This design comes from an exercise in tuning for small area and a short achievable clock period on the open sky130 flow, not from production work.
At most, simulation tests tie the RTL to the original design; equivalence was not proved.
Not every run is shown, and edits may drop behaviour that the tests do not exercise.
Only the layout flow was run in runs 2 and 5 to 7; the RTL was not checked for function there.

==> flow/design.v <==
module sharpening(
    input reset,
    input clk,
    input stall,
    input  [80:0] img_flat,  
    input  [71:0] fil_flat,  
    output logic signed [20:0] out  
);
    logic signed [8:0] img[8:0];  
    logic signed [7:0] fil[0:2][0:2];
    genvar k;
    generate
        for (k = 0; k < 9; k = k + 1) begin : g_unpack
            assign img[k] = img_flat[9*k +: 9];
            assign fil[k/3][k%3] = fil_flat[8*k +: 8];
        end
    endgenerate
    logic signed [16:0] temp[0:8];   
    always_ff @(posedge clk) begin
       if(reset) out<=0;
       else begin
       if(stall) out<=out;
       else begin
        temp[0] = (fil[0][0]) * img[0];
        temp[1] = (fil[0][1]) * img[1];
        temp[2] = (fil[0][2]) * img[2];
        temp[3] = (fil[1][0]) * img[3];
        temp[4] = (fil[1][1]) * img[4];
        temp[5] = (fil[1][2]) * img[5];
        temp[6] = (fil[2][0]) * img[6];
        temp[7] = (fil[2][1]) * img[7];
        temp[8] = (fil[2][2]) * img[8];
        out <= temp[0] + temp[1] + temp[2] + temp[3] + temp[4] + temp[5] + temp[6] + temp[7] + temp[8];
        end
        end
    end
endmodule
`timescale 1ns / 1ps
module addition(
    input reset,
    input [8:0] img,
    input stall,
    input clk,
    input signed [20:0] sharpened_image,
    output logic signed [20:0] out);
    always_ff@(posedge clk)begin
    if (reset) out<=0;
    else begin
    if(stall) out<=out;
    else begin
    out<=sharpened_image+img;
    end
    end
    end
endmodule
`timescale 1ns / 1ps
parameter norm_width = 21;
module Normalization(A, out, clk ,reset,stall);
    input clk;
    input reset;
    input stall;
    input logic signed  [norm_width:0]A;
    output logic signed [norm_width+8:0]out;  
    localparam integer signed max=1530;
    localparam integer signed min=-510;
    logic signed [norm_width+8:0]temp;
    logic signed [norm_width+8:0]temp_out;
    always_ff@(posedge clk)begin
        if(reset) temp<=0;
        else begin
        if(stall) temp<=temp;
        else begin
            temp <= 255*(A - min); 
            end  
        end 
    end
    always_ff@(posedge clk)begin
        if(reset) temp_out<=0;
        else begin
        if(stall) temp_out<=temp_out;
        else temp_out <= temp /(max-min);
        end
    end
    assign   out = temp_out;
endmodule
module image_enhance (
    input  logic        clk,
    input  logic        reset,
    input  logic        stall,
    input  logic [80:0] img,       
    input  logic [71:0] fil,       
    input  logic [8:0]  add_img,   
    output logic [29:0] out        
);
    logic signed [20:0] sharpened_image;
    logic signed [20:0] addition_out;
    logic signed [29:0] normalized_img;
    sharpening ar1(reset, clk, stall, img, fil, sharpened_image);
    addition ad1(reset, add_img, stall, clk, sharpened_image, addition_out);
    Normalization nr1({addition_out[20], addition_out}, normalized_img, clk, reset, stall);
    assign out = normalized_img;
endmodule
==> flow/run.sh <==
#!/bin/bash
# synth_recipe.tcl (not shown) runs the flow's synth.tcl, then flattens the netlist and writes it again
# the make line also repeats each setting of config.mk as NAME=value (left out here)
make -C /OpenROAD-flow-scripts/flow DESIGN_CONFIG=/design/flow/config.mk WORK_HOME=/design/flow/orfs CLKGATE_MAP_FILE= SYNTH_SCRIPT=/design/flow/synth_recipe.tcl finish
==> flow/config.mk <==
export PLATFORM = sky130hd
export DESIGN_NAME = image_enhance
export DESIGN_NICKNAME = image_enhance
export VERILOG_FILES = /design/flow/design.v
export SDC_FILE = /design/flow/constraint.sdc
export NUM_CORES = 4
export LEC_CHECK = 0
export CAP_MARGIN = 20
export CORE_MARGIN = 2
export CORE_UTILIZATION = 30
export SLEW_MARGIN = 20
==> flow/constraint.sdc <==
create_clock -name core_clock -period 20.0 [get_ports {clk}]
set_input_delay 4.0000 -clock core_clock [delete_from_list [all_inputs] [get_ports {clk}]]
set_output_delay 4.0000 -clock core_clock [all_outputs]
set_load 0.01 [all_outputs]
### Met1 routing, run 1

The bar under the picture is 100 µm long. Supply wires on this layer in gray.
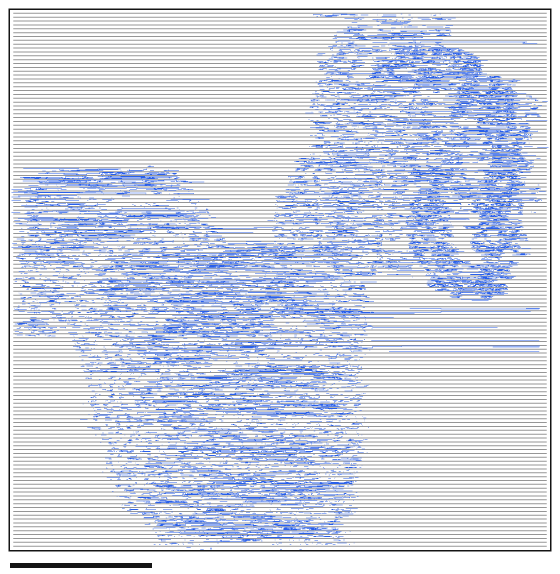
share of all routed wire: 42%
longest straight run: 118 µm
wire length on this layer: 46.4 mm

### The metal 2 layer, run 1

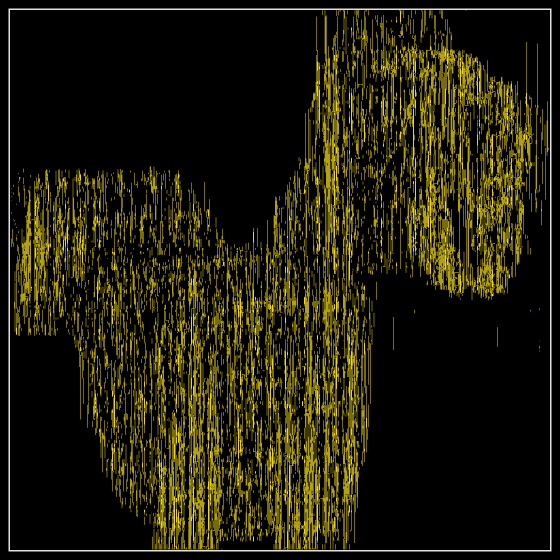
wire length on this layer: 55.9 mm
main direction: vertical
share of all routed wire: 51%
longest straight run: 144 µm

### M3 wires, run 1

The bar under the picture is 100 µm long.
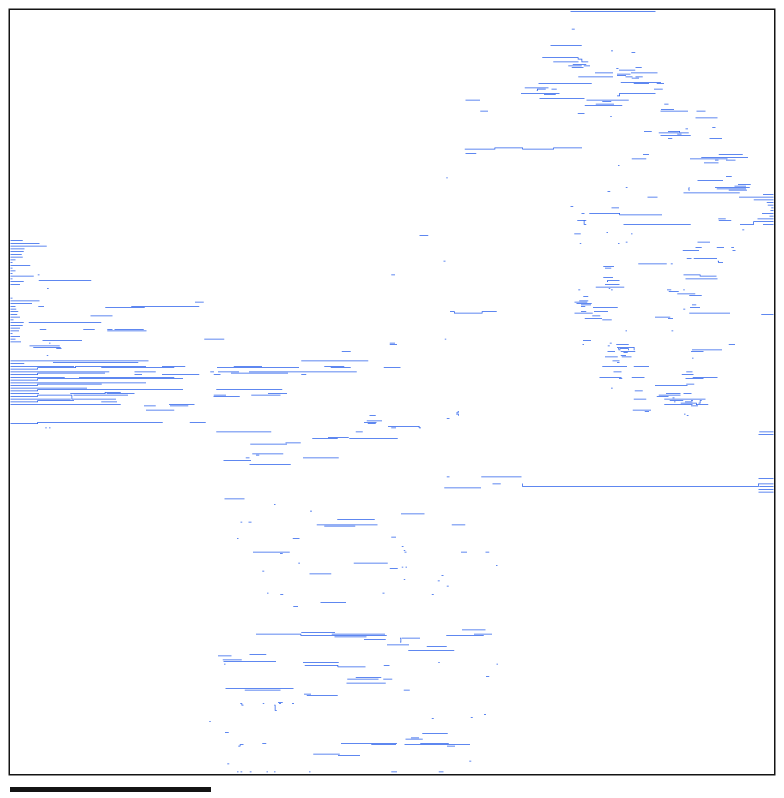
longest straight run: 117 µm
main direction: horizontal
share of all routed wire: 4.1%
routed via count: 31,900
total routed wirelength: 110 mm
met3 usage in global routing: 1.58%

==> summary.md, run 1 <==
| Metric | Value |
|---|---|
| Vias/cell | `roughly 4.7` |
| Layout cells sized above 1 | `approximately 2%` |
| Min cycle time layout | `roughly 17 ns` |
| Total core area | `~140,000 µm²` |
| CP Capture Type | `flop` |
| Net Count, Synth | `6,179` |
| 1st-iter DRT viols | `2,038` |
| Skew-Pair Late Insertion Delay | `roughly 0.39 ns` |
| I/O Pins | `slightly below 200` |
| TritonCTS Buffers | `9` |
| Max-slew headroom | `35.9%` |
| #FFs+latches synth | `102` |
| Final setup viols | `0` |
| EDFF count, synth | `0` |
| Critical path fanouts, max | `11` |
| 1st-pass router iterations | `6` |
| Clock tree sinks | `about 100` |
| CP Data Required Time | `a little over 20 ns` |
| Gate Count Post-Synth | `about 4,800` |
| DIE HEIGHT | `380 µm` |
| Post-CTS sizing | `0` |
| Critical path type | `flop to flop` |
| Vias in the first global route | `between 30,000 and 40,000` |
| Non-Filler Instances | `between 6,000 and 7,000` |
| First-pass GRT wire length | `approximately 180 mm` |
| Fin Setup TNS | `0 ns` |
| Worst-Margin Slew | `0.935 ns` |
| CTS root buffer | `clkbuf_16` |
| WL/cell | `16.3 µm` |
| Worst-path clk slew | `0.09 ns` |
| Run status | `timing/DRC/antenna clean` |
| Maxcap violations | `0` |
| Final ANT Viol Nets | `0` |
| Largest net degree at the start of global routing | `just under 70` |
| CP max stage delay | `0.79 ns` |
| IO buf count | `194` |
| Syn avg cell area | `slightly below 9 µm²` |
| RSZ-0062 raised after global routing | `false` |
| # hold bufs at CTS | `0` |
| Initial antenna violation count | `42` |
| Initial Utilization | `approximately 30%` |
| H-tree depth | `3` |
| Placer Congestion | `around 0.94` |
| Total grt overflow | `0` |
| Startpoint types | `flop` |
| Die area | `about 140,000 µm²` |
| Gr usage total | `between 15 and 20%` |
| Hold WS | `0.453 ns` |
| Layout area overhead | `10.1%` |
| Synth Cell Area | `around 43,000 µm²` |
| Post-DP HPWL | `roughly 100 mm` |
| Final Max Slew Viols | `0` |
| Hold Crit Class | `flop to flop` |
| Rows | `roughly 140` |
## run 1: area by class of cell
type	instances	area [µm²]
diodes	23	57.6
clock buffers	9	225
clock inverters	7	85.1
fillers	14700	94300
inverters	1147	4310
multi-input cells	3396	35700
flip-flops and latches	102	2040
well taps	1890	2360
repair buffers	201	1990
## run 1: critical path, delay by kind of cell, from the launching register on
| kind | cells | cell delay [ns] |
|---|---|---|
| compound gates | 27 | 8.73 |
| simple gates | 21 | 7.63 |
| flops | 1 | 0.38 |
| fa+ha+maj | 1 | 0.21 |
## run 1: synth_stat cells (14+ instances only)
library cell | n | area, µm²
dfxtp_1 | 102 | 2040
xor2_1 | 67 | 587
o211ai_1 | 26 | 195
a21oi_1 | 190 | 951
nor4_1 | 18 | 113
ha_1 | 317 | 3970
nor3_1 | 47 | 235
buf_2 | 15 | 75.1
o21a_1 | 14 | 105
and3_1 | 22 | 138
or4_1 | 21 | 158
mux2i_1 | 24 | 240
clkbuf_1 | 90 | 338
o31ai_1 | 24 | 180
and2_1 | 278 | 1740
inv_1 | 1144 | 4290
nand3_1 | 44 | 220
or3_1 | 20 | 125
o21bai_1 | 38 | 285
a211oi_1 | 24 | 180
fa_1 | 940 | 18800
a21o_1 | 37 | 278
nand2_1 | 492 | 1850
nor2b_1 | 18 | 113
nor2_1 | 182 | 683
o21ai_0 | 66 | 330
xnor2_1 | 140 | 1230
nand4_1 | 27 | 169
nand2b_1 | 72 | 450
## run 1: layout by cell type, fill, tap and decap left out, types with 66 or more instances in the layout
cell	instances
nand2_1	492
nor2_1	182
fa_1	940
ha_1	317
dfxtp_1	101
xor2_1	67
xnor2_1	140
nand2b_1	72
o21ai_0	66
inv_1	1144
clkdlybuf4s50_1	192
a21oi_1	190
and2_1	278
## run 1: final timing paths
path | start | end | slack, ns | cells after the start
worst min-delay path | nr1.temp_out[27] | nr1.temp_out[27] | 0.45 | 1
worst max-delay path | nr1.temp[8] | nr1.temp_out[18] | 2.89 | 49
worst min register to register | nr1.temp_out[27] | nr1.temp_out[27] | 0.45 | 1
worst max register to register | nr1.temp[8] | nr1.temp_out[18] | 2.89 | 49
## run 1: per-stage QoR
step | instance area, µm² | setup slack (ns) | util, %
4_1_cts | 46700 | 3.14 | 33.1
6_report | 46800 | 2.89 | 33.2
3_5_place_dp | 46400 | 3.16 | 32.9
2_1_floorplan | 42500 | 4.90 | -
3_3_place_gp | 46400 | 3.19 | 32.9
5_1_grt | 46800 | 1.52 | 33.2
## run 1: logic make-up after synthesis
| family | share of synthesized area [%] |
|---|---|
| AOI/OAI and AO/OA | 9.76 |
| xor gates and xnor gates | 4.32 |
| adders and majority gates | 53.6 |
| buffers and inverters | 11.2 |
| DFF | 4.80 |
| muxes | 0.892 |
| and+or+nand+nor | 15.5 |
## run 1: state kept, by name, indices dropped and copies added (netlist names)
| signal | flops |
|---|---|
| nr1.temp_out | 30 |
| nr1.temp | 30 |
| ar1.out | 21 |
| ad1.out | 21 |
## run 1: routing by layer
layer	GRT usage (%)	vias up	part of all wire (%)
li1	-	14900	-
met1	20.0	16000	42
met5	0	-	0.17
met2	27.9	754	51
met4	4.85	30	3.0
met3	1.58	164	4.1
### The metal 4 layer, run 1

The bar under the picture is 100 µm long. Supply wires on this layer in gray.
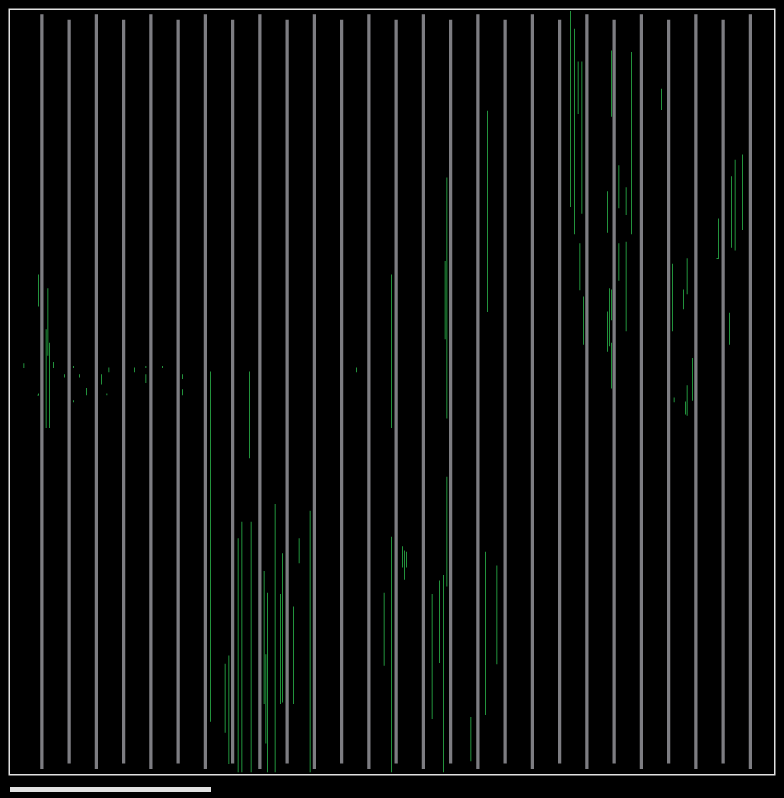

--- run 2: outline of the changes from run 1 ---
flow/design.v: 102 -> 3931 lines; modules unchanged: 0
  image_enhance: edited, 17 -> 3931 lines
  removed: sharpening, addition, Normalization
### The metal 4 layer, run 2

The bar under the picture is 100 µm long. Supply wires on this layer in gray.
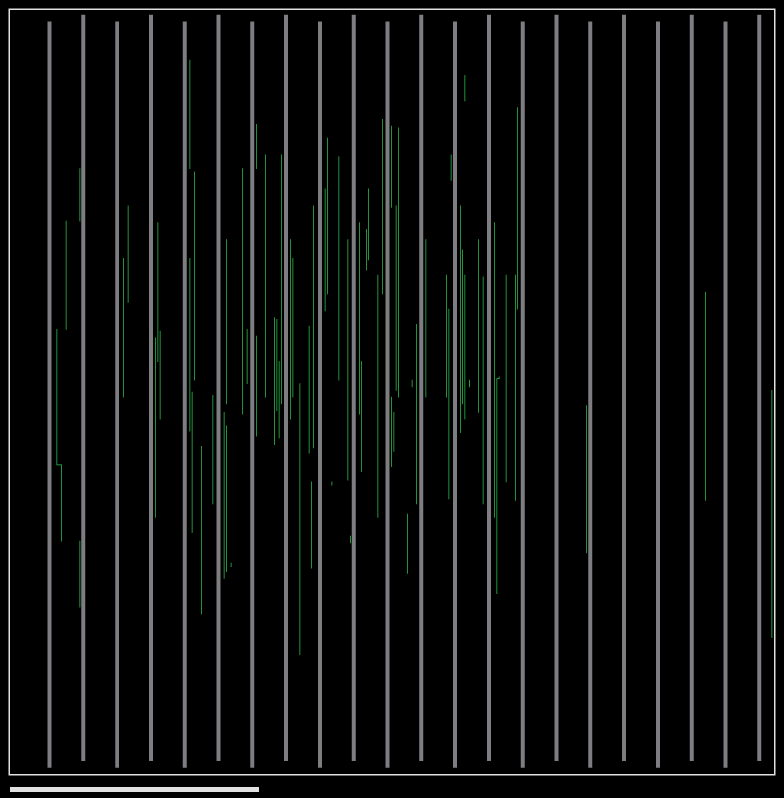
nets with wire on the layer: 59
share of all routed wire: 4.8%
wire length on this layer: 4,180 µm
longest straight run: 118 µm
main direction: vertical
total routed wirelength: 87.9 mm
routed via count: 18,300

### The whole layout, all layers, run 2

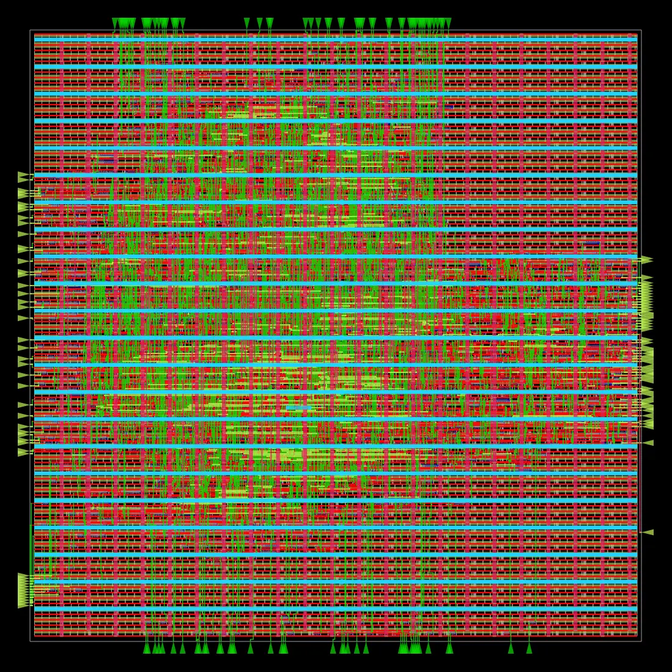
core occupancy in the finished layout: 34.5%
die area: 94,100 µm²
Die W: 307 µm
Rows: 111

==> run 2 against run 1 <==
Net effect:
- critical path depth down 32
- highest routed layer unchanged
- largest cell class unchanged
- still clean
- critical path type unchanged
- sequential cell count grew 136
- count of clock-buffer cells in the layout is 29 higher
==> summary.md, run 2 <==
| Metric | Value |
|---|---|
| Run status | `timing/DRC/antenna clean` |
| Critical path type | `flop to flop` |
| 1st-pass router iterations | `6` |
| Worst-Margin Slew | `0.988 ns` |
| Gr usage total | `roughly a fifth` |
| Post-CTS sizing | `0` |
| Min cycle time layout | `roughly 6.2 ns` |
| Hold Startpoint | `xh_r[11]` |
| Total grt overflow | `0` |
| RSZ-0062 raised after global routing | `false` |
| Largest registers | `g_r: 81 flops, f_r: 72 flops, cs_r: 40 flops` |
| Skew-Pair Late Insertion Delay | `approximately 0.60 ns` |
| Synth Cell Area | `roughly 27,000 µm²` |
| Vias/cell | `4.60` |
| Layout area overhead | `14.5%` |
| Total core area | `91,200 µm²` |
| Post-DP HPWL | `~74 mm` |
| Largest net degree at the start of global routing | `76` |
| Most common cell after layout, fill and taps aside | `inv_1` |
| Critical path fanouts, max | `9` |
| CP Data Required Time | `slightly above 20 ns` |
| IO buf count | `194` |
| Worst-path clk slew | `roughly 0.060 ns` |
| Startpoint types | `flop` |
| WL/cell | `between 20 and 25 µm` |
| H-tree depth | `1` |
| Most flop-heavy register | `g_r` |
| Initial antenna violation count | `5` |
| Hold Crit Class | `flop to flop` |
| Gr busiest metal | `met2` |
| Post-synth top area share | `45.2%` |
| Commonest cells in the netlist | `629 x inv_1, 621 x fa_1, 376 x nand2_1, 310 x and2_1, 153 x edfxtp_1` |
| TritonCTS Buffers | `28` |
| GR met1 Demand/Resource | `between 20 and 25%` |
| Largest cells by area after synthesis | `fa_1 45%, edfxtp_1 17%, inv_1 8.6%` |
| Vias in the first global route | `19,600` |
| Layout cells sized above 1 | `under 10%` |
| Final ANT Viol Nets | `0` |
| Gate Count Post-Synth | `~2,600` |
| Global routing usage on met2 | `31.8%` |
| CP max stage delay | `between 0.5 and 0.6 ns` |
| Worst slack at placement | `between 10 and 15 ns` |
| CTS root buffer | `clkbuf_16` |
| I/O Pins | `195` |
| Final setup viols | `0` |
| Most frequent cells in the layout | `629 x inv_1, 621 x fa_1, 376 x nand2_1` |
| # hold bufs at CTS | `0` |
| Initial Utilization | `between 30% and 40%` |
| #FFs+latches synth | `about 240` |
### M3 wires, run 2

The bar under the picture is 100 µm long.
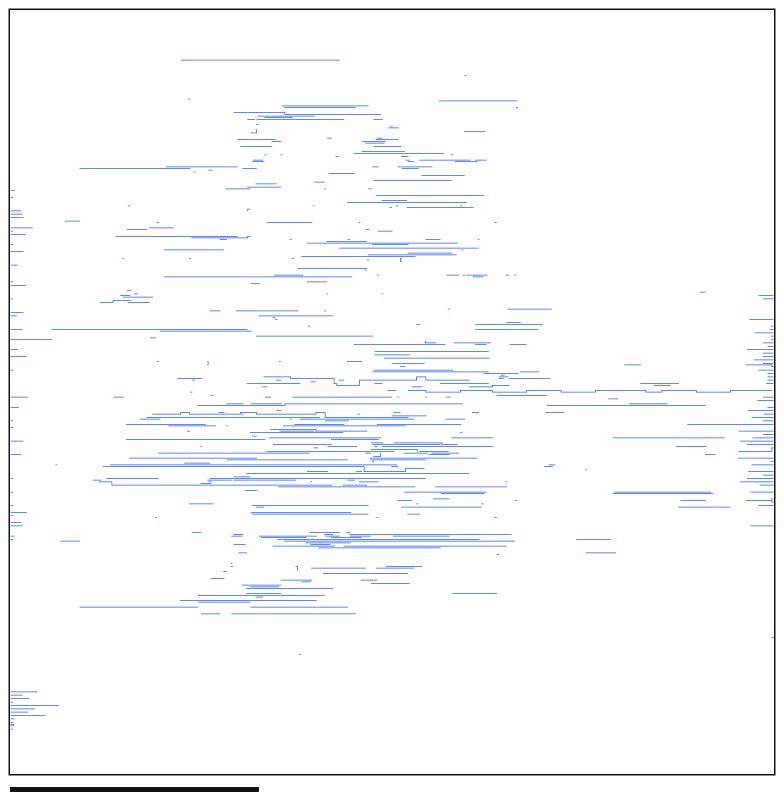
longest straight run: 115 µm
main direction: horizontal
wire length on this layer: 6,520 µm
share of all routed wire: 7.4%
nets with wire on the layer: 318
met3 usage in global routing: 4.10%

run 2: cell count changes after synthesis, sizes merged, moves of 38 or more:
cell	delta
nand3	-38
nand2	-117
fa	-319
xnor2	-126
xor2	-56
nand2b	-71
ha	-256
o21ai	-64
a21oi	-151
inv	-514
edfxtp	+153
nor2	-83
run 2: cells by family after synthesis:
kind of cell / synth area share (%)
xor gates and xnor gates: 0.796
DFF: 22.9
muxes: 0.692
adders and majority gates: 48.0
buffers and inverters: 9.96
and+or+nand+nor: 14.6
AOI/OAI and AO/OA: 3.10
run 2: metal layers:
metal  routed length (µm)  share of wire [%]  vias to the layer above
met2                42600                 48                      695
met5                   11              0.013                        -
met4                 4180                4.8                        2
met1                34500                 39                     9466
met3                 6520                7.4                      154
li1                     -                  -                     8000
run 2: per-stage QoR:
stage | instance area (µm²) | hold slack, ns | utilization, %
5_1_grt | 31500 | 0.463 | 34.5
6_report | 31500 | 0.443 | 34.5
3_3_place_gp | 30600 | 0.435 | 33.5
4_1_cts | 31500 | 0.447 | 34.5
2_1_floorplan | 27500 | 0.425 | -
3_5_place_dp | 30600 | 0.438 | 33.5
run 2: critical path: cells and delay by family (launching register included):
kind	cells	cell delay (ns)
AOI/OAI and AO/OA	1	0.15
buffers and inverters	3	0.16
DFF	1	0.53
adders and majority gates	10	4.85
and+or+nand+nor	3	0.36
run 2: path summary, 6_finish.rpt:
path | endpoint | slack (ns) | cells after the start
max | cs_r[32] | 13.80 | 17
min | xh_r[11] | 0.44 | 2
max reg2reg | cs_r[32] | 13.80 | 17
min reg2reg | xh_r[11] | 0.44 | 2
run 2: layout make-up:
class                           instances  area, µm²  area share, %
Antenna cell                            1       2.50        0.00795
Clock buffer                           38        779           2.48
Clock inverter                         13        116          0.370
Inverter                              630       2370           7.54
Multi-Input combinational cell       1679      18500           58.6
Sequential cell                       238       6300           20.0
Tap cell                             1186       1480           4.71
Timing Repair Buffer                  199       1970           6.26
### The metal 2 layer, run 2

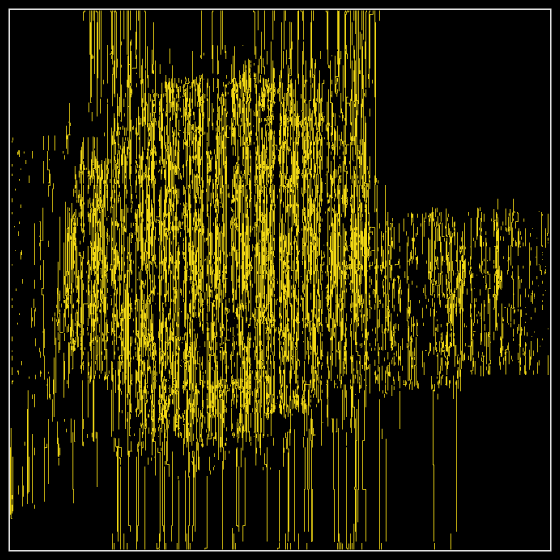

==> inputs of run 3 (changes only) <==
--- a/flow/design.v
+++ b/flow/design.v
@@ -10,5 +10,5 @@
     logic [80:0] g_r;
     logic [71:0] f_r;
-    logic        v1;
+    logic        v1;      
     always_ff @(posedge clk) begin
         if (!stall) begin
@@ -17,8 +17,4 @@
         end
     end
-    always_ff @(posedge clk) begin
-        if (reset) v1 <= 1'b0;
-        else if (!stall) v1 <= 1'b1;
-    end
     logic pp1;
     logic pp2;
@@ -1959,4 +1955,40 @@
     logic s1937;
     logic c1938;
+    logic s1939;
+    logic c1940;
+    logic s1941;
+    logic c1942;
+    logic s1943;
+    logic c1944;
+    logic s1945;
+    logic c1946;
+    logic s1947;
+    logic c1948;
+    logic s1949;
+    logic c1950;
+    logic s1951;
+    logic c1952;
+    logic s1953;
+    logic c1954;
+    logic s1955;
+    logic c1956;
+    logic s1957;
+    logic c1958;
+    logic s1959;
+    logic c1960;
+    logic s1961;
+    logic c1962;
+    logic s1963;
+    logic c1964;
+    logic s1965;
+    logic c1966;
+    logic s1967;
+    logic c1968;
+    logic s1969;
+    logic c1970;
+    logic s1971;
+    logic c1972;
+    logic s1973;
+    logic c1974;
     assign pp1 = f_r[0] & g_r[0];
     assign pp2 = f_r[0] & g_r[1];
@@ -3821,102 +3853,135 @@
     assign s1861 = c1790 ^ c1792;
     assign c1862 = c1790 & c1792;
-    assign s1863 = pp577 ^ s1693;
-    assign c1864 = pp577 & s1693;
-    assign s1865 = s1701 ^ c1794 ^ s1795;
-    assign c1866 = (s1701 & c1794) | (s1795 & (s1701 ^ c1794));
-    assign s1867 = c1796 ^ c1798 ^ s1799;
-    assign c1868 = (c1796 & c1798) | (s1799 & (c1796 ^ c1798));
-    assign s1869 = c1800 ^ c1802 ^ s1803;
-    assign c1870 = (c1800 & c1802) | (s1803 & (c1800 ^ c1802));
-    assign s1871 = c1804 ^ c1806 ^ s1807;
-    assign c1872 = (c1804 & c1806) | (s1807 & (c1804 ^ c1806));
-    assign s1873 = c1808 ^ c1810 ^ s1811;
-    assign c1874 = (c1808 & c1810) | (s1811 & (c1808 ^ c1810));
-    assign s1875 = c1812 ^ c1814 ^ s1815;
-    assign c1876 = (c1812 & c1814) | (s1815 & (c1812 ^ c1814));
-    assign s1877 = c1816 ^ c1818 ^ s1819;
-    assign c1878 = (c1816 & c1818) | (s1819 & (c1816 ^ c1818));
-    assign s1879 = c1820 ^ c1822 ^ s1823;
-    assign c1880 = (c1820 & c1822) | (s1823 & (c1820 ^ c1822));
-    assign s1881 = c1824 ^ c1826 ^ s1827;
-    assign c1882 = (c1824 & c1826) | (s1827 & (c1824 ^ c1826));
-    assign s1883 = c1828 ^ c1830 ^ s1831;
-    assign c1884 = (c1828 & c1830) | (s1831 & (c1828 ^ c1830));
-    assign s1885 = c1832 ^ c1834 ^ s1835;
-    assign c1886 = (c1832 & c1834) | (s1835 & (c1832 ^ c1834));
-    assign s1887 = c1836 ^ c1838 ^ s1839;
-    assign c1888 = (c1836 & c1838) | (s1839 & (c1836 ^ c1838));
-    assign s1889 = c1840 ^ c1842 ^ s1843;
-    assign c1890 = (c1840 & c1842) | (s1843 & (c1840 ^ c1842));
-    assign s1891 = c1844 ^ c1846 ^ s1847;
-    assign c1892 = (c1844 & c1846) | (s1847 & (c1844 ^ c1846));
-    assign s1893 = c1848 ^ c1850 ^ s1851;
-    assign c1894 = (c1848 & c1850) | (s1851 & (c1848 ^ c1850));
-    assign s1895 = c1852 ^ c1854 ^ s1855;
-    assign c1896 = (c1852 & c1854) | (s1855 & (c1852 ^ c1854));
-    assign s1897 = c1856 ^ c1858 ^ s1859;
-    assign c1898 = (c1856 & c1858) | (s1859 & (c1856 ^ c1858));
-    assign s1899 = 1'b1 ^ c1860;
-    assign c1900 = 1'b1 & c1860;
-    assign s1901 = s1695 ^ s1793;
-    assign c1902 = s1695 & s1793;
-    assign s1903 = s1797 ^ c1864 ^ s1865;
-    assign c1904 = (s1797 & c1864) | (s1865 & (s1797 ^ c1864));
-    assign s1905 = s1801 ^ c1866 ^ s1867;
-    assign c1906 = (s1801 & c1866) | (s1867 & (s1801 ^ c1866));
-    assign s1907 = s1805 ^ c1868 ^ s1869;
-    assign c1908 = (s1805 & c1868) | (s1869 & (s1805 ^ c1868));
-    assign s1909 = s1809 ^ c1870 ^ s1871;
-    assign c1910 = (s1809 & c1870) | (s1871 & (s1809 ^ c1870));
-    assign s1911 = s1813 ^ c1872 ^ s1873;
-    assign c1912 = (s1813 & c1872) | (s1873 & (s1813 ^ c1872));
-    assign s1913 = s1817 ^ c1874 ^ s1875;
-    assign c1914 = (s1817 & c1874) | (s1875 & (s1817 ^ c1874));
-    assign s1915 = s1821 ^ c1876 ^ s1877;
-    assign c1916 = (s1821 & c1876) | (s1877 & (s1821 ^ c1876));
-    assign s1917 = s1825 ^ c1878 ^ s1879;
-    assign c1918 = (s1825 & c1878) | (s1879 & (s1825 ^ c1878));
-    assign s1919 = s1829 ^ c1880 ^ s1881;
-    assign c1920 = (s1829 & c1880) | (s1881 & (s1829 ^ c1880));
-    assign s1921 = s1833 ^ c1882 ^ s1883;
-    assign c1922 = (s1833 & c1882) | (s1883 & (s1833 ^ c1882));
-    assign s1923 = s1837 ^ c1884 ^ s1885;
-    assign c1924 = (s1837 & c1884) | (s1885 & (s1837 ^ c1884));
-    assign s1925 = s1841 ^ c1886 ^ s1887;
-    assign c1926 = (s1841 & c1886) | (s1887 & (s1841 ^ c1886));
-    assign s1927 = s1845 ^ c1888 ^ s1889;
-    assign c1928 = (s1845 & c1888) | (s1889 & (s1845 ^ c1888));
-    assign s1929 = s1849 ^ c1890 ^ s1891;
-    assign c1930 = (s1849 & c1890) | (s1891 & (s1849 ^ c1890));
-    assign s1931 = s1853 ^ c1892 ^ s1893;
-    assign c1932 = (s1853 & c1892) | (s1893 & (s1853 ^ c1892));
-    assign s1933 = s1857 ^ c1894 ^ s1895;
-    assign c1934 = (s1857 & c1894) | (s1895 & (s1857 ^ c1894));
-    assign s1935 = s1861 ^ c1896 ^ s1897;
-    assign c1936 = (s1861 & c1896) | (s1897 & (s1861 ^ c1896));
-    assign s1937 = c1862 ^ c1898 ^ s1899;
-    assign c1938 = (c1862 & c1898) | (s1899 & (c1862 ^ c1898));
-    logic [39:0] cs_r;
+    logic [74:0] cs_r;
     logic [8:0] a_r;
-    logic [39:0] cs_d;
-    assign cs_d = v1 ? {c1900, s1937, s1935, s1933, s1931, s1929, s1927, s1925, s1923, s1921, s1919, s1917, s1915, s1913, s1911, s1909, s1907, s1905, s1903, s1863, c1938, c1936, c1934, c1932, c1930, c1928, c1926, c1924, c1922, c1920, c1918, c1916, c1914, c1912, c1910, c1908, c1906, c1904, c1902, s1901} : 40'd510;
+    logic       s2;       
+    logic       d2;       
     always_ff @(posedge clk) begin
-        if (reset) begin
-            cs_r <= 40'd510;
-            a_r <= 9'd0;
-        end else if (!stall) begin
-            cs_r <= cs_d;
+        if (!stall) begin
+            cs_r <= {1'b1, c1862, c1860, s1861, s1859, c1858, c1856, s1857, s1855, c1854, c1852, s1853, s1851, c1850, c1848, s1849, s1847, c1846, c1844, s1845, s1843, c1842, c1840, s1841, s1839, c1838, c1836, s1837, s1835, c1834, c1832, s1833, s1831, c1830, c1828, s1829, s1827, c1826, c1824, s1825, s1823, c1822, c1820, s1821, s1819, c1818, c1816, s1817, s1815, c1814, c1812, s1813, s1811, c1810, c1808, s1809, s1807, c1806, c1804, s1805, s1803, c1802, c1800, s1801, s1799, c1798, c1796, s1701, s1797, s1795, c1794, s1695, s1693, pp577, s1793};
             a_r <= add_img;
         end
     end
-    logic [19:0] x;
-    assign x = 20'({cs_r[19], cs_r[18], cs_r[17], cs_r[16], cs_r[15], cs_r[14], cs_r[13], cs_r[12], cs_r[11], cs_r[10], cs_r[9], cs_r[8], cs_r[7], cs_r[6], cs_r[5], cs_r[4], cs_r[3], cs_r[2], cs_r[1], cs_r[0]}) + 20'({cs_r[39], cs_r[38], cs_r[37], cs_r[36], cs_r[35], cs_r[34], cs_r[33], cs_r[32], cs_r[31], cs_r[30], cs_r[29], cs_r[28], cs_r[27], cs_r[26], cs_r[25], cs_r[24], cs_r[23], cs_r[22], cs_r[21], cs_r[20]}) + 20'(a_r);
+    assign s1863 = cs_r[0] ^ cs_r[1];
+    assign c1864 = cs_r[0] & cs_r[1];
+    assign s1865 = cs_r[4] ^ cs_r[5] ^ cs_r[6];
+    assign c1866 = (cs_r[4] & cs_r[5]) | (cs_r[6] & (cs_r[4] ^ cs_r[5]));
+    assign s1867 = cs_r[8] ^ cs_r[9] ^ cs_r[10];
+    assign c1868 = (cs_r[8] & cs_r[9]) | (cs_r[10] & (cs_r[8] ^ cs_r[9]));
+    assign s1869 = cs_r[12] ^ cs_r[13] ^ cs_r[14];
+    assign c1870 = (cs_r[12] & cs_r[13]) | (cs_r[14] & (cs_r[12] ^ cs_r[13]));
+    assign s1871 = cs_r[16] ^ cs_r[17] ^ cs_r[18];
+    assign c1872 = (cs_r[16] & cs_r[17]) | (cs_r[18] & (cs_r[16] ^ cs_r[17]));
+    assign s1873 = cs_r[20] ^ cs_r[21] ^ cs_r[22];
+    assign c1874 = (cs_r[20] & cs_r[21]) | (cs_r[22] & (cs_r[20] ^ cs_r[21]));
+    assign s1875 = cs_r[24] ^ cs_r[25] ^ cs_r[26];
+    assign c1876 = (cs_r[24] & cs_r[25]) | (cs_r[26] & (cs_r[24] ^ cs_r[25]));
+    assign s1877 = cs_r[28] ^ cs_r[29] ^ cs_r[30];
+    assign c1878 = (cs_r[28] & cs_r[29]) | (cs_r[30] & (cs_r[28] ^ cs_r[29]));
+    assign s1879 = cs_r[32] ^ cs_r[33] ^ cs_r[34];
+    assign c1880 = (cs_r[32] & cs_r[33]) | (cs_r[34] & (cs_r[32] ^ cs_r[33]));
+    assign s1881 = cs_r[36] ^ cs_r[37];
+    assign c1882 = cs_r[36] & cs_r[37];
+    assign s1883 = cs_r[40] ^ cs_r[41];
+    assign c1884 = cs_r[40] & cs_r[41];
+    assign s1885 = cs_r[44] ^ cs_r[45];
+    assign c1886 = cs_r[44] & cs_r[45];
+    assign s1887 = cs_r[48] ^ cs_r[49];
+    assign c1888 = cs_r[48] & cs_r[49];
+    assign s1889 = cs_r[52] ^ cs_r[53];
+    assign c1890 = cs_r[52] & cs_r[53];
+    assign s1891 = cs_r[56] ^ cs_r[57];
+    assign c1892 = cs_r[56] & cs_r[57];
+    assign s1893 = cs_r[60] ^ cs_r[61];
+    assign c1894 = cs_r[60] & cs_r[61];
+    assign s1895 = cs_r[64] ^ cs_r[65];
+    assign c1896 = cs_r[64] & cs_r[65];
+    assign s1897 = cs_r[68] ^ cs_r[69];
+    assign c1898 = cs_r[68] & cs_r[69];
+    assign s1899 = cs_r[2] ^ cs_r[3];
+    assign c1900 = cs_r[2] & cs_r[3];
+    assign s1901 = cs_r[7] ^ a_r[1] ^ c1864;
+    assign c1902 = (cs_r[7] & a_r[1]) | (c1864 & (cs_r[7] ^ a_r[1]));
+    assign s1903 = cs_r[11] ^ a_r[2] ^ c1866;
+    assign c1904 = (cs_r[11] & a_r[2]) | (c1866 & (cs_r[11] ^ a_r[2]));
+    assign s1905 = cs_r[15] ^ a_r[3] ^ c1868;
+    assign c1906 = (cs_r[15] & a_r[3]) | (c1868 & (cs_r[15] ^ a_r[3]));
+    assign s1907 = cs_r[19] ^ a_r[4] ^ c1870;
+    assign c1908 = (cs_r[19] & a_r[4]) | (c1870 & (cs_r[19] ^ a_r[4]));
+    assign s1909 = cs_r[23] ^ a_r[5] ^ c1872;
+    assign c1910 = (cs_r[23] & a_r[5]) | (c1872 & (cs_r[23] ^ a_r[5]));
+    assign s1911 = cs_r[27] ^ a_r[6] ^ c1874;
+    assign c1912 = (cs_r[27] & a_r[6]) | (c1874 & (cs_r[27] ^ a_r[6]));
+    assign s1913 = cs_r[31] ^ a_r[7] ^ c1876;
+    assign c1914 = (cs_r[31] & a_r[7]) | (c1876 & (cs_r[31] ^ a_r[7]));
+    assign s1915 = cs_r[35] ^ a_r[8] ^ c1878;
+    assign c1916 = (cs_r[35] & a_r[8]) | (c1878 & (cs_r[35] ^ a_r[8]));
+    assign s1917 = cs_r[38] ^ cs_r[39] ^ c1880;
+    assign c1918 = (cs_r[38] & cs_r[39]) | (c1880 & (cs_r[38] ^ cs_r[39]));
+    assign s1919 = cs_r[42] ^ cs_r[43] ^ c1882;
+    assign c1920 = (cs_r[42] & cs_r[43]) | (c1882 & (cs_r[42] ^ cs_r[43]));
+    assign s1921 = cs_r[46] ^ cs_r[47] ^ c1884;
+    assign c1922 = (cs_r[46] & cs_r[47]) | (c1884 & (cs_r[46] ^ cs_r[47]));
+    assign s1923 = cs_r[50] ^ cs_r[51] ^ c1886;
+    assign c1924 = (cs_r[50] & cs_r[51]) | (c1886 & (cs_r[50] ^ cs_r[51]));
+    assign s1925 = cs_r[54] ^ cs_r[55] ^ c1888;
+    assign c1926 = (cs_r[54] & cs_r[55]) | (c1888 & (cs_r[54] ^ cs_r[55]));
+    assign s1927 = cs_r[58] ^ cs_r[59] ^ c1890;
+    assign c1928 = (cs_r[58] & cs_r[59]) | (c1890 & (cs_r[58] ^ cs_r[59]));
+    assign s1929 = cs_r[62] ^ cs_r[63] ^ c1892;
+    assign c1930 = (cs_r[62] & cs_r[63]) | (c1892 & (cs_r[62] ^ cs_r[63]));
+    assign s1931 = cs_r[66] ^ cs_r[67] ^ c1894;
+    assign c1932 = (cs_r[66] & cs_r[67]) | (c1894 & (cs_r[66] ^ cs_r[67]));
+    assign s1933 = cs_r[70] ^ cs_r[71] ^ c1896;
+    assign c1934 = (cs_r[70] & cs_r[71]) | (c1896 & (cs_r[70] ^ cs_r[71]));
+    assign s1935 = cs_r[72] ^ cs_r[73] ^ cs_r[74];
+    assign c1936 = (cs_r[72] & cs_r[73]) | (cs_r[74] & (cs_r[72] ^ cs_r[73]));
+    assign s1937 = a_r[0] ^ s1863;
+    assign c1938 = a_r[0] & s1863;
+    assign s1939 = s1865 ^ c1900 ^ s1901;
+    assign c1940 = (s1865 & c1900) | (s1901 & (s1865 ^ c1900));
+    assign s1941 = s1867 ^ c1902 ^ s1903;
+    assign c1942 = (s1867 & c1902) | (s1903 & (s1867 ^ c1902));
+    assign s1943 = s1869 ^ c1904 ^ s1905;
+    assign c1944 = (s1869 & c1904) | (s1905 & (s1869 ^ c1904));
+    assign s1945 = s1871 ^ c1906 ^ s1907;
+    assign c1946 = (s1871 & c1906) | (s1907 & (s1871 ^ c1906));
+    assign s1947 = s1873 ^ c1908 ^ s1909;
+    assign c1948 = (s1873 & c1908) | (s1909 & (s1873 ^ c1908));
+    assign s1949 = s1875 ^ c1910 ^ s1911;
+    assign c1950 = (s1875 & c1910) | (s1911 & (s1875 ^ c1910));
+    assign s1951 = s1877 ^ c1912 ^ s1913;
+    assign c1952 = (s1877 & c1912) | (s1913 & (s1877 ^ c1912));
+    assign s1953 = s1879 ^ c1914 ^ s1915;
+    assign c1954 = (s1879 & c1914) | (s1915 & (s1879 ^ c1914));
+    assign s1955 = s1881 ^ c1916 ^ s1917;
+    assign c1956 = (s1881 & c1916) | (s1917 & (s1881 ^ c1916));
+    assign s1957 = s1883 ^ c1918 ^ s1919;
+    assign c1958 = (s1883 & c1918) | (s1919 & (s1883 ^ c1918));
+    assign s1959 = s1885 ^ c1920 ^ s1921;
+    assign c1960 = (s1885 & c1920) | (s1921 & (s1885 ^ c1920));
+    assign s1961 = s1887 ^ c1922 ^ s1923;
+    assign c1962 = (s1887 & c1922) | (s1923 & (s1887 ^ c1922));
+    assign s1963 = s1889 ^ c1924 ^ s1925;
+    assign c1964 = (s1889 & c1924) | (s1925 & (s1889 ^ c1924));
+    assign s1965 = s1891 ^ c1926 ^ s1927;
+    assign c1966 = (s1891 & c1926) | (s1927 & (s1891 ^ c1926));
+    assign s1967 = s1893 ^ c1928 ^ s1929;
+    assign c1968 = (s1893 & c1928) | (s1929 & (s1893 ^ c1928));
+    assign s1969 = s1895 ^ c1930 ^ s1931;
+    assign c1970 = (s1895 & c1930) | (s1931 & (s1895 ^ c1930));
+    assign s1971 = s1897 ^ c1932 ^ s1933;
+    assign c1972 = (s1897 & c1932) | (s1933 & (s1897 ^ c1932));
+    assign s1973 = c1898 ^ c1934 ^ s1935;
+    assign c1974 = (c1898 & c1934) | (s1935 & (c1898 ^ c1934));
+    logic [19:0] x1, x0, x;
+    assign x1 = {c1974, c1972, c1970, c1968, c1966, c1964, c1962, c1960, c1958, c1956, c1954, c1952, c1950, c1948, c1946, c1944, c1942, c1940, c1938, s1937} + {c1936, s1973, s1971, s1969, s1967, s1965, s1963, s1961, s1959, s1957, s1955, s1953, s1951, s1949, s1947, s1945, s1943, s1941, s1939, s1899};
+    assign x0 = 20'd510 + 20'(d2 ? a_r : 9'd0);
+    assign x = (s2 & d2) ? x1 : x0;
     logic [16:0] xh_r;
     logic        xn_r;
+    logic        d3;      
     always_ff @(posedge clk) begin
-        if (reset) begin
-            xh_r <= 17'd0;
-            xn_r <= 1'b0;
-        end else if (!stall) begin
+        if (!stall) begin
             xh_r <= x[19:3];
             xn_r <= x[19] & (|x[2:0]);
@@ -3926,6 +3991,19 @@
     always_ff @(posedge clk) begin
         if (reset) o_r <= 17'd0;
-        else if (!stall) o_r <= xh_r + {16'd0, xn_r};
+        else if (!stall) o_r <= d3 ? xh_r + {16'd0, xn_r} : 17'd0;
     end
     assign out = {{13{o_r[16]}}, o_r};
+    always_ff @(posedge clk) begin
+        if (reset) begin
+            v1 <= 1'b0;
+            s2 <= 1'b0;
+            d2 <= 1'b0;
+            d3 <= 1'b0;
+        end else if (!stall) begin
+            v1 <= 1'b1;
+            s2 <= v1;
+            d2 <= 1'b1;
+            d3 <= 1'b1;
+        end
+    end
 endmodule
--- a/flow/config.mk
+++ b/flow/config.mk
@@ -6,6 +6,6 @@
 export NUM_CORES = 4
 export LEC_CHECK = 0
-export CAP_MARGIN = 20
+export CAP_MARGIN = 50
 export CORE_MARGIN = 2
 export CORE_UTILIZATION = 30
-export SLEW_MARGIN = 20
+export SLEW_MARGIN = 80
### The metal 2 layer, run 3

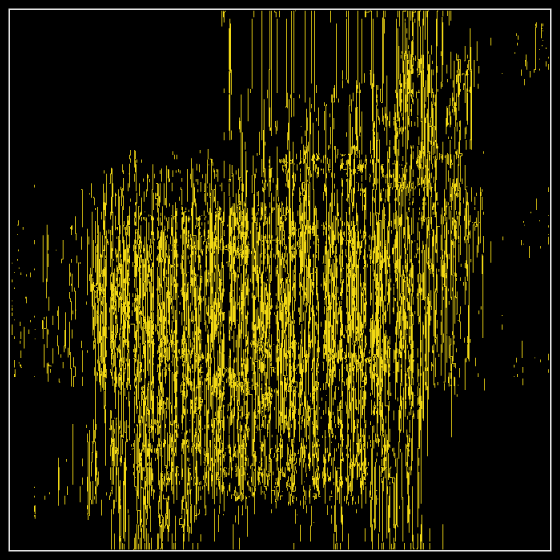
share of all routed wire: 50%
wire length on this layer: 43.3 mm
nets with wire on the layer: 3,272
main direction: vertical

### The metal 4 layer, run 3

The bar under the picture is 100 µm long. Supply wires on this layer in gray.
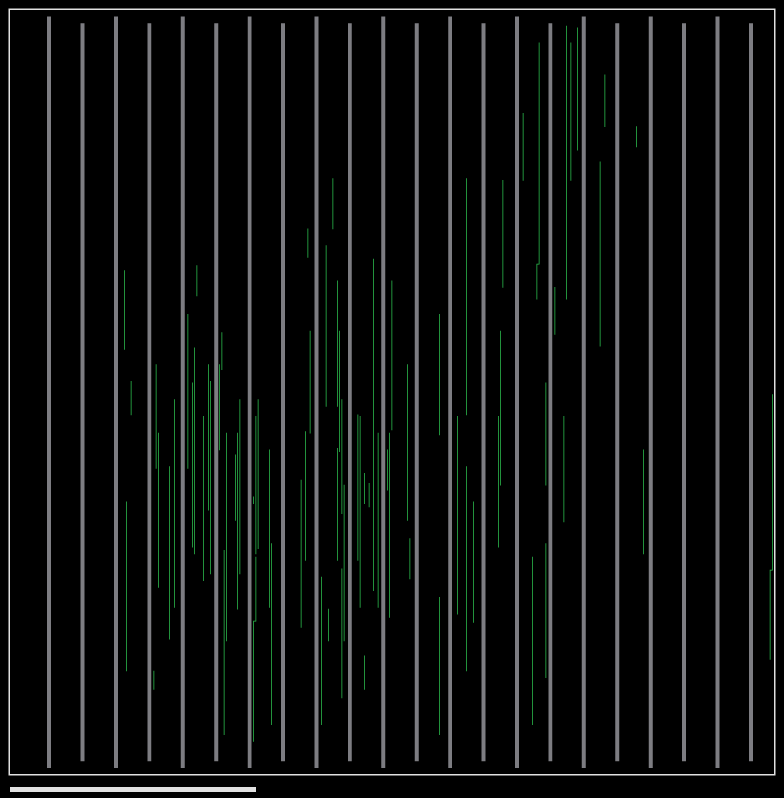
nets with wire on the layer: 68
share of all routed wire: 4.8%
main direction: vertical
longest straight run: 135 µm
wire length on this layer: 4,160 µm
total routed wirelength: 87.0 mm
routed via count: 18,700

==> run 3 against run 2 <==
Net effect:
- sequential share of layout area is 2.9 points higher
- utilization is 3.1 points higher
- sequential cell count is 35 higher
- hold slack better by 0.026 ns
==> summary.md, run 3 <==
| Metric | Value |
|---|---|
| Run status | `timing/DRC/antenna clean` |
| Hold WS | `0.469 ns` |
| RSZ-0062 raised after global routing | `false` |
| 1st-iter DRT viols | `between 1,000 and 1,500` |
| Commonest cells in the netlist | `620 x fa_1, 494 x inv_1, 360 x and2_1, 325 x nand2_1, 254 x edfxtp_1` |
| Max-slew headroom | `around 80%` |
| Net Count, Synth | `3,251` |
| Vias in the first global route | `21,100` |
| Min cycle time layout | `a little under 6 ns` |
| Layout area overhead | `24.5%` |
| Die W | `between 300 and 400 µm` |
| H-tree depth | `2` |
| Rows | `between 100 and 150` |
| Post-DP HPWL | `approximately 77 mm` |
| Total core area | `between 90,000 and 100,000 µm²` |
| Post-CTS sizing | `0` |
| Most flop-heavy register | `g_r` |
| TritonCTS Buffers | `34` |
| Gr usage total | `about a fifth` |
| Startpoint types | `primary input` |
| WL/cell | `approximately 21 µm` |
| Synth Cell Area | `approximately 28,000 µm²` |
| Largest registers | `g_r: 81 flops, cs_r: 74 flops, f_r: 72 flops` |
| Largest net degree at the start of global routing | `45` |
| Final ANT Viol Nets | `0` |
| Max FFs per register | `81` |
| Filler instances | `9,012` |
| Hold Crit Class | `flop to flop` |
| Initial antenna violation count | `1` |
| # hold bufs at CTS | `0` |
| Most common cell after layout, fill and taps aside | `fa_1` |
| First-pass GRT wire length | `between 100 and 150 mm` |
| Layout cells sized above 1 | `between 10% and 20%` |
### Met1 routing, run 3

The bar under the picture is 100 µm long. Supply wires on this layer in gray.
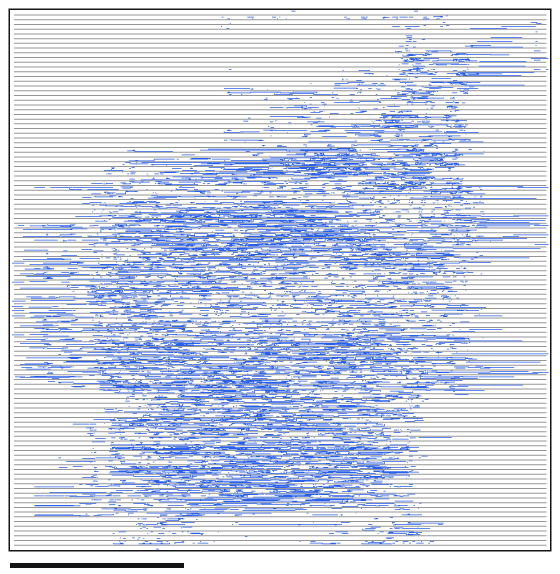
share of all routed wire: 39%
longest straight run: 74.1 µm
main direction: horizontal
nets with wire on the layer: 3,350

run 3: cell types whose count changed in the layout (fill, tap and decap cells not counted), sizes merged, moves of 11 or more:
cell / previous run / this run
edfxtp: 153 / 254
mux2i: 19 / 6
clkdlybuf4s18: 0 / 118
nor2: 100 / 36
buf: 7 / 118
dfxtp: 85 / 19
clkdlybuf4s15: 0 / 46
nand2: 376 / 325
a21oi: 42 / 28
nand3: 7 / 18
and2: 310 / 361
inv: 631 / 497
run 3: through the flow:
stage | std cells | setup WS (ns) | cell area (µm²)
finish | 4134 | 14.21 | 35000
global route | 4134 | 14.11 | 35000
CTS | 4132 | 14.22 | 35000
detailed placement | 4072 | 13.64 | 33900
global placement | 3793 | 12.46 | 31400
floorplan | 2402 | 10.29 | 28100
run 3: final cells by class:
class	count	area [µm²]	share of cell area, %
multi-input cells	1575	18100	51.7
flip-flops and latches	273	8020	22.9
repair buffers	478	4390	12.5
inverters	494	1870	5.34
well taps	1254	1570	4.48
clock buffers	44	888	2.54
clock inverters	16	181	0.518
run 3: critical path, cell delays in order:
cell and delay, ns:
clkdlybuf4s50_1 0.44, buf_6 0.20, inv_16 0.16, buf_12 0.25, buf_8 0.24, buf_8 0.23
buf_12 0.21, buf_12 0.21
run 3: metal layers:
layer	global-route usage, %	part of all wire [%]	up-vias
li1	-	-	8118
met1	23.7	39	9632
met2	32.6	50	759
met3	2.81	6.6	166
met4	8.00	4.8	0
met5	0	0	-
run 3: kinds of logic after synthesis:
family                   after synthesis  synth area share [%]
XOR/XNOR                              29                 0.903
adder cells (fa/ha/maj)              684                  47.0
multiplexers                           7                 0.254
flip-flops                           273                  28.5
AO/OA/AOI/OAI                         83                  1.93
AND/OR/NAND/NOR                      772                  13.9
buffers and inverters                554                  7.58
run 3: path summary, 6_finish.rpt:
check | start | end | slack [ns] | cells after the start
setup / recovery | stall | g_r[35] | 14.21 | 8
hold / removal | o_r[14] | o_r[14] | 0.47 | 2
setup reg to reg | f_r[5] | cs_r[47] | 14.54 | 14
hold reg to reg | o_r[14] | o_r[14] | 0.47 | 2
### The whole layout, all layers, run 3

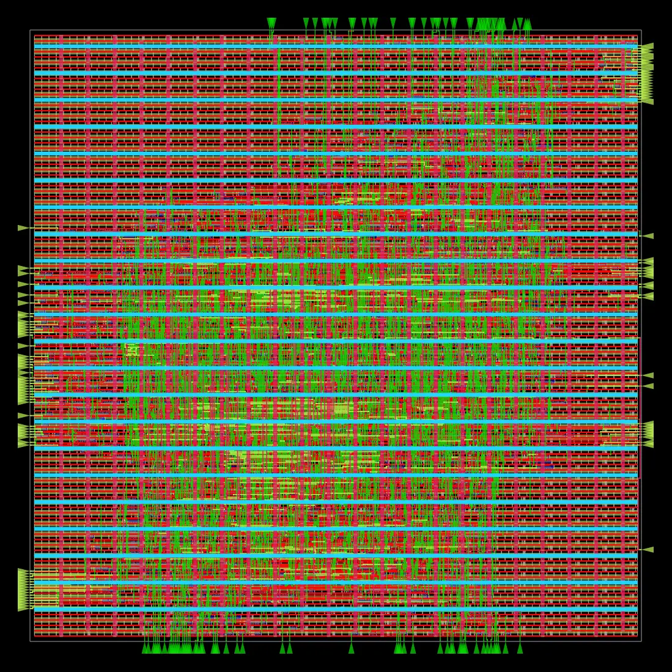

==> inputs of run 4 (changes only) <==
--- a/flow/config.mk
+++ b/flow/config.mk
@@ -6,6 +6,6 @@
 export NUM_CORES = 4
 export LEC_CHECK = 0
-export CAP_MARGIN = 50
+export CAP_MARGIN = 20
 export CORE_MARGIN = 2
 export CORE_UTILIZATION = 30
-export SLEW_MARGIN = 80
+export SLEW_MARGIN = 20
### The whole layout, all layers, run 4

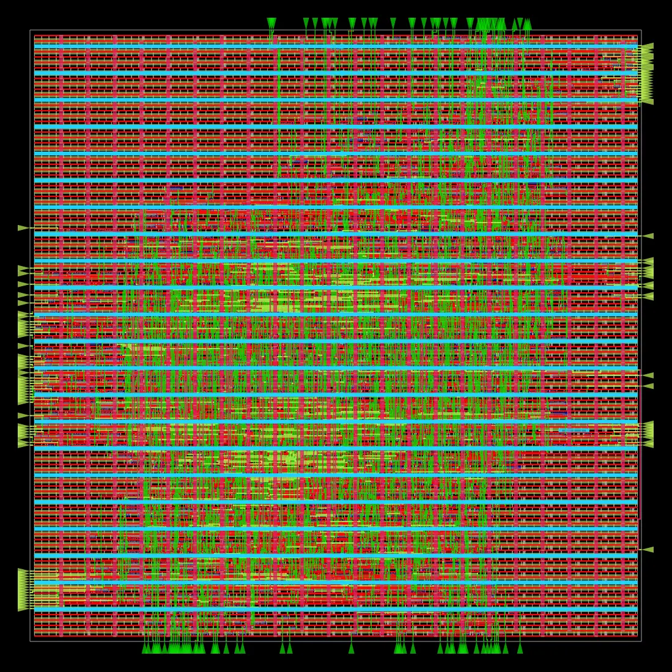
DIE HEIGHT: 310 µm
Rows: 112
Non-Filler Instances: 3,854
total routed wirelength: 85.2 mm

### M3 wires, run 4

The bar under the picture is 100 µm long.
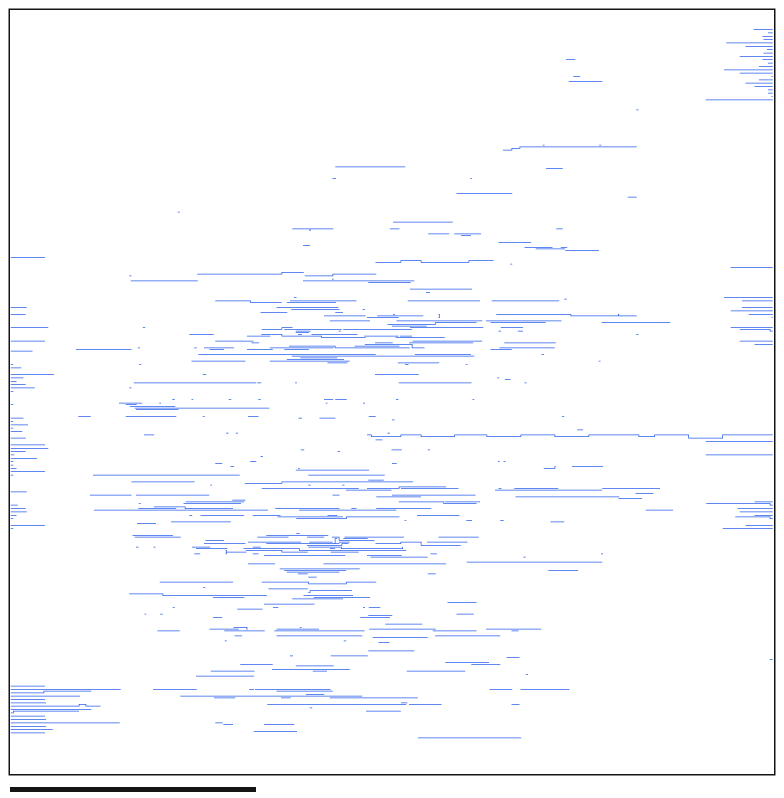
main direction: horizontal
nets with wire on the layer: 282

==> run 4 against run 3 <==
Net effect:
- synthesized area did not move
- utilization fell by 2.7 points
- largest cell class unchanged
- sequential cell count did not move
- highest routed layer is now met5
- non-clock buffer count fell by 281
- sequential share of layout area rose by 1.8 points
- first-iteration DRC count fell by 18%
==> summary.md, run 4 <==
| Metric | Value |
|---|---|
| Post-synth top area cell | `fa_1` |
| 1st-iter DRT viols | `between 1,000 and 1,500` |
| Gr usage total | `between 10% and 20%` |
| I/O Pins | `around 200` |
| CP Data Required Time | `roughly 20 ns` |
| Final instance area | `between 30,000 and 40,000 µm²` |
| Worst-Margin Slew | `approximately 1.0 ns` |
| WL/cell | `about 22 µm` |
| Post-synth top area share | `around 44%` |
| Worst setup margin | `about 13 ns` |
| Final setup viols | `0` |
| Metal3 WL | `approximately 6.4 mm` |
| Largest cells by area after synthesis | `fa_1 44%, edfxtp_1 27%, and2_1 8.0%` |
| Commonest cells in the netlist | `620 x fa_1, 494 x inv_1, 360 x and2_1, 325 x nand2_1, 254 x edfxtp_1` |
| Most common cell on crit path | `buf_4` |
| IO buf count | `between 150 and 200` |
| Worst-path clk slew | `roughly 0.050 ns` |
| H-tree depth | `2` |
| Vias in the first global route | `19,600` |
| Fin Setup TNS | `0 ns` |
| Synth Cell Area | `28,100 µm²` |
| WP buf/inv | `5` |
| Max-slew headroom | `31.1%` |
| Syn avg cell area | `approximately 12 µm²` |
| CP max-delay cell | `buf_4` |
| Placer Congestion | `0.905` |
| EDFF count, synth | `~250` |
| Net Count, Synth | `around 3,300` |
| Most flop-heavy register | `g_r` |
| Initial antenna violation count | `4` |
| Clock tree sinks | `273` |
| Maxcap violations | `0` |
| Highest metal used | `met5` |
| TritonCTS Buffers | `35` |
| Metal2 WL | `between 40 and 50 mm` |
| Critical path fanouts, max | `roughly 110` |
| Most frequent cells in the layout | `620 x fa_1, 493 x inv_1, 360 x and2_1` |
| Most common cell after layout, fill and taps aside | `fa_1` |
| Run status | `timing/DRC/antenna clean` |
| Placed cell area | `31,400 µm²` |
| Initial Utilization | `between 30% and 40%` |
| 1st-pass router iterations | `5` |
| Largest registers | `g_r: 81 flops, cs_r: 74 flops, f_r: 72 flops` |
| Filler instances | `between 9,000 and 10,000` |
| RSZ-0062 raised after global routing | `false` |
| Reg area | `around 8000 µm²` |
| Cell chain of the critical path | `clkdlybuf4s50_1 -> buf_4 -> inv_8 -> buf_4 -> buf_4` |
| Largest net degree at the start of global routing | `114` |
| Critical path type | `primary input to flop` |
### The metal 4 layer, run 4

The bar under the picture is 100 µm long. Supply wires on this layer in gray.
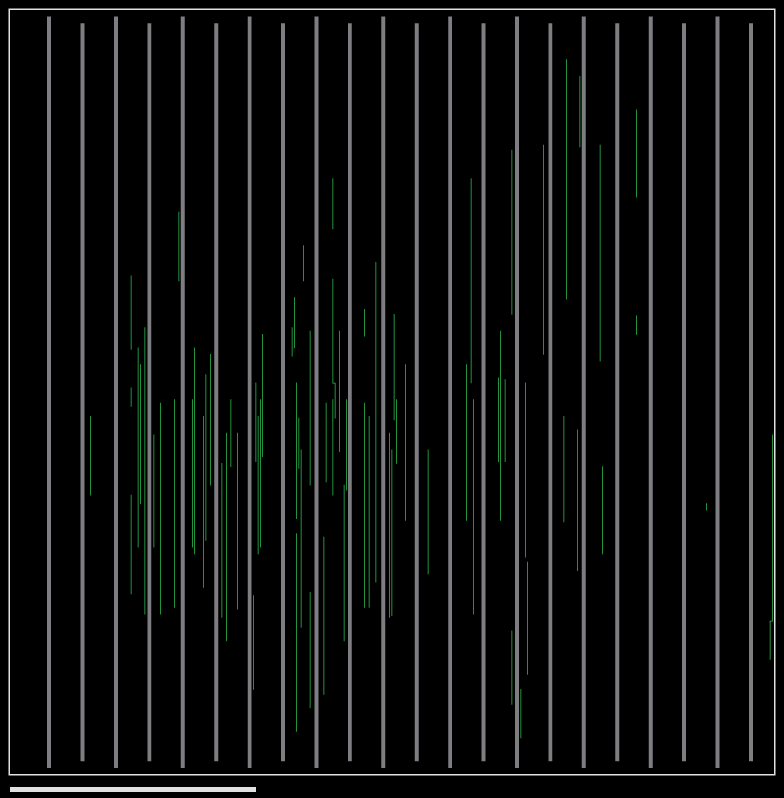
share of all routed wire: 4.7%
nets with wire on the layer: 61
routed via count: 17,600

run 4: worst paths after layout:
kind,slack (ns),depth (start not counted),start,to
max,13.01,5,stall,g_r[32]
min,0.46,2,o_r[15],o_r[15]
max reg2reg,14.74,12,g_r[26],cs_r[47]
min reg2reg,0.46,2,o_r[15],o_r[15]
run 4: routing by layer:
layer / up-vias / global-route usage [%]
li1: 7551 / -
met1: 9140 / 22.6
met2: 725 / 31.7
met3: 160 / 3.61
met4: 2 / 7.67
met5: - / 0
run 4: area by class of cell:
class / count / area share [%]
tap: 1254 / 4.83
sequential: 273 / 24.6
multi-input combinational: 1575 / 55.4
inverter: 494 / 5.73
timing repair buffer: 197 / 6.05
clock inverter: 21 / 0.620
clock buffer: 40 / 2.75
run 4: cells by family (layout without fill, tap and decap cells):
logic type	after synthesis	after routing	synth area share, %
compound gates	83	83	1.93
buf+inv	554	752	7.58
xor+xnor	29	29	0.903
flops	273	273	28.5
mux	7	7	0.254
simple gates	772	772	13.9
fa+ha+maj	684	684	47.0
run 4: through the flow:
step	hold slack [ns]	util [%]	std cells
finish	0.462	34.9	3854
CTS	0.464	34.9	3854
detailed placement	0.458	33.7	3793
global route	0.491	34.9	3854
floorplan	0.486	-	2402
global placement	0.460	33.7	3793
run 4: worst reg2reg max path: cells and delay by family, from the launching register on:
| family | cells | cell delay [ns] |
|---|---|---|
| adder cells (fa/ha/maj) | 8 | 3.97 |
| buffers and inverters | 3 | 0.18 |
| flip-flops | 1 | 0.60 |
| AND/OR/NAND/NOR | 1 | 0.25 |
### The metal 2 layer, run 4

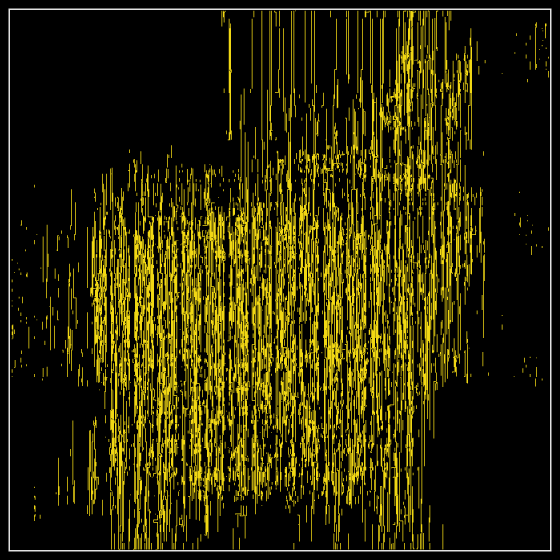

==> inputs of run 5 (changes only) <==
--- a/flow/design.v
+++ b/flow/design.v
@@ -3989,9 +3989,15 @@
     end
     logic signed [16:0] o_r;
+    logic               o_s;
     always_ff @(posedge clk) begin
-        if (reset) o_r <= 17'd0;
-        else if (!stall) o_r <= d3 ? xh_r + {16'd0, xn_r} : 17'd0;
+        if (reset) begin
+            o_r <= 17'd0;
+            o_s <= 1'b0;
+        end else if (!stall) begin
+            o_r <= d3 ? xh_r + {16'd0, xn_r} : 17'd0;
+            o_s <= d3 & xh_r[16] & ~(xn_r & (&xh_r[15:0]));
+        end
     end
-    assign out = {{13{o_r[16]}}, o_r};
+    assign out = {{7{o_s}}, {7{o_r[16]}}, o_r[15:0]};
     always_ff @(posedge clk) begin
         if (reset) begin
==> flow/flow/run.sh (new file) <==
#!/bin/bash
# Layout flow: the standard synthesis, then a netlist pass that removes
# inverters around the full-adder cells (flow/invopt.py: cell polarities chosen so fewer inverters are needed), then the standard
# ORFS flow from floorplan to finish with the settings in flow/settings.txt.
set -euo pipefail
R=orfs/results/sky130hd/image_enhance/base
bash standard.sh synth > synth.log 2>&1
python3 flow/invopt.py $R/1_2_yosys.v $R/1_2_yosys_invopt.v > invopt.log 2>&1
cp $R/1_2_yosys.v $R/1_2_yosys_orig.v
cp $R/1_2_yosys_invopt.v $R/1_2_yosys.v
rm -f $R/1_synth.odb $R/1_synth.sdc
mapfile -t EXTRA < flow/settings.txt
bash standard.sh "${EXTRA[@]}" finish > finish.log 2>&1
==> flow/flow/invopt.py (new file) <==
#!/usr/bin/env python3
"""Remove inverters around adder cells in a mapped sky130hd netlist.

The netlist's logic is kept; only the polarity in which signals are carried
changes:
  * fa cells are self-dual, FA(~a,~b,~c) = (~sum, ~cout), so each may work
    on complemented inputs and give complemented outputs;
  * 2-input AND/OR-type gates (and2, nand2, or2, nor2 and their b-variants)
    and xor2/xnor2 take their inputs in either polarity and give their output
    in either polarity, by choice of cell;
  * ha cells are split into an xor gate and an AND-type gate when that helps.
Every other cell, and every port, keeps the polarity it has.  The choice is
made by simulated annealing on total cell area, then every inverter is
rebuilt: at most one per driven signal.

Usage: invopt2.py IN.v OUT.v
"""
import re, sys, random, math, os
from collections import defaultdict

src = open(sys.argv[1]).read()
OUTP = {"X", "Y", "Q", "Q_N", "SUM", "COUT", "HI", "LO", "GCLK"}
PFX = "sky130_fd_sc_hd__"
inst_re = re.compile(r'^(\s*)(sky130_fd_sc_hd__\w+)\s+(\S+)\s*\((.*?)\);\n', re.S | re.M)
pin_re = re.compile(r'\.(\w+)\(\s*((?:\\\S+\s)|[^()\s]+)\s*\)')

cells, pieces, last = [], [], 0
for m in inst_re.finditer(src):
    pieces.append(src[last:m.start()])
    pins = [(p, n.strip()) for p, n in pin_re.findall(m.group(4))]
    cells.append({"type": m.group(2), "name": m.group(3), "pins": pins, "ind": m.group(1)})
    pieces.append(len(cells) - 1)
    last = m.end()
pieces.append(src[last:])

header_text = "".join(p for p in pieces if isinstance(p, str))
special = set()
for m in re.finditer(r'^\s*(input|output|inout)\s+(\[[^\]]*\]\s*)?(\S+?)\s*;', header_text, re.M):
    special.add(m.group(3))
for m in re.finditer(r'^\s*assign\s+(.*?);', header_text, re.M | re.S):
    for t in re.findall(r'\\\S+|[A-Za-z_][\w$]*', m.group(1)):
        special.add(t)

def base(n):
    return n if n.startswith("\\") else re.sub(r'\[\d+\]$', '', n)

def is_special(n):
    return n in special or base(n) in special or "'" in n

driver, loads = {}, defaultdict(list)
for i, c in enumerate(cells):
    for p, n in c["pins"]:
        if p in OUTP:
            driver[n] = (i, p)
        else:
            loads[n].append((i, p))

def kind_of(t):
    if not t.startswith(PFX):
        return None
    return t[len(PFX):]

INVRE = re.compile(r'(clk)?inv_\d+$')
inv_cells = {i for i, c in enumerate(cells) if INVRE.match(kind_of(c["type"]))}

# AND-type cells: name -> (pinA, pinB, out, ia, ib, io): out = AND(A^ia, B^ib) ^ io
ANDT = {
    "and2_1": ("A", "B", "X", 0, 0, 0), "and2_0": ("A", "B", "X", 0, 0, 0),
    "nand2_1": ("A", "B", "Y", 0, 0, 1),
    "or2_1": ("A", "B", "X", 1, 1, 1), "or2_0": ("A", "B", "X", 1, 1, 1),
    "nor2_1": ("A", "B", "Y", 1, 1, 0),
    "and2b_1": ("A_N", "B", "X", 1, 0, 0),
    "nand2b_1": ("A_N", "B", "Y", 1, 0, 1),
    "or2b_1": ("A", "B_N", "X", 1, 0, 1),
    "nor2b_1": ("A", "B_N", "Y", 1, 0, 0),
}
XORT = {"xor2_1": ("A", "B", "X", 0), "xnor2_1": ("A", "B", "Y", 1)}
A = {"and2": 6.256, "nand2": 3.7536, "nor2": 3.7536, "or2": 6.256,
     "nor2b": 6.256, "nand2b": 6.256, "xor2": 8.7584, "ha": 12.512}
INV = 3.7536

def root_of(n):
    par, k = 0, 0
    while n in driver and driver[n][0] in inv_cells and k < 100:
        n = dict(cells[driver[n][0]]["pins"])["A"]
        par ^= 1
        k += 1
    return n, par

netroot = {n: root_of(n) for n in set(driver) | set(loads)}
trees = {}
for n, (r, par) in netroot.items():
    t = trees.setdefault(r, {"nets": [], "loads": [], "frozen": False})
    t["nets"].append((n, par))
    if is_special(n) and n != r:
        t["frozen"] = True
    for (ci, p) in loads[n]:
        if ci not in inv_cells:
            t["loads"].append((ci, p, par))

# node kinds
kind = {}
for i, c in enumerate(cells):
    k = kind_of(c["type"])
    if i in inv_cells:
        kind[i] = "inv"
    elif re.match(r'fa_1$', k):
        kind[i] = "fa"
    elif k == "ha_1":
        kind[i] = "ha"
    elif k in ANDT:
        kind[i] = "and"
    elif k in XORT:
        kind[i] = "xor"
    else:
        kind[i] = "fixed"

# cells touching frozen trees or driving special roots are fixed
for r, t in trees.items():
    if t["frozen"] or is_special(r):
        if r in driver:
            kind[driver[r][0]] = "fixed" if kind[driver[r][0]] != "inv" else "inv"
        if t["frozen"]:
            for (ci, p, par) in t["loads"]:
                kind[ci] = "fixed"

# per node: input literals (root, lp) and output roots
pinmap = {i: dict(c["pins"]) for i, c in enumerate(cells)}
node_in = {}
for i, c in enumerate(cells):
    k = kind[i]
    if k in ("and", "xor", "ha"):
        pm = pinmap[i]
        if k == "and":
            pa, pb, po, ia, ib, io = ANDT[kind_of(c["type"])]
        elif k == "xor":
            pa, pb, po, io = XORT[kind_of(c["type"])]
            ia = ib = 0
        else:
            pa, pb, ia, ib, io = "A", "B", 0, 0, 0
        ra, par_a = netroot[pm[pa]]
        rb, par_b = netroot[pm[pb]]
        node_in[i] = (ra, par_a ^ ia, rb, par_b ^ ib, io)

# variables: fa -> [f]; and/xor -> [o]; ha -> [o_s, o_c]
pol = defaultdict(int)       # (cell, outpin) -> output polarity
def outpol(r):
    if r not in driver:
        return 0
    ci, p = driver[r]
    return pol[(ci, p)]

def and_cell(pa, pb, oo):
    if pa == pb:
        return {(0, 0): "and2", (0, 1): "nand2", (1, 0): "nor2", (1, 1): "or2"}[(pa, oo)]
    return "nand2b" if oo else "nor2b"

def node_cost(i):
    k = kind[i]
    if k not in ("and", "xor", "ha"):
        return 0.0
    ra, la, rb, lb, io = node_in[i]
    pa, pb = la ^ outpol(ra), lb ^ outpol(rb)
    if k == "and":
        oo = io ^ pol[(i, ANDT[kind_of(cells[i]["type"])][2])]
        return A[and_cell(pa, pb, oo)]
    if k == "xor":
        return A["xor2"]
    os_, oc = pol[(i, "SUM")], pol[(i, "COUT")]
    if pa == 0 and pb == 0 and os_ == 0 and oc == 0:
        return A["ha"]
    return A["xor2"] + A[and_cell(pa, pb, oc)]

def load_need(ci, p, par, pd):
    """1 if this load pin needs the complement of the root net."""
    k = kind[ci]
    if k in ("and", "xor", "ha"):
        return 0
    if k == "fa":
        return par ^ pd ^ pol[(ci, "SUM")]
    return par ^ pd

def root_cost(r):
    t = trees[r]
    if t["frozen"]:
        return 0.0
    pd = outpol(r)
    for (ci, p, par) in t["loads"]:
        if load_need(ci, p, par, pd):
            return INV
    return 0.0

# variables
var_cells = [i for i in range(len(cells)) if kind[i] in ("fa", "and", "xor", "ha")]
out_roots = defaultdict(set)
in_roots = defaultdict(set)
for r, t in trees.items():
    if r in driver:
        out_roots[driver[r][0]].add(r)
    for (ci, p, par) in t["loads"]:
        in_roots[ci].add(r)
abs_loads = defaultdict(set)     # root -> absorbing nodes loading it
for r, t in trees.items():
    for (ci, p, par) in t["loads"]:
        if kind[ci] in ("and", "xor", "ha"):
            abs_loads[r].add(ci)

def flip_var(i, which):
    k = kind[i]
    if k == "fa":
        pol[(i, "SUM")] ^= 1
        pol[(i, "COUT")] ^= 1
    elif k in ("and", "xor"):
        o = ANDT[kind_of(cells[i]["type"])][2] if k == "and" else XORT[kind_of(cells[i]["type"])][2]
        pol[(i, o)] ^= 1
    else:
        pol[(i, "SUM" if which == 0 else "COUT")] ^= 1

def affected(i):
    rs = set(out_roots[i]) | set(in_roots[i])
    ns = {i}
    for r in out_roots[i]:
        ns |= abs_loads[r]
    return rs, ns

aff_cache = {i: affected(i) for i in var_cells}

def local(i):
    rs, ns = aff_cache[i]
    return sum(root_cost(r) for r in rs) + sum(node_cost(n) for n in ns)

def total():
    return sum(root_cost(r) for r in trees) + sum(node_cost(n) for n in range(len(cells)))

moves = [(i, 0) for i in var_cells] + [(i, 1) for i in var_cells if kind[i] == "ha"]
random.seed(1)
before = total() + INV * 0
inv_before = len(inv_cells) * INV
T0 = float(os.environ.get("T0", "4.0"))
steps = int(os.environ.get("SA", "300")) * len(moves)
for s_ in range(steps):
    i, w = moves[random.randrange(len(moves))]
    c0 = local(i)
    flip_var(i, w)
    dl = local(i) - c0
    T = T0 * (1 - s_ / steps)
    if not (dl < 0 or (T > 0.01 and random.random() < math.exp(-dl / T))):
        flip_var(i, w)
changed, passes = True, 0
while changed and passes < 50:
    changed, passes = False, passes + 1
    for (i, w) in moves:
        c0 = local(i)
        flip_var(i, w)
        if local(i) - c0 < -1e-9:
            changed = True
        else:
            flip_var(i, w)
after = total()
print(f"cost (gate area of the flexible cells + inverters): {before:.1f} -> {after:.1f}", file=sys.stderr)

# ---- rebuild ----
remove = set()
for r, t in trees.items():
    if not t["frozen"]:
        for (n, par) in t["nets"]:
            if n in driver and driver[n][0] in inv_cells:
                remove.add(driver[n][0])
new_cells, new_wires = [], []
cnt = [0]
invnet = {}
def get_inv(r):
    if r not in invnet:
        cnt[0] += 1
        n = f"_invopt_n{cnt[0]}_"
        new_wires.append(n)
        new_cells.append({"type": PFX + "inv_1", "name": f"_invopt_{cnt[0]}_",
                          "pins": [("A", r), ("Y", n)], "ind": "  "})
        invnet[r] = n
    return invnet[r]

# reconnect fixed and fa loads
for r, t in trees.items():
    if t["frozen"]:
        continue
    pd = outpol(r)
    for (ci, p, par) in t["loads"]:
        if kind[ci] in ("and", "xor", "ha"):
            continue
        tgt = get_inv(r) if load_need(ci, p, par, pd) else r
        cells[ci]["pins"] = [(pp, tgt if pp == p else nn) for (pp, nn) in cells[ci]["pins"]]

AND_PINS = {"and2": ("A", "B", "X"), "nand2": ("A", "B", "Y"), "nor2": ("A", "B", "Y"),
            "or2": ("A", "B", "X")}
def make_and(pa, pb, oo, ra, rb, outnet):
    t = and_cell(pa, pb, oo)
    if t in AND_PINS:
        a, b, o = AND_PINS[t]
        return PFX + t + "_1", [(a, ra), (b, rb), (o, outnet)]
    # mixed: inverted-literal input goes to A_N (nand2b) / A (nor2b)
    inv_in, true_in = (ra, rb) if pa else (rb, ra)
    if t == "nand2b":
        return PFX + "nand2b_1", [("A_N", inv_in), ("B", true_in), ("Y", outnet)]
    return PFX + "nor2b_1", [("A", inv_in), ("B_N", true_in), ("Y", outnet)]

def make_xor(pa, pb, want_func_inv, ra, rb, outnet):
    # pins see a^pa, b^pb; output must be a^b^want_func_inv
    if pa ^ pb ^ want_func_inv:
        return PFX + "xnor2_1", [("A", ra), ("B", rb), ("Y", outnet)]
    return PFX + "xor2_1", [("A", ra), ("B", rb), ("X", outnet)]

hx = [0]
for i in var_cells:
    k = kind[i]
    if k not in ("and", "xor", "ha"):
        continue
    c = cells[i]
    ra, la, rb, lb, io = node_in[i]
    pa, pb = la ^ outpol(ra), lb ^ outpol(rb)
    pm = pinmap[i]
    if k == "and":
        o = ANDT[kind_of(c["type"])][2]
        c["type"], c["pins"] = make_and(pa, pb, io ^ pol[(i, o)], ra, rb, pm[o])
    elif k == "xor":
        o = XORT[kind_of(c["type"])][2]
        c["type"], c["pins"] = make_xor(pa, pb, io ^ pol[(i, o)], ra, rb, pm[o])
    else:
        os_, oc = pol[(i, "SUM")], pol[(i, "COUT")]
        if pa == 0 and pb == 0 and os_ == 0 and oc == 0:
            c["pins"] = [("A", ra), ("B", rb), ("COUT", pm["COUT"]), ("SUM", pm["SUM"])]
        else:
            hx[0] += 1
            t1, p1 = make_xor(pa, pb, os_, ra, rb, pm["SUM"])
            new_cells.append({"type": t1, "name": f"_haxor_{hx[0]}_", "pins": p1, "ind": "  "})
            c["type"], c["pins"] = make_and(pa, pb, oc, ra, rb, pm["COUT"])

def fmt_net(n):
    return n + " " if n.startswith("\\") else n

def fmt(c):
    pins = ",\n".join(f"    .{p}({fmt_net(n)})" for p, n in c["pins"])
    return f"{c['ind']}{c['type']} {c['name']} (\n{pins}\n  );\n"

used = set()
for i, c in enumerate(cells):
    if i not in remove:
        used.update(n for p, n in c["pins"])
for c in new_cells:
    used.update(n for p, n in c["pins"])

out = []
for p in pieces:
    if isinstance(p, str):
        def keep(m):
            n = m.group(1)
            return m.group(0) if (n in used or is_special(n)) else ""
        out.append(re.sub(r'^\s*wire\s+(\\\S+|[\w$]+)\s*;\n', keep, p, flags=re.M))
    elif p not in remove:
        out.append(fmt(cells[p]))
text = "".join(out)
i = text.rfind("endmodule")
text = text[:i] + "".join(fmt(c) for c in new_cells) + text[i:]
m = re.search(r'^\s*wire\s', text, re.M)
text = text[:m.start()] + "\n" + "".join(f"  wire {w};\n" for w in new_wires) + text[m.start():]
open(sys.argv[2], "w").write(text)
from collections import Counter
print(f"removed {len(remove)} inverters, added {sum(1 for c in new_cells if 'inv_1' in c['type'])}, "
      f"split {hx[0]} half adders", file=sys.stderr)
==> flow/flow/settings.txt (new file) <==
SETUP_SLACK_MARGIN=15.0
BUFFER_PORTS_ARGS=-buffer_cell sky130_fd_sc_hd__buf_1
==> flow/standard.sh (new file) <==
#!/bin/bash
# synth_recipe.tcl (not shown) runs the flow's synth.tcl, then flattens the netlist and writes it again
# the make line also repeats each setting of config.mk as NAME=value (left out here)
make -C /OpenROAD-flow-scripts/flow DESIGN_CONFIG=/design/flow/config.mk WORK_HOME=/design/flow/orfs CLKGATE_MAP_FILE= SYNTH_SCRIPT=/design/flow/synth_recipe.tcl "${@:-finish}"
removed: flow/run.sh
### The metal 2 layer, run 5

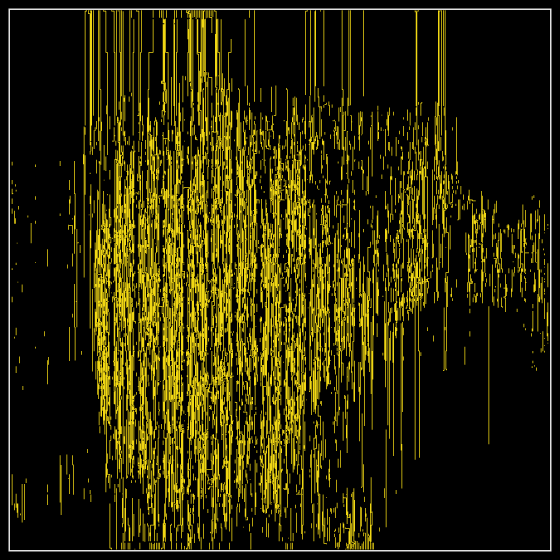
share of all routed wire: 49%
main direction: vertical
nets with wire on the layer: 2,699
wire length on this layer: 40.8 mm
global routing usage on met2: 32.0%
routed via count: 16,800
total routed wirelength: 82.7 mm

### The whole layout, all layers, run 5

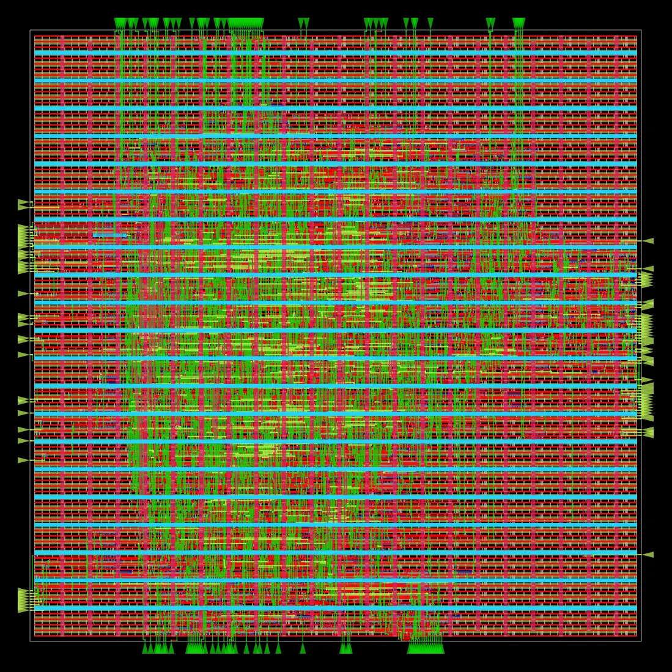
final instance area: 30,100 µm²
I/O Pins: 195
Rows: 108

### M3 wires, run 5

The bar under the picture is 100 µm long.
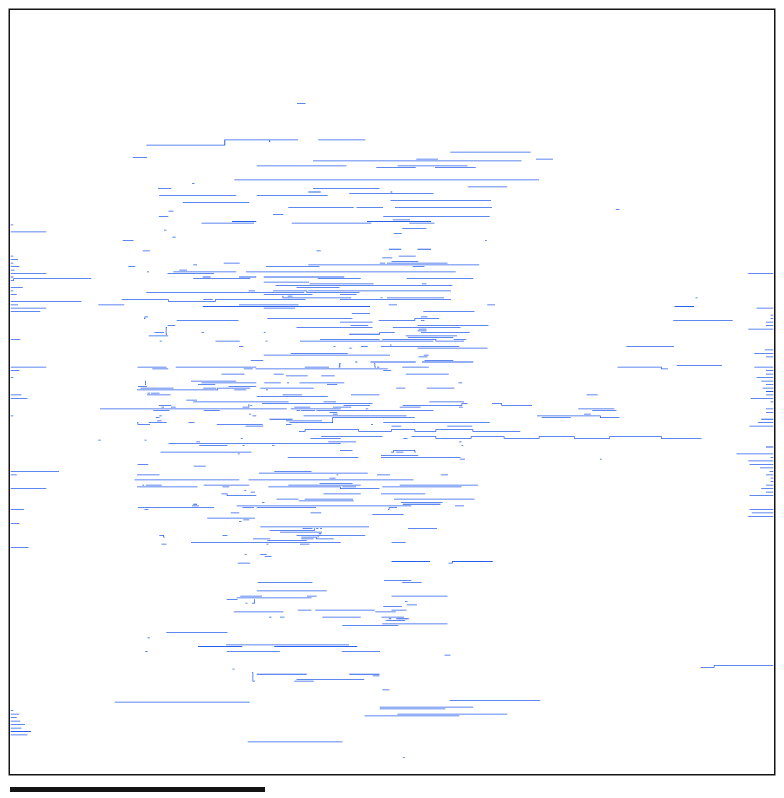
nets with wire on the layer: 299
main direction: horizontal
longest straight run: 119 µm
share of all routed wire: 7.7%

==> run 5 against run 4 <==
Net effect:
- still clean
- global-route usage is 0.24 points higher
- cell area is 7.4% lower
- hold slack worse by 0.010 ns
- cell count is 10% lower
- sequential share of layout area is 2.1 points higher
- non-clock buffer count is 82 higher
- first-iteration DRC count is 18% higher
- synthesized cell count is 15% lower
==> summary.md, run 5 <==
| Metric | Value |
|---|---|
| Run status | `timing/DRC/antenna clean` |
| Largest registers | `g_r: 81 flops, cs_r: 74 flops, f_r: 72 flops` |
| Skew-Pair Late Insertion Delay | `about 0.62 ns` |
| Maxcap violations | `0` |
| Filler instances | `8,480` |
| Net Count, Synth | `2,858` |
| Met1 Routed Length | `roughly 32 mm` |
| 1st-pass router iterations | `5` |
| Layout area overhead | `14.9%` |
| RSZ-0062 raised after global routing | `true` |
| DIE HEIGHT | `299 µm` |
| Placer Congestion | `just over 0.9` |
| Critical path type | `flop to primary output` |
| Vias in the first global route | `~19,000` |
| Largest net degree at the start of global routing | `89` |
| Max-slew headroom | `a little over half` |
| Metal2 WL | `between 40 and 50 mm` |
| Final setup viols | `0` |
| Post-DP HPWL | `about 68 mm` |
| Layout cells sized above 1 | `around 9.7%` |
| Most frequent cells in the layout | `598 x fa_1, 574 x nand2_1, 254 x edfxtp_1` |
| WL/cell | `23.9 µm` |
| TritonCTS Buffers | `31` |
| Clock tree sinks | `roughly 270` |
| Critical path fanouts, max | `8` |
| Min cycle time layout | `slightly above 5 ns` |
| Max FFs per register | `between 80 and 90` |
| Most common cell after layout, fill and taps aside | `fa_1` |
| Total core area | `86,600 µm²` |
| WP buf/inv | `1` |
| Final ANT Viol Nets | `0` |
| Gate Count Post-Synth | `just over 2,000` |
| Initial Utilization | `a little under a third` |
| Fin Setup TNS | `0 ns` |
| CP Capture Type | `primary output` |
| Reg-to-reg slack, setup | `about 15 ns` |
| Metal3 WL | `6.36 mm` |
| Initial antenna violation count | `2` |
==> run 5: timing repair <==
item / in CTS / in global routing
setup buffers: 54 / 26
cloned: 1 / 1
pin swaps: 3 / 14
endpoints found under the setup margin: 121 / 122
resized for setup: 76 / 25
==> run 5: final timing paths <==
check             endpoint    start  cells past startpoint
setup / recovery   out[24]      o_s                      1
hold / removal     o_r[12]  o_r[12]                      2
setup reg to reg  cs_r[43]  g_r[11]                     11
hold reg to reg    o_r[12]  o_r[12]                      2
==> run 5: cell type report <==
type / instances / area [µm²] / share of cell area, %
clock buffer: 37 / 798 / 2.65
clock inverter: 18 / 216 / 0.719
inverter: 86 / 327 / 1.08
multi-input combinational: 1615 / 17600 / 58.6
sequential: 274 / 8060 / 26.8
tap: 1155 / 1450 / 4.80
timing repair buffer: 279 / 1620 / 5.37
==> run 5: stage by stage <==
| step | hold slack (ns) | cells | utilization (%) | worst slack [ns] |
|---|---|---|---|---|
| floorplan | 0.470 | 2032 | - | 11.56 |
| global placement | 0.441 | 3327 | 32.5 | 13.55 |
| detailed placement | 0.442 | 3327 | 32.5 | 13.53 |
| CTS | 0.454 | 3437 | 34.4 | 14.87 |
| global route | 0.465 | 3464 | 34.7 | 14.83 |
| finish | 0.451 | 3464 | 34.7 | 14.88 |
==> run 5: metal layers <==
metal | track usage (%) | up-vias
li1 | - | 7006
met5 | 0 | -
met4 | 6.11 | 2
met2 | 32.0 | 760
met1 | 23.6 | 8804
met3 | 3.77 | 193
==> run 5: tightest hold or removal path, delay by kind of cell, from the launching register on <==
family | cells | cell delay, ns
AND/OR/NAND/NOR | 1 | 0.05
flip-flops | 1 | 0.32
AO/OA/AOI/OAI | 1 | 0.05
### The metal 4 layer, run 5

The bar under the picture is 100 µm long. Supply wires on this layer in gray.
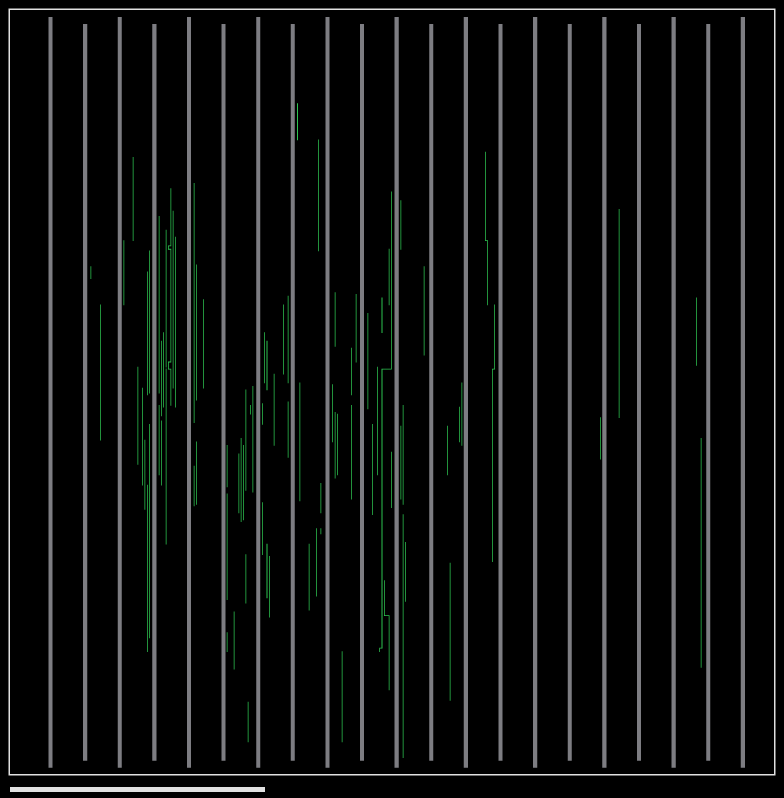

==> inputs of run 6 (changes only) <==
--- a/flow/config.mk
+++ b/flow/config.mk
@@ -9,3 +9,4 @@
 export CORE_MARGIN = 2
 export CORE_UTILIZATION = 30
+export CTS_BUF_LIST = sky130_fd_sc_hd__clkbuf_8
 export SLEW_MARGIN = 20
### The metal 4 layer, run 6

The bar under the picture is 100 µm long. Supply wires on this layer in gray.
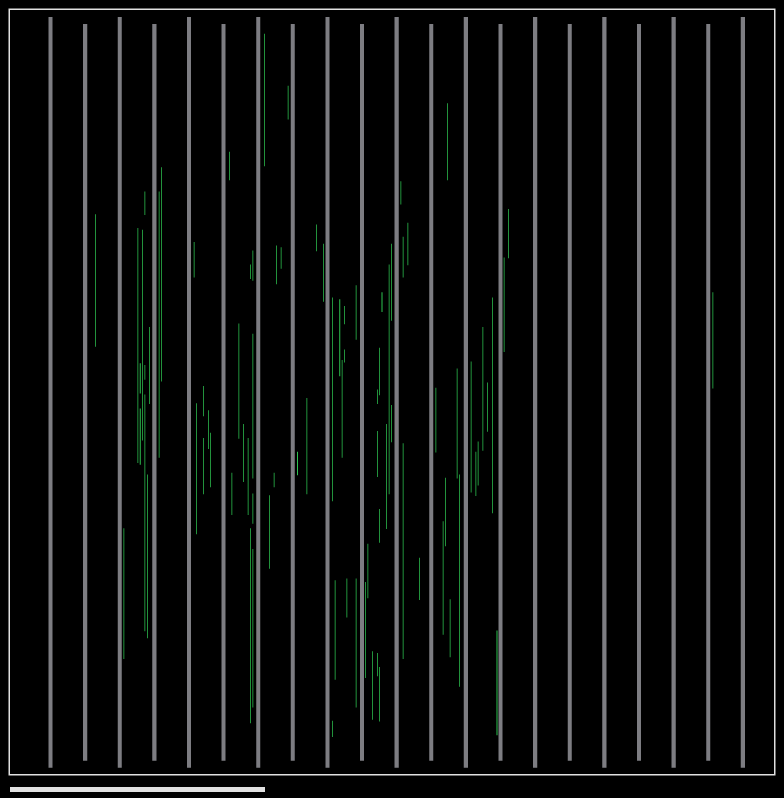
share of all routed wire: 3.3%
longest straight run: 104 µm

### The whole layout, all layers, run 6

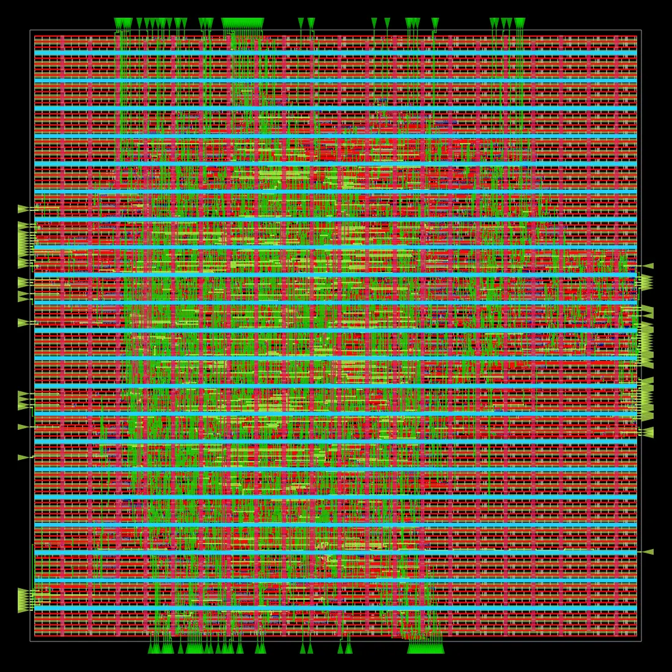
core occupancy in the finished layout: 34.8%
total routed wirelength: 84.1 mm
final instance area: 30,100 µm²
DIE HEIGHT: 299 µm
Non-Filler Instances: 3,498

==> run 6 against run 5 <==
Net effect:
- still clean on timing, DRC and antenna
- synthesized area unchanged
- count of clock-buffer cells in the layout increased by 16
- sequential share of layout area about the same
- critical endpoint is now out[21]
==> summary.md, run 6 <==
| Metric | Value |
|---|---|
| Run status | `timing/DRC/antenna clean` |
| Initial Utilization | `30.2%` |
| Cell chain of the critical path | `buf_2` |
| Vias/cell | `approximately 4.9` |
| I/O Pins | `just under 200` |
| CP Capture Type | `primary output` |
| RSZ-0062 raised after global routing | `true` |
| Most common cell after layout, fill and taps aside | `fa_1` |
| Final ANT Viol Nets | `0` |
| Maxcap violations | `0` |
| WL/cell | `24.0 µm` |
| Worst-Margin Slew | `0.755 ns` |
| Total grt overflow | `0` |
| Fin Setup TNS | `0 ns` |
| Most flop-heavy register | `g_r` |
| Post-DP HPWL | `~69 mm` |
| Max FFs per register | `81` |
| Startpoint types | `flop` |
| Clock tree sinks | `274` |
| Filler instances | `8,543` |
| Critical path fanouts, max | `8` |
| Net Count, Synth | `~2,900` |
| Skew-Pair Late Insertion Delay | `~0.67 ns` |
| First-pass GRT wire length | `roughly 120 mm` |
| TritonCTS Buffers | `51` |
| Vias in the first global route | `approximately 19,000` |
| Gate Count Post-Synth | `just over 2,000` |
| Worst slack at placement | `between 10 and 15 ns` |
| Final setup viols | `0` |
| Largest net degree at the start of global routing | `between 80 and 90` |
| Worst-path clk slew | `about 0.060 ns` |
| CP Data Required Time | `between 15 and 20 ns` |
| Placer Congestion | `between 0.9 and 1` |
| Layout area overhead | `15.0%` |
| CP max stage delay | `between 0.3 and 0.4 ns` |
| Layout cells sized above 1 | `approximately 10%` |
| Max-slew headroom | `approximately 50%` |
| CTS root buffer | `clkbuf_8` |
| Critical path type | `flop to primary output` |
### Met1 routing, run 6

The bar under the picture is 100 µm long. Supply wires on this layer in gray.
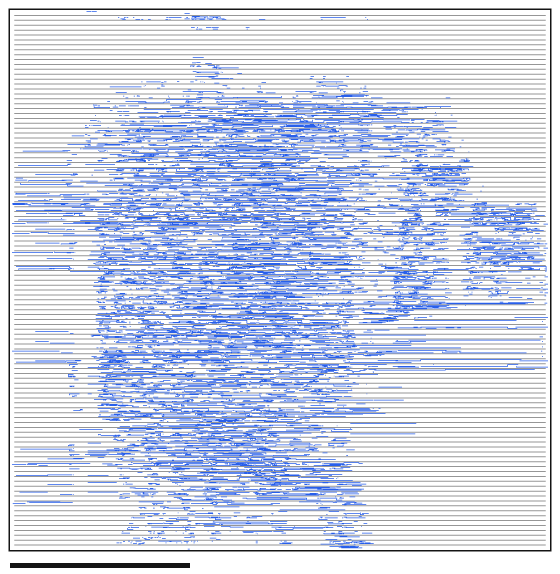
longest straight run: 73.1 µm
wire length on this layer: 32.8 mm
nets with wire on the layer: 2,726

## run 6: metrics by stage
step | hold slack [ns] | instances
finish | 0.454 | 3498
global route | 0.477 | 3498
CTS | 0.455 | 3466
detailed placement | 0.442 | 3326
global placement | 0.436 | 3326
floorplan | 0.470 | 2032
## run 6: cell type report
type | instances | area, µm² | area share (%)
flip-flops and latches | 274 | 8060 | 26.7
clock buffers | 53 | 729 | 2.42
clock inverters | 43 | 347 | 1.15
repair buffers | 272 | 1600 | 5.31
inverters | 86 | 327 | 1.08
well taps | 1155 | 1450 | 4.80
multi-input cells | 1615 | 17600 | 58.5
## run 6: what timing repair did
item / 4_1_cts / 5_1_grt
hold buffers: 0 / 0
pin swaps: 0 / 2
resized for setup: 76 / 19
setup endpoints to repair: 278 / 43
buffers inserted: 41 / 32
gates cloned: 3 / 0
## run 6: final timing paths
check / depth (start not counted) / startpoint / endpoint / slack, ns
worst max-delay path: 1 / o_r[16] / out[21] / 14.81
worst min-delay path: 2 / o_r[14] / o_r[14] / 0.45
worst max register to register: 11 / f_r[7] / cs_r[55] / 15.05
worst min register to register: 2 / o_r[14] / o_r[14] / 0.45
## run 6: worst register-to-register path, delay by kind of cell (launching register included)
family | cells | cell delay (ns)
buf+inv | 3 | 0.41
fa+ha+maj | 7 | 3.57
simple gates | 1 | 0.17
flops | 1 | 0.51
## run 6: per-layer routing
| layer | track usage (%) | share of wire, % | vias up |
|---|---|---|---|
| li1 | - | - | 7044 |
| met1 | 24.3 | 39 | 9028 |
| met2 | 32.7 | 50 | 823 |
| met3 | 3.85 | 7.8 | 200 |
| met4 | 5.74 | 3.3 | 0 |
| met5 | 0 | 0 | - |
### M3 wires, run 6

The bar under the picture is 100 µm long.
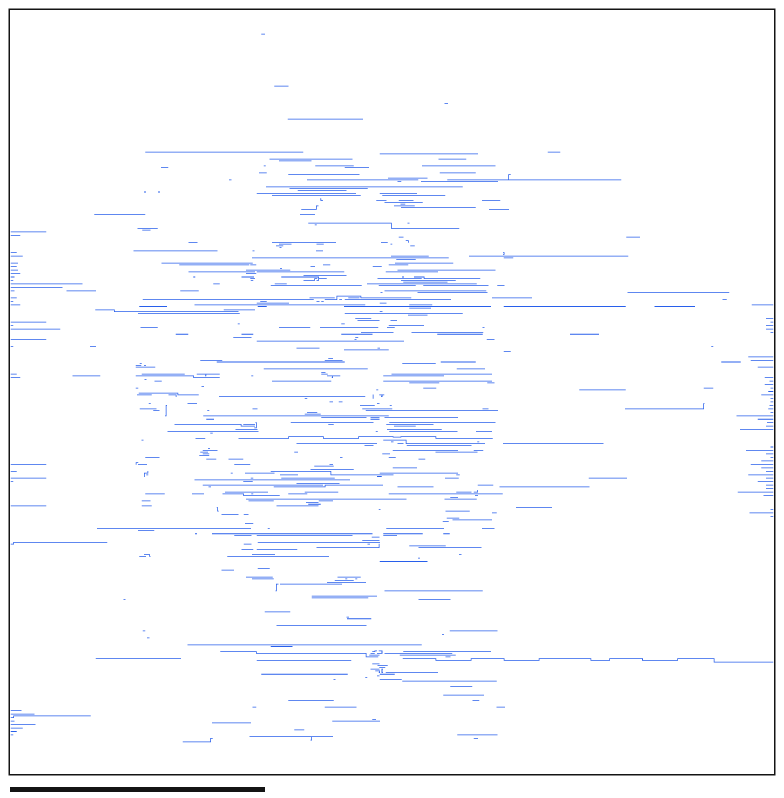

==> inputs of run 7 (changes only) <==
--- a/flow/design.v
+++ b/flow/design.v
@@ -3981,4 +3981,5 @@
     logic [16:0] xh_r;
     logic        xn_r;
+    logic        on_r;    
     logic        d3;      
     always_ff @(posedge clk) begin
@@ -3986,18 +3987,21 @@
             xh_r <= x[19:3];
             xn_r <= x[19] & (|x[2:0]);
+            on_r <= x[19] & ~((&x[18:3]) & (|x[2:0]));
         end
     end
     logic signed [16:0] o_r;
-    logic               o_s;
+    logic               o_s, o_t;
     always_ff @(posedge clk) begin
         if (reset) begin
             o_r <= 17'd0;
             o_s <= 1'b0;
+            o_t <= 1'b0;
         end else if (!stall) begin
             o_r <= d3 ? xh_r + {16'd0, xn_r} : 17'd0;
             o_s <= d3 & xh_r[16] & ~(xn_r & (&xh_r[15:0]));
+            o_t <= d3 & on_r;
         end
     end
-    assign out = {{7{o_s}}, {7{o_r[16]}}, o_r[15:0]};
+    assign out = {{4{o_t}}, {5{o_s}}, {5{o_r[16]}}, o_r[15:0]};
     always_ff @(posedge clk) begin
         if (reset) begin
--- a/flow/config.mk
+++ b/flow/config.mk
@@ -9,4 +9,3 @@
 export CORE_MARGIN = 2
 export CORE_UTILIZATION = 30
-export CTS_BUF_LIST = sky130_fd_sc_hd__clkbuf_8
 export SLEW_MARGIN = 20
### M3 wires, run 7

The bar under the picture is 100 µm long.
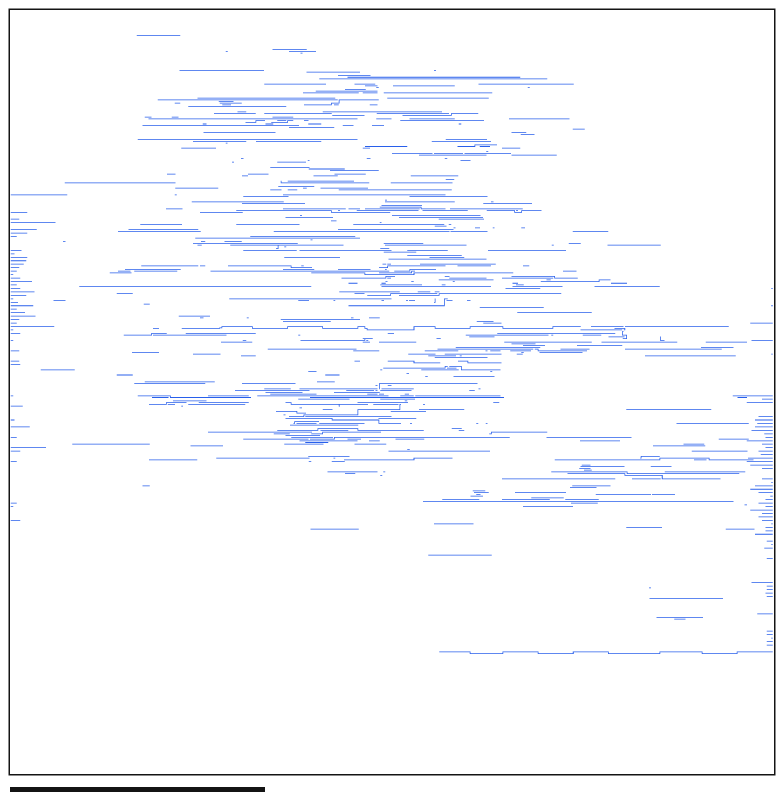
main direction: horizontal
longest straight run: 122 µm
wire length on this layer: 8,640 µm
met3 usage in global routing: 4.21%
total routed wirelength: 83.7 mm

### The metal 4 layer, run 7

The bar under the picture is 100 µm long. Supply wires on this layer in gray.
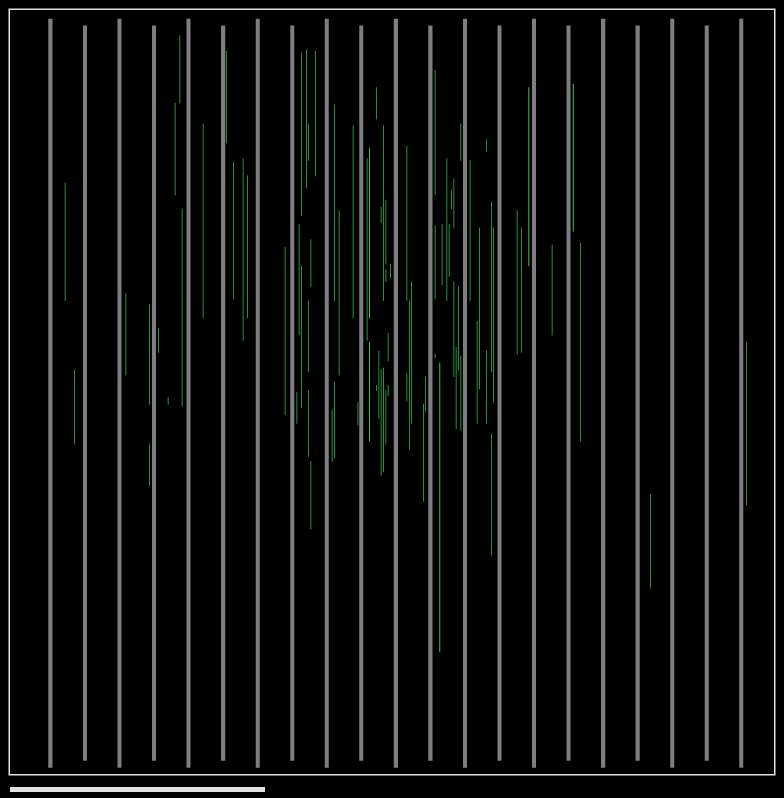
nets with wire on the layer: 71
longest straight run: 114 µm
wire length on this layer: 3,310 µm
share of all routed wire: 4.0%

### The metal 2 layer, run 7

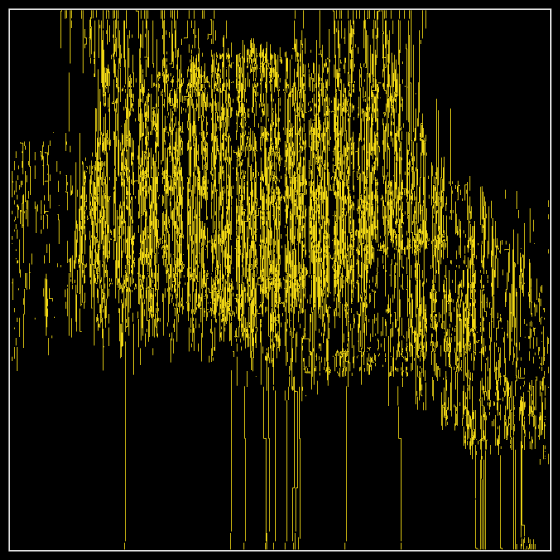
longest straight run: 111 µm
main direction: vertical
global routing usage on met2: 30.3%
routed via count: 17,300

==> run 7 against run 6 <==
Net effect:
- cell area grew 1.3%
- sequential cell count grew 2
- register-to-register slack is essentially flat
==> summary.md, run 7 <==
| Metric | Value |
|---|---|
| Run status | `timing/DRC/antenna clean` |
| Gr usage total | `18.9%` |
| Skew-Pair Late Insertion Delay | `~0.6 ns` |
| Ant diodes | `0` |
| Cell chain of the critical path | `buf_2` |
| Die W | `300 µm` |
| Most common cell after layout, fill and taps aside | `fa_1` |
| Filler instances | `between 8,000 and 9,000` |
| Post-DP HPWL | `between 60 and 70 mm` |
| Final ANT Viol Nets | `0` |
| First-pass GRT wire length | `124 mm` |
| CP Capture Type | `primary output` |
| Total core area | `about 87,000 µm²` |
| Die area | `90,100 µm²` |
| Worst-path clk slew | `~0.06 ns` |
| Total grt overflow | `0` |
| WL/cell | `23.9 µm` |
| Most frequent cells in the layout | `611 x fa_1, 564 x nand2_1, 255 x edfxtp_1` |
| CP max-delay cell | `dfxtp_4` |
| RSZ-0062 raised after global routing | `true` |
| Final Max Slew Viols | `0` |
| Max-slew headroom | `between 40% and 50%` |
| Vias/cell | `about 4.9` |
| Crit path max-delay family | `flip-flops` |
| DIE HEIGHT | `approximately 300 µm` |
| Initial Utilization | `between 30 and 40%` |
| Fin Setup TNS | `0 ns` |
| WP buf/inv | `1` |
| Max FFs per register | `81` |
| Initial antenna violation count | `1` |
| Critical path fanouts, max | `5` |
| Maxcap violations | `0` |
| Synth Cell Area | `26,300 µm²` |
| 1st-iter DRT viols | `about 1,500` |
| IO buf count | `194` |
| I/O Pins | `195` |
| Largest registers | `g_r: 81 flops, cs_r: 74 flops, f_r: 72 flops` |
| 1st-pass router iterations | `5` |
| Non-Filler Instances | `3,494` |
==> run 7: area by class of cell <==
| cell class | instances | area (µm²) | share of cell area (%) |
|---|---|---|---|
| Sequential cell | 276 | 8110 | 26.6 |
| Clock buffer | 38 | 866 | 2.84 |
| Multi-Input combinational cell | 1621 | 17700 | 57.9 |
| Inverter | 91 | 345 | 1.13 |
| Timing Repair Buffer | 290 | 1830 | 5.98 |
| Clock inverter | 23 | 245 | 0.803 |
| Tap cell | 1155 | 1450 | 4.73 |
==> run 7: final timing paths <==
check | startpoint | to | depth (start not counted)
setup reg to reg | g_r[58] | cs_r[47] | 9
setup / recovery | o_t | out[27] | 1
hold reg to reg | o_r[1] | o_r[1] | 2
hold / removal | o_r[1] | o_r[1] | 2
==> run 7: per-stage QoR <==
step	setup WS [ns]	util, %	instance area (µm²)	hold WS [ns]
finish	14.89	35.1	30500	0.495
detailed placement	12.94	32.6	28300	0.479
global placement	13.00	32.6	28300	0.483
CTS	14.86	34.7	30100	0.494
floorplan	11.72	-	26300	0.525
global route	14.86	35.1	30500	0.551
==> run 7: repair_timing <==
item                                    CTS  global route
cloned                                    3             0
buffers inserted                         49            39
pin swaps                                 0             9
endpoints found under the setup margin  232           152
resized for setup                        92            14
==> run 7: routing by layer <==
metal	up-vias	wire [µm]	track usage, %
met5	-	16	0
met4	2	3310	7.10
met3	189	8640	4.21
met2	976	39900	30.3
met1	9009	31800	25.3
li1	7115	-	-
### The whole layout, all layers, run 7

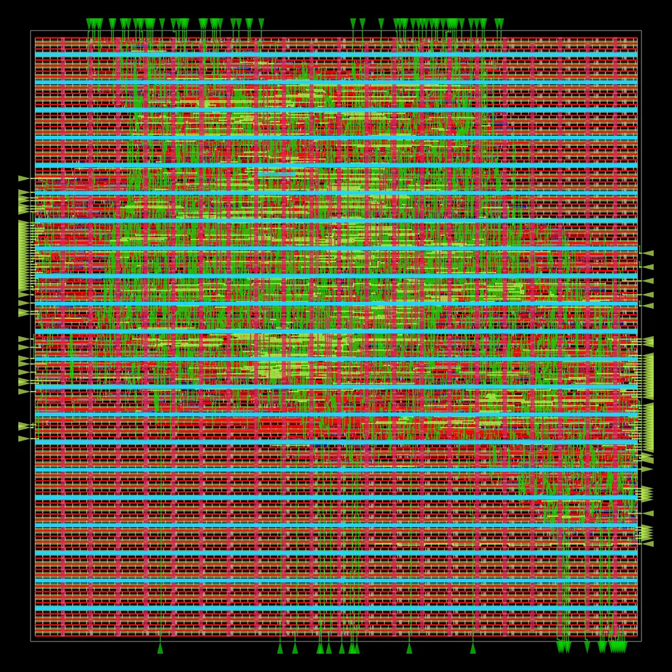

==> inputs of run 8 (changes only) <==
--- a/flow/design.v
+++ b/flow/design.v
@@ -3981,5 +3981,4 @@
     logic [16:0] xh_r;
     logic        xn_r;
-    logic        on_r;    
     logic        d3;      
     always_ff @(posedge clk) begin
@@ -3987,21 +3986,12 @@
             xh_r <= x[19:3];
             xn_r <= x[19] & (|x[2:0]);
-            on_r <= x[19] & ~((&x[18:3]) & (|x[2:0]));
         end
     end
     logic signed [16:0] o_r;
-    logic               o_s, o_t;
     always_ff @(posedge clk) begin
-        if (reset) begin
-            o_r <= 17'd0;
-            o_s <= 1'b0;
-            o_t <= 1'b0;
-        end else if (!stall) begin
-            o_r <= d3 ? xh_r + {16'd0, xn_r} : 17'd0;
-            o_s <= d3 & xh_r[16] & ~(xn_r & (&xh_r[15:0]));
-            o_t <= d3 & on_r;
-        end
+        if (reset) o_r <= 17'd0;
+        else if (!stall) o_r <= d3 ? xh_r + {16'd0, xn_r} : 17'd0;
     end
-    assign out = {{4{o_t}}, {5{o_s}}, {5{o_r[16]}}, o_r[15:0]};
+    assign out = {{13{o_r[16]}}, o_r};
     always_ff @(posedge clk) begin
         if (reset) begin
--- a/flow/flow/run.sh
+++ b/flow/flow/run.sh
@@ -1,5 +1,5 @@
 #!/bin/bash
 # Layout flow: the standard synthesis, then a netlist pass that removes
-# inverters around the full-adder cells (flow/invopt.py: cell polarities chosen so fewer inverters are needed), then the standard
+# inverters around the full-adder cells (flow/invopt.py), then the standard
 # ORFS flow from floorplan to finish with the settings in flow/settings.txt.
 set -euo pipefail
==> flow/flow/invopt.py (replaced) <==
#!/usr/bin/env python3
"""Remove inverters around full-adder cells in a mapped sky130hd netlist.

A full adder is self-dual: FA(~a,~b,~c) = (~sum, ~cout).  Each fa cell may
therefore be "flipped" (fed the complements of its inputs, giving the
complements of its outputs) without changing the function.  This picks a
flip for every fa cell, greedily, to minimise the inverters needed, then
rebuilds the inverters: at most one per driven signal.

Usage: invopt.py IN.v OUT.v
"""
import re, sys
from collections import defaultdict

src = open(sys.argv[1]).read()
OUTP = {"X", "Y", "Q", "Q_N", "SUM", "COUT", "HI", "LO", "GCLK"}
inst_re = re.compile(r'^(\s*)(sky130_fd_sc_hd__\w+)\s+(\S+)\s*\((.*?)\);\n', re.S | re.M)
pin_re = re.compile(r'\.(\w+)\(\s*((?:\\\S+\s)|[^()\s]+(?:\[\d+\])?)\s*\)')

cells = []
pieces = []
last = 0
for m in inst_re.finditer(src):
    pieces.append(src[last:m.start()])
    pins = [(p, n.strip()) for p, n in pin_re.findall(m.group(4))]
    cells.append({"type": m.group(2), "name": m.group(3), "pins": pins, "ind": m.group(1)})
    pieces.append(len(cells) - 1)
    last = m.end()
pieces.append(src[last:])

# special nets: ports and anything in assign statements stay as they are
header_text = "".join(p for p in pieces if isinstance(p, str))
special = set()
for m in re.finditer(r'^\s*(input|output|inout)\s+(\[[^\]]*\]\s*)?(\S+?)\s*;', header_text, re.M):
    special.add(m.group(3))
for m in re.finditer(r'^\s*assign\s+(.*?);', header_text, re.M | re.S):
    for t in re.findall(r'\\\S+|[A-Za-z_][\w$]*', m.group(1)):
        special.add(t)

def base(n):
    n = n.strip()
    if n.startswith("\\"):
        return n
    return re.sub(r'\[\d+\]$', '', n)

def is_special(n):
    return n in special or base(n) in special

driver = {}
loads = defaultdict(list)
for i, c in enumerate(cells):
    for p, n in c["pins"]:
        if p in OUTP:
            driver[n] = (i, p)
        else:
            loads[n].append((i, p))

def is_inv(c):
    return re.match(r'sky130_fd_sc_hd__(clk)?inv_\d+$', c["type"]) is not None

def is_fa(c):
    return re.match(r'sky130_fd_sc_hd__fa_\d+$', c["type"]) is not None

# root of each net through inverter chains
def root_of(n):
    par = 0
    seen = 0
    while n in driver and is_inv(cells[driver[n][0]]) and seen < 100:
        ci = driver[n][0]
        n = dict(cells[ci]["pins"])["A"]
        par ^= 1
        seen += 1
    return n, par

# build trees: root -> list of (cell, pin, parity), frozen flag
trees = {}
inv_cells = set()
for i, c in enumerate(cells):
    if is_inv(c):
        inv_cells.add(i)
netroot = {}
allnets = set(driver) | set(loads)
for n in allnets:
    netroot[n] = root_of(n)
for n, (r, par) in netroot.items():
    t = trees.setdefault(r, {"loads": [], "frozen": False, "nets": []})
    t["nets"].append((n, par))
    if is_special(n) and (n != r):
        t["frozen"] = True
    for (ci, p) in loads[n]:
        if ci in inv_cells:
            continue
        t["loads"].append((ci, p, par))
# a special root net itself is fine (it keeps its value if its driver is fixed)
for r, t in trees.items():
    if is_special(r):
        t["special_root"] = True

flip = defaultdict(int)
fixed = set()
for r, t in trees.items():
    if t["frozen"] or t.get("special_root"):
        if r in driver:
            fixed.add(driver[r][0])
        if t["frozen"]:
            for (ci, p, par) in t["loads"]:
                fixed.add(ci)
# output-inverting swaps for simple gates: type -> (other type, old pin, new pin, area delta)
AREA = {"and2_1": 6.256, "nand2_1": 3.7536, "or2_1": 6.256, "nor2_1": 3.7536,
        "xor2_1": 8.7584, "xnor2_1": 8.7584, "and3_1": 6.256, "nand3_1": 5.0048,
        "or3_1": 6.256, "nor3_1": 5.0048, "a21oi_1": 5.0048, "a21o_1": 7.5072,
        "o21ai_0": 5.0048, "o21a_1": 7.5072, "and4_1": 8.7584, "nand4_1": 6.256,
        "a22oi_1": 7.5072, "a22o_1": 8.7584, "o22ai_1": 6.256, "o22a_1": 8.7584,
        "a31oi_1": 6.256, "a31o_1": 8.7584}
PAIRS = [("and2_1", "nand2_1"), ("or2_1", "nor2_1"), ("xor2_1", "xnor2_1"),
         ("and3_1", "nand3_1"), ("or3_1", "nor3_1"), ("a21o_1", "a21oi_1"),
         ("o21a_1", "o21ai_0"), ("and4_1", "nand4_1"), ("a22o_1", "a22oi_1"),
         ("o22a_1", "o22ai_1"), ("a31o_1", "a31oi_1")]
SWAP = {}
for a, b in PAIRS:
    SWAP["sky130_fd_sc_hd__" + a] = "sky130_fd_sc_hd__" + b
    SWAP["sky130_fd_sc_hd__" + b] = "sky130_fd_sc_hd__" + a
def outpin(t):
    n = t[len("sky130_fd_sc_hd__"):]
    return "X" if n.split("_")[0] in ("and2", "or2", "and3", "or3", "a21o", "o21a", "and4", "a22o", "o22a", "a31o") else "Y"
def swap_delta(c):
    a = AREA[c["type"][len("sky130_fd_sc_hd__"):]]
    b = AREA[SWAP[c["type"]][len("sky130_fd_sc_hd__"):]]
    return b - a
flippable = [i for i, c in enumerate(cells) if (is_fa(c) or c["type"] in SWAP) and i not in fixed]
flipset = set(flippable)
isfa = {i: is_fa(cells[i]) for i in flippable}
INV = 3.7536

def drv_cell(r):
    return driver[r][0] if r in driver else None

def tree_cost(r):
    t = trees[r]
    if t["frozen"]:
        return 0
    dc = drv_cell(r)
    pd = flip[dc] if dc is not None else 0
    need = False
    for (ci, p, par) in t["loads"]:
        if par ^ pd ^ (flip[ci] if (ci in flipset and isfa[ci]) else 0):
            need = True
            break
    return INV if need else 0

def own(ci):
    return 0 if isfa[ci] or not flip[ci] else swap_delta(cells[ci])

cell_roots = defaultdict(set)
for r, t in trees.items():
    dc = drv_cell(r)
    if dc is not None:
        cell_roots[dc].add(r)
    for (ci, p, par) in t["loads"]:
        cell_roots[ci].add(r)

import random, math
random.seed(1)
def total():
    return sum(tree_cost(r) for r in trees) + sum(own(c) for c in flippable)
def delta_flip(ci):
    rs = cell_roots[ci]
    c0 = sum(tree_cost(r) for r in rs) + own(ci)
    flip[ci] ^= 1
    c1 = sum(tree_cost(r) for r in rs) + own(ci)
    flip[ci] ^= 1
    return c1 - c0
before = total()
best = before
bestflip = dict(flip)
T = 4.0
steps = 200 * len(flippable)
for s_ in range(steps):
    ci = random.choice(flippable)
    dl = delta_flip(ci)
    if dl < 0 or (T > 0.01 and random.random() < math.exp(-dl / T)):
        flip[ci] ^= 1
    T = 4.0 * (1 - s_ / steps)
changed = True
passes = 0
while changed and passes < 50:
    changed = False
    passes += 1
    for ci in flippable:
        if delta_flip(ci) < 0:
            flip[ci] ^= 1
            changed = True
after = total()
print(f"inverters: {len(inv_cells)} cells; cost {before:.1f} -> {after:.1f}; "
      f"flipped {sum(flip[c] for c in flippable)} of {len(flippable)} cells, {passes} passes",
      file=sys.stderr)

# rebuild
remove = set()
for r, t in trees.items():
    if t["frozen"]:
        continue
    for (n, par) in t["nets"]:
        if n in driver and driver[n][0] in inv_cells:
            remove.add(driver[n][0])
new_cells = []
new_wires = []
k = 0
for r, t in trees.items():
    if t["frozen"]:
        continue
    dc = drv_cell(r)
    pd = flip[dc] if dc is not None else 0
    invnet = None
    for (ci, p, par) in t["loads"]:
        needinv = par ^ pd ^ (flip[ci] if (ci in flipset and isfa[ci]) else 0)
        target = r
        if needinv:
            if invnet is None:
                k += 1
                invnet = f"_invopt_n{k}_"
                new_wires.append(invnet)
                new_cells.append({"type": "sky130_fd_sc_hd__inv_1", "name": f"_invopt_{k}_",
                                  "pins": [("A", r), ("Y", invnet)], "ind": "  "})
            target = invnet
        c = cells[ci]
        c["pins"] = [(pp, target if pp == p else nn) for (pp, nn) in c["pins"]]

for ci in flippable:
    if flip[ci] and not isfa[ci]:
        c = cells[ci]
        op, nt = outpin(c["type"]), SWAP[c["type"]]
        np_ = outpin(nt)
        c["type"] = nt
        c["pins"] = [((np_ if pp == op else pp), nn) for (pp, nn) in c["pins"]]

def fmt_net(n):
    return n + " " if n.startswith("\\") else n

def fmt(c):
    pins = ",\n".join(f"    .{p}({fmt_net(n)})" for p, n in c["pins"])
    return f"{c['ind']}{c['type']} {c['name']} (\n{pins}\n  );\n"

used = set()
for i, c in enumerate(cells):
    if i in remove:
        continue
    for p, n in c["pins"]:
        used.add(n)
for c in new_cells:
    for p, n in c["pins"]:
        used.add(n)

out = []
for p in pieces:
    if isinstance(p, str):
        # drop declarations of wires that are no longer used
        def keep(m):
            n = m.group(1)
            if n in used or is_special(n) or n.startswith("["):
                return m.group(0)
            return ""
        p = re.sub(r'^\s*wire\s+(\\\S+|[\w$]+)\s*;\n', keep, p, flags=re.M)
        out.append(p)
    elif p not in remove:
        out.append(fmt(cells[p]))
text = "".join(out)
decl = "".join(f"  wire {w};\n" for w in new_wires)
newc = "".join(fmt(c) for c in new_cells)
i = text.rfind("endmodule")
text = text[:i] + newc + text[i:]
m = re.search(r'^\s*wire\s', text, re.M)
text = text[:m.start()] + "\n" + decl + text[m.start():]
open(sys.argv[2], "w").write(text)
print(f"removed {len(remove)} inverters, added {len(new_cells)}", file=sys.stderr)
==> flow/flow/settings.txt (replaced) <==
SETUP_SLACK_MARGIN=14.5
BUFFER_PORTS_ARGS=-buffer_cell sky130_fd_sc_hd__buf_4
### The whole layout, all layers, run 8

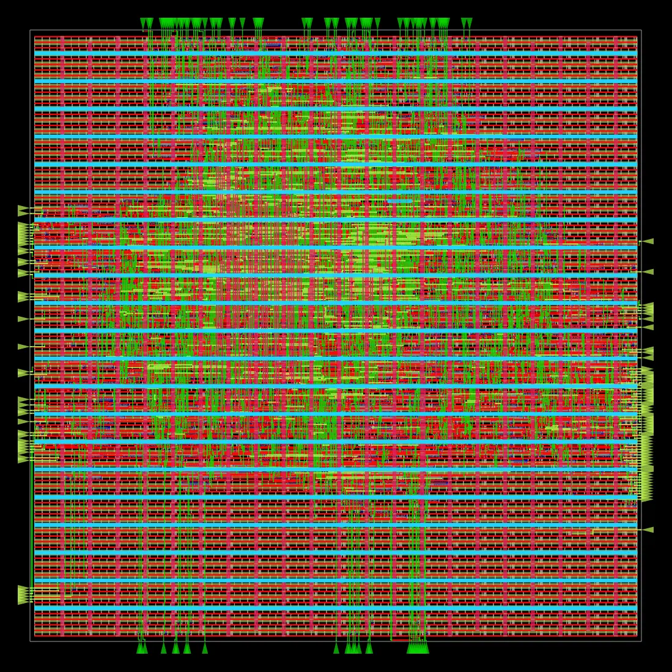
total routed wirelength: 82.6 mm
Non-Filler Instances: 3,387

### The metal 2 layer, run 8

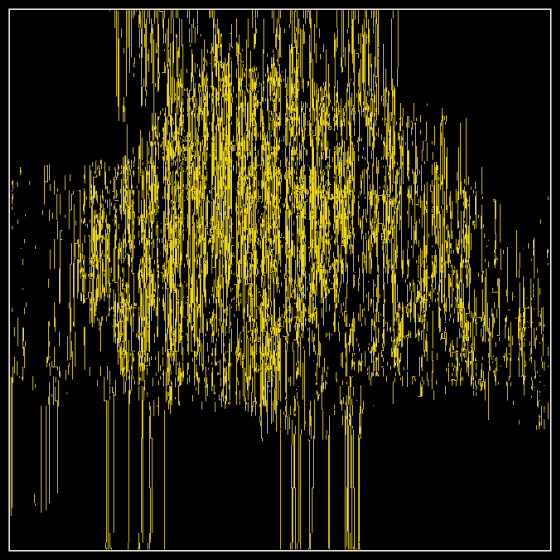
longest straight run: 92.6 µm
nets with wire on the layer: 2,644
global routing usage on met2: 29.2%
routed via count: 16,600

==> run 8 against run 7 <==
Net effect:
- count of clock-buffer cells in the layout down 4
- critical path type is now primary input to flop
- highest routed layer unchanged
- still clean
- global-route usage fell by 0.42 points
- sequential cell count decreased by 3
- largest cell class unchanged
==> summary.md, run 8 <==
| Metric | Value |
|---|---|
| Most common cell after layout, fill and taps aside | `fa_1` |
| Largest net degree at the start of global routing | `79` |
| Clock tree sinks | `approximately 270` |
| WL/cell | `approximately 24 µm` |
| Min cycle time layout | `~5.3 ns` |
| Synth Cell Area | `26,200 µm²` |
| Startpoint types | `primary input` |
| Worst slack at placement | `around 13 ns` |
| IO buf count | `194` |
| Layout area overhead | `13.8%` |
| Filler instances | `about 8,600` |
| Syn avg cell area | `~13 µm²` |
| I/O Pins | `195` |
| Placer Congestion | `between 1 and 1.5` |
| Initial Utilization | `about 30%` |
| Critical path type | `primary input to flop` |
| Net Count, Synth | `2,886` |
| Core occupancy in the finished layout | `roughly a third` |
| Die W | `between 200 and 300 µm` |
| Critical path fanouts, max | `78` |
| Maxcap violations | `0` |
| Max-slew headroom | `between 30% and 40%` |
| Die area | `about 90,000 µm²` |
| Vias in the first global route | `~18,000` |
| Rows | `~110` |
| Skew-Pair Late Insertion Delay | `~0.64 ns` |
| CP Capture Type | `flop` |
| CP Data Required Time | `around 20 ns` |
| Worst Reg-to-Reg Cells | `10` |
| Run status | `timing/DRC/antenna clean` |
| Hold Crit Class | `flop to flop` |
| Total grt overflow | `0` |
| H-tree depth | `1` |
| Largest registers | `g_r: 81 flops, cs_r: 74 flops, f_r: 72 flops` |
| Final ANT Viol Nets | `0` |
### M3 wires, run 8

The bar under the picture is 100 µm long.
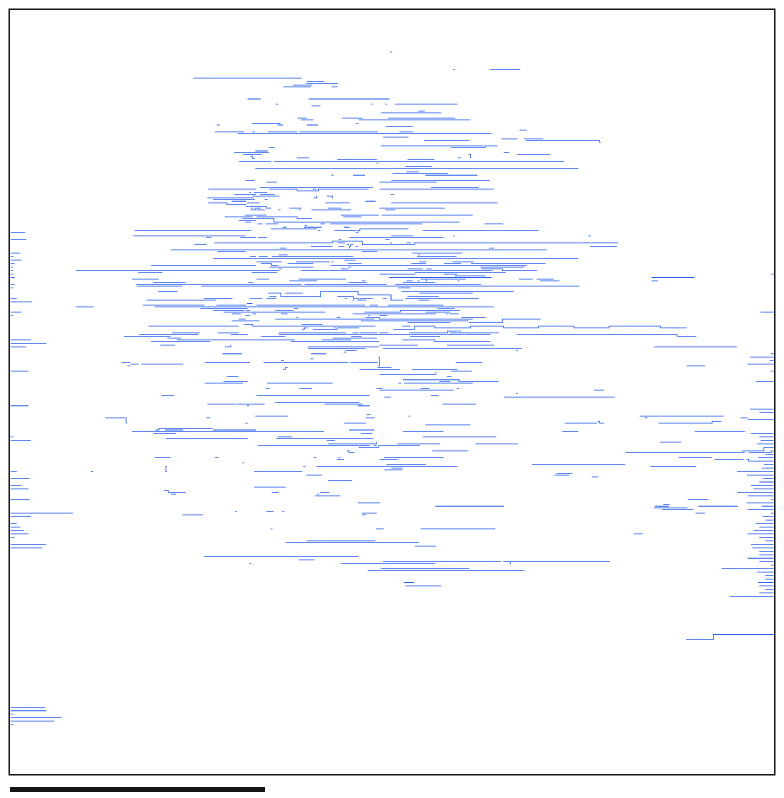
longest straight run: 148 µm
wire length on this layer: 7,970 µm

[run 8: timing repair]
item / CTS / global route
endpoints found under the setup margin: 77 / 77
buffers inserted: 0 / 0
pin swaps: 0 / 0
resized for setup: 3 / 4
gates cloned: 1 / 0
hold endpoints to repair: 0 / 0
[run 8: per-stage QoR]
step           instance area, µm²  hold WS, ns
5_1_grt                     29900        0.501
2_1_floorplan               26300        0.490
3_5_place_dp                28900        0.473
4_1_cts                     29900        0.482
3_3_place_gp                28900        0.486
6_report                    29900        0.479
[run 8: path summary, 6_finish.rpt]
path,from,to
setup / recovery,stall,f_r[17]
hold reg to reg,o_r[14],o_r[14]
setup reg to reg,f_r[3],cs_r[43]
hold / removal,o_r[14],o_r[14]
[run 8: cell type report]
type	instances	area [µm²]	area share, %
clock inverter	23	160	0.536
timing repair buffer	197	1500	5.02
inverter	129	488	1.63
sequential	273	8010	26.8
multi-input combinational	1575	17500	58.5
timing repair inverter	1	5.00	0.0168
clock buffer	34	787	2.63
tap	1155	1450	4.84
[run 8: worst max-delay path: stages]
cell and delay (ns):
buf_4 0.20, clkinvlp_4 0.36, buf_12 0.40, buf_8 0.43
[run 8: metal layers]
| layer | GRT usage [%] | wire length [µm] | vias to the layer above |
|---|---|---|---|
| li1 | - | - | 6809 |
| met1 | 24.6 | 32200 | 8702 |
| met2 | 29.2 | 38100 | 923 |
| met3 | 4.13 | 7970 | 176 |
| met4 | 8.05 | 4310 | 2 |
| met5 | 0 | 10 | - |

[afterwards: timing with drivers on the ports]
The results above use ideal ports. As a check the final layouts listed here were re-extracted and re-timed, cells and wires unchanged. Step 1: set_driving_cell puts a clkbuf_16 on clk and a buf_2 on each other input, an assumption about the parent block. Step 2 adds t to the input delays and takes it off the output delays; t is the mean of the earliest and latest rising clock arrival at the registers after step 1. Input paths then give back, and output paths get back, about the clock's delay inside the block. Slacks: ideal ports / drivers / drivers and shift; pairs: ideal ports / drivers.
run	t (ns)	slack for setup (ns)	hold slack, ns	worst setup path after step 2
run 1	0.426	2.893 / 2.893 / 2.893	0.453 / 0.453 / 0.453	register to register
run 2	0.655	13.799 / 13.799 / 13.511	0.443 / 0.443 / 0.443	input to register
run 3	0.623	14.207 / 14.241 / 13.619	0.469 / 0.469 / 0.469	input to register
run 4	0.615	13.007 / 13.039 / 12.425	0.462 / 0.462 / 0.462	input to register
run 5	0.654	14.878 / 14.821 / 14.497	0.451 / 0.451 / 0.451	input to register
run 6	0.706	14.814 / 14.755 / 14.314	0.454 / 0.454 / 0.454	input to register
run 7	0.646	14.893 / 14.828 / 14.469	0.495 / 0.495 / 0.495	input to register
run 8	0.682	14.703 / 14.692 / 14.064	0.479 / 0.479 / 0.479	input to register
After both steps setup and hold are still met in every run listed. The setup slack of run 8, which loses most, moves by -0.011 ns with the drivers and by -0.639 ns with both steps.
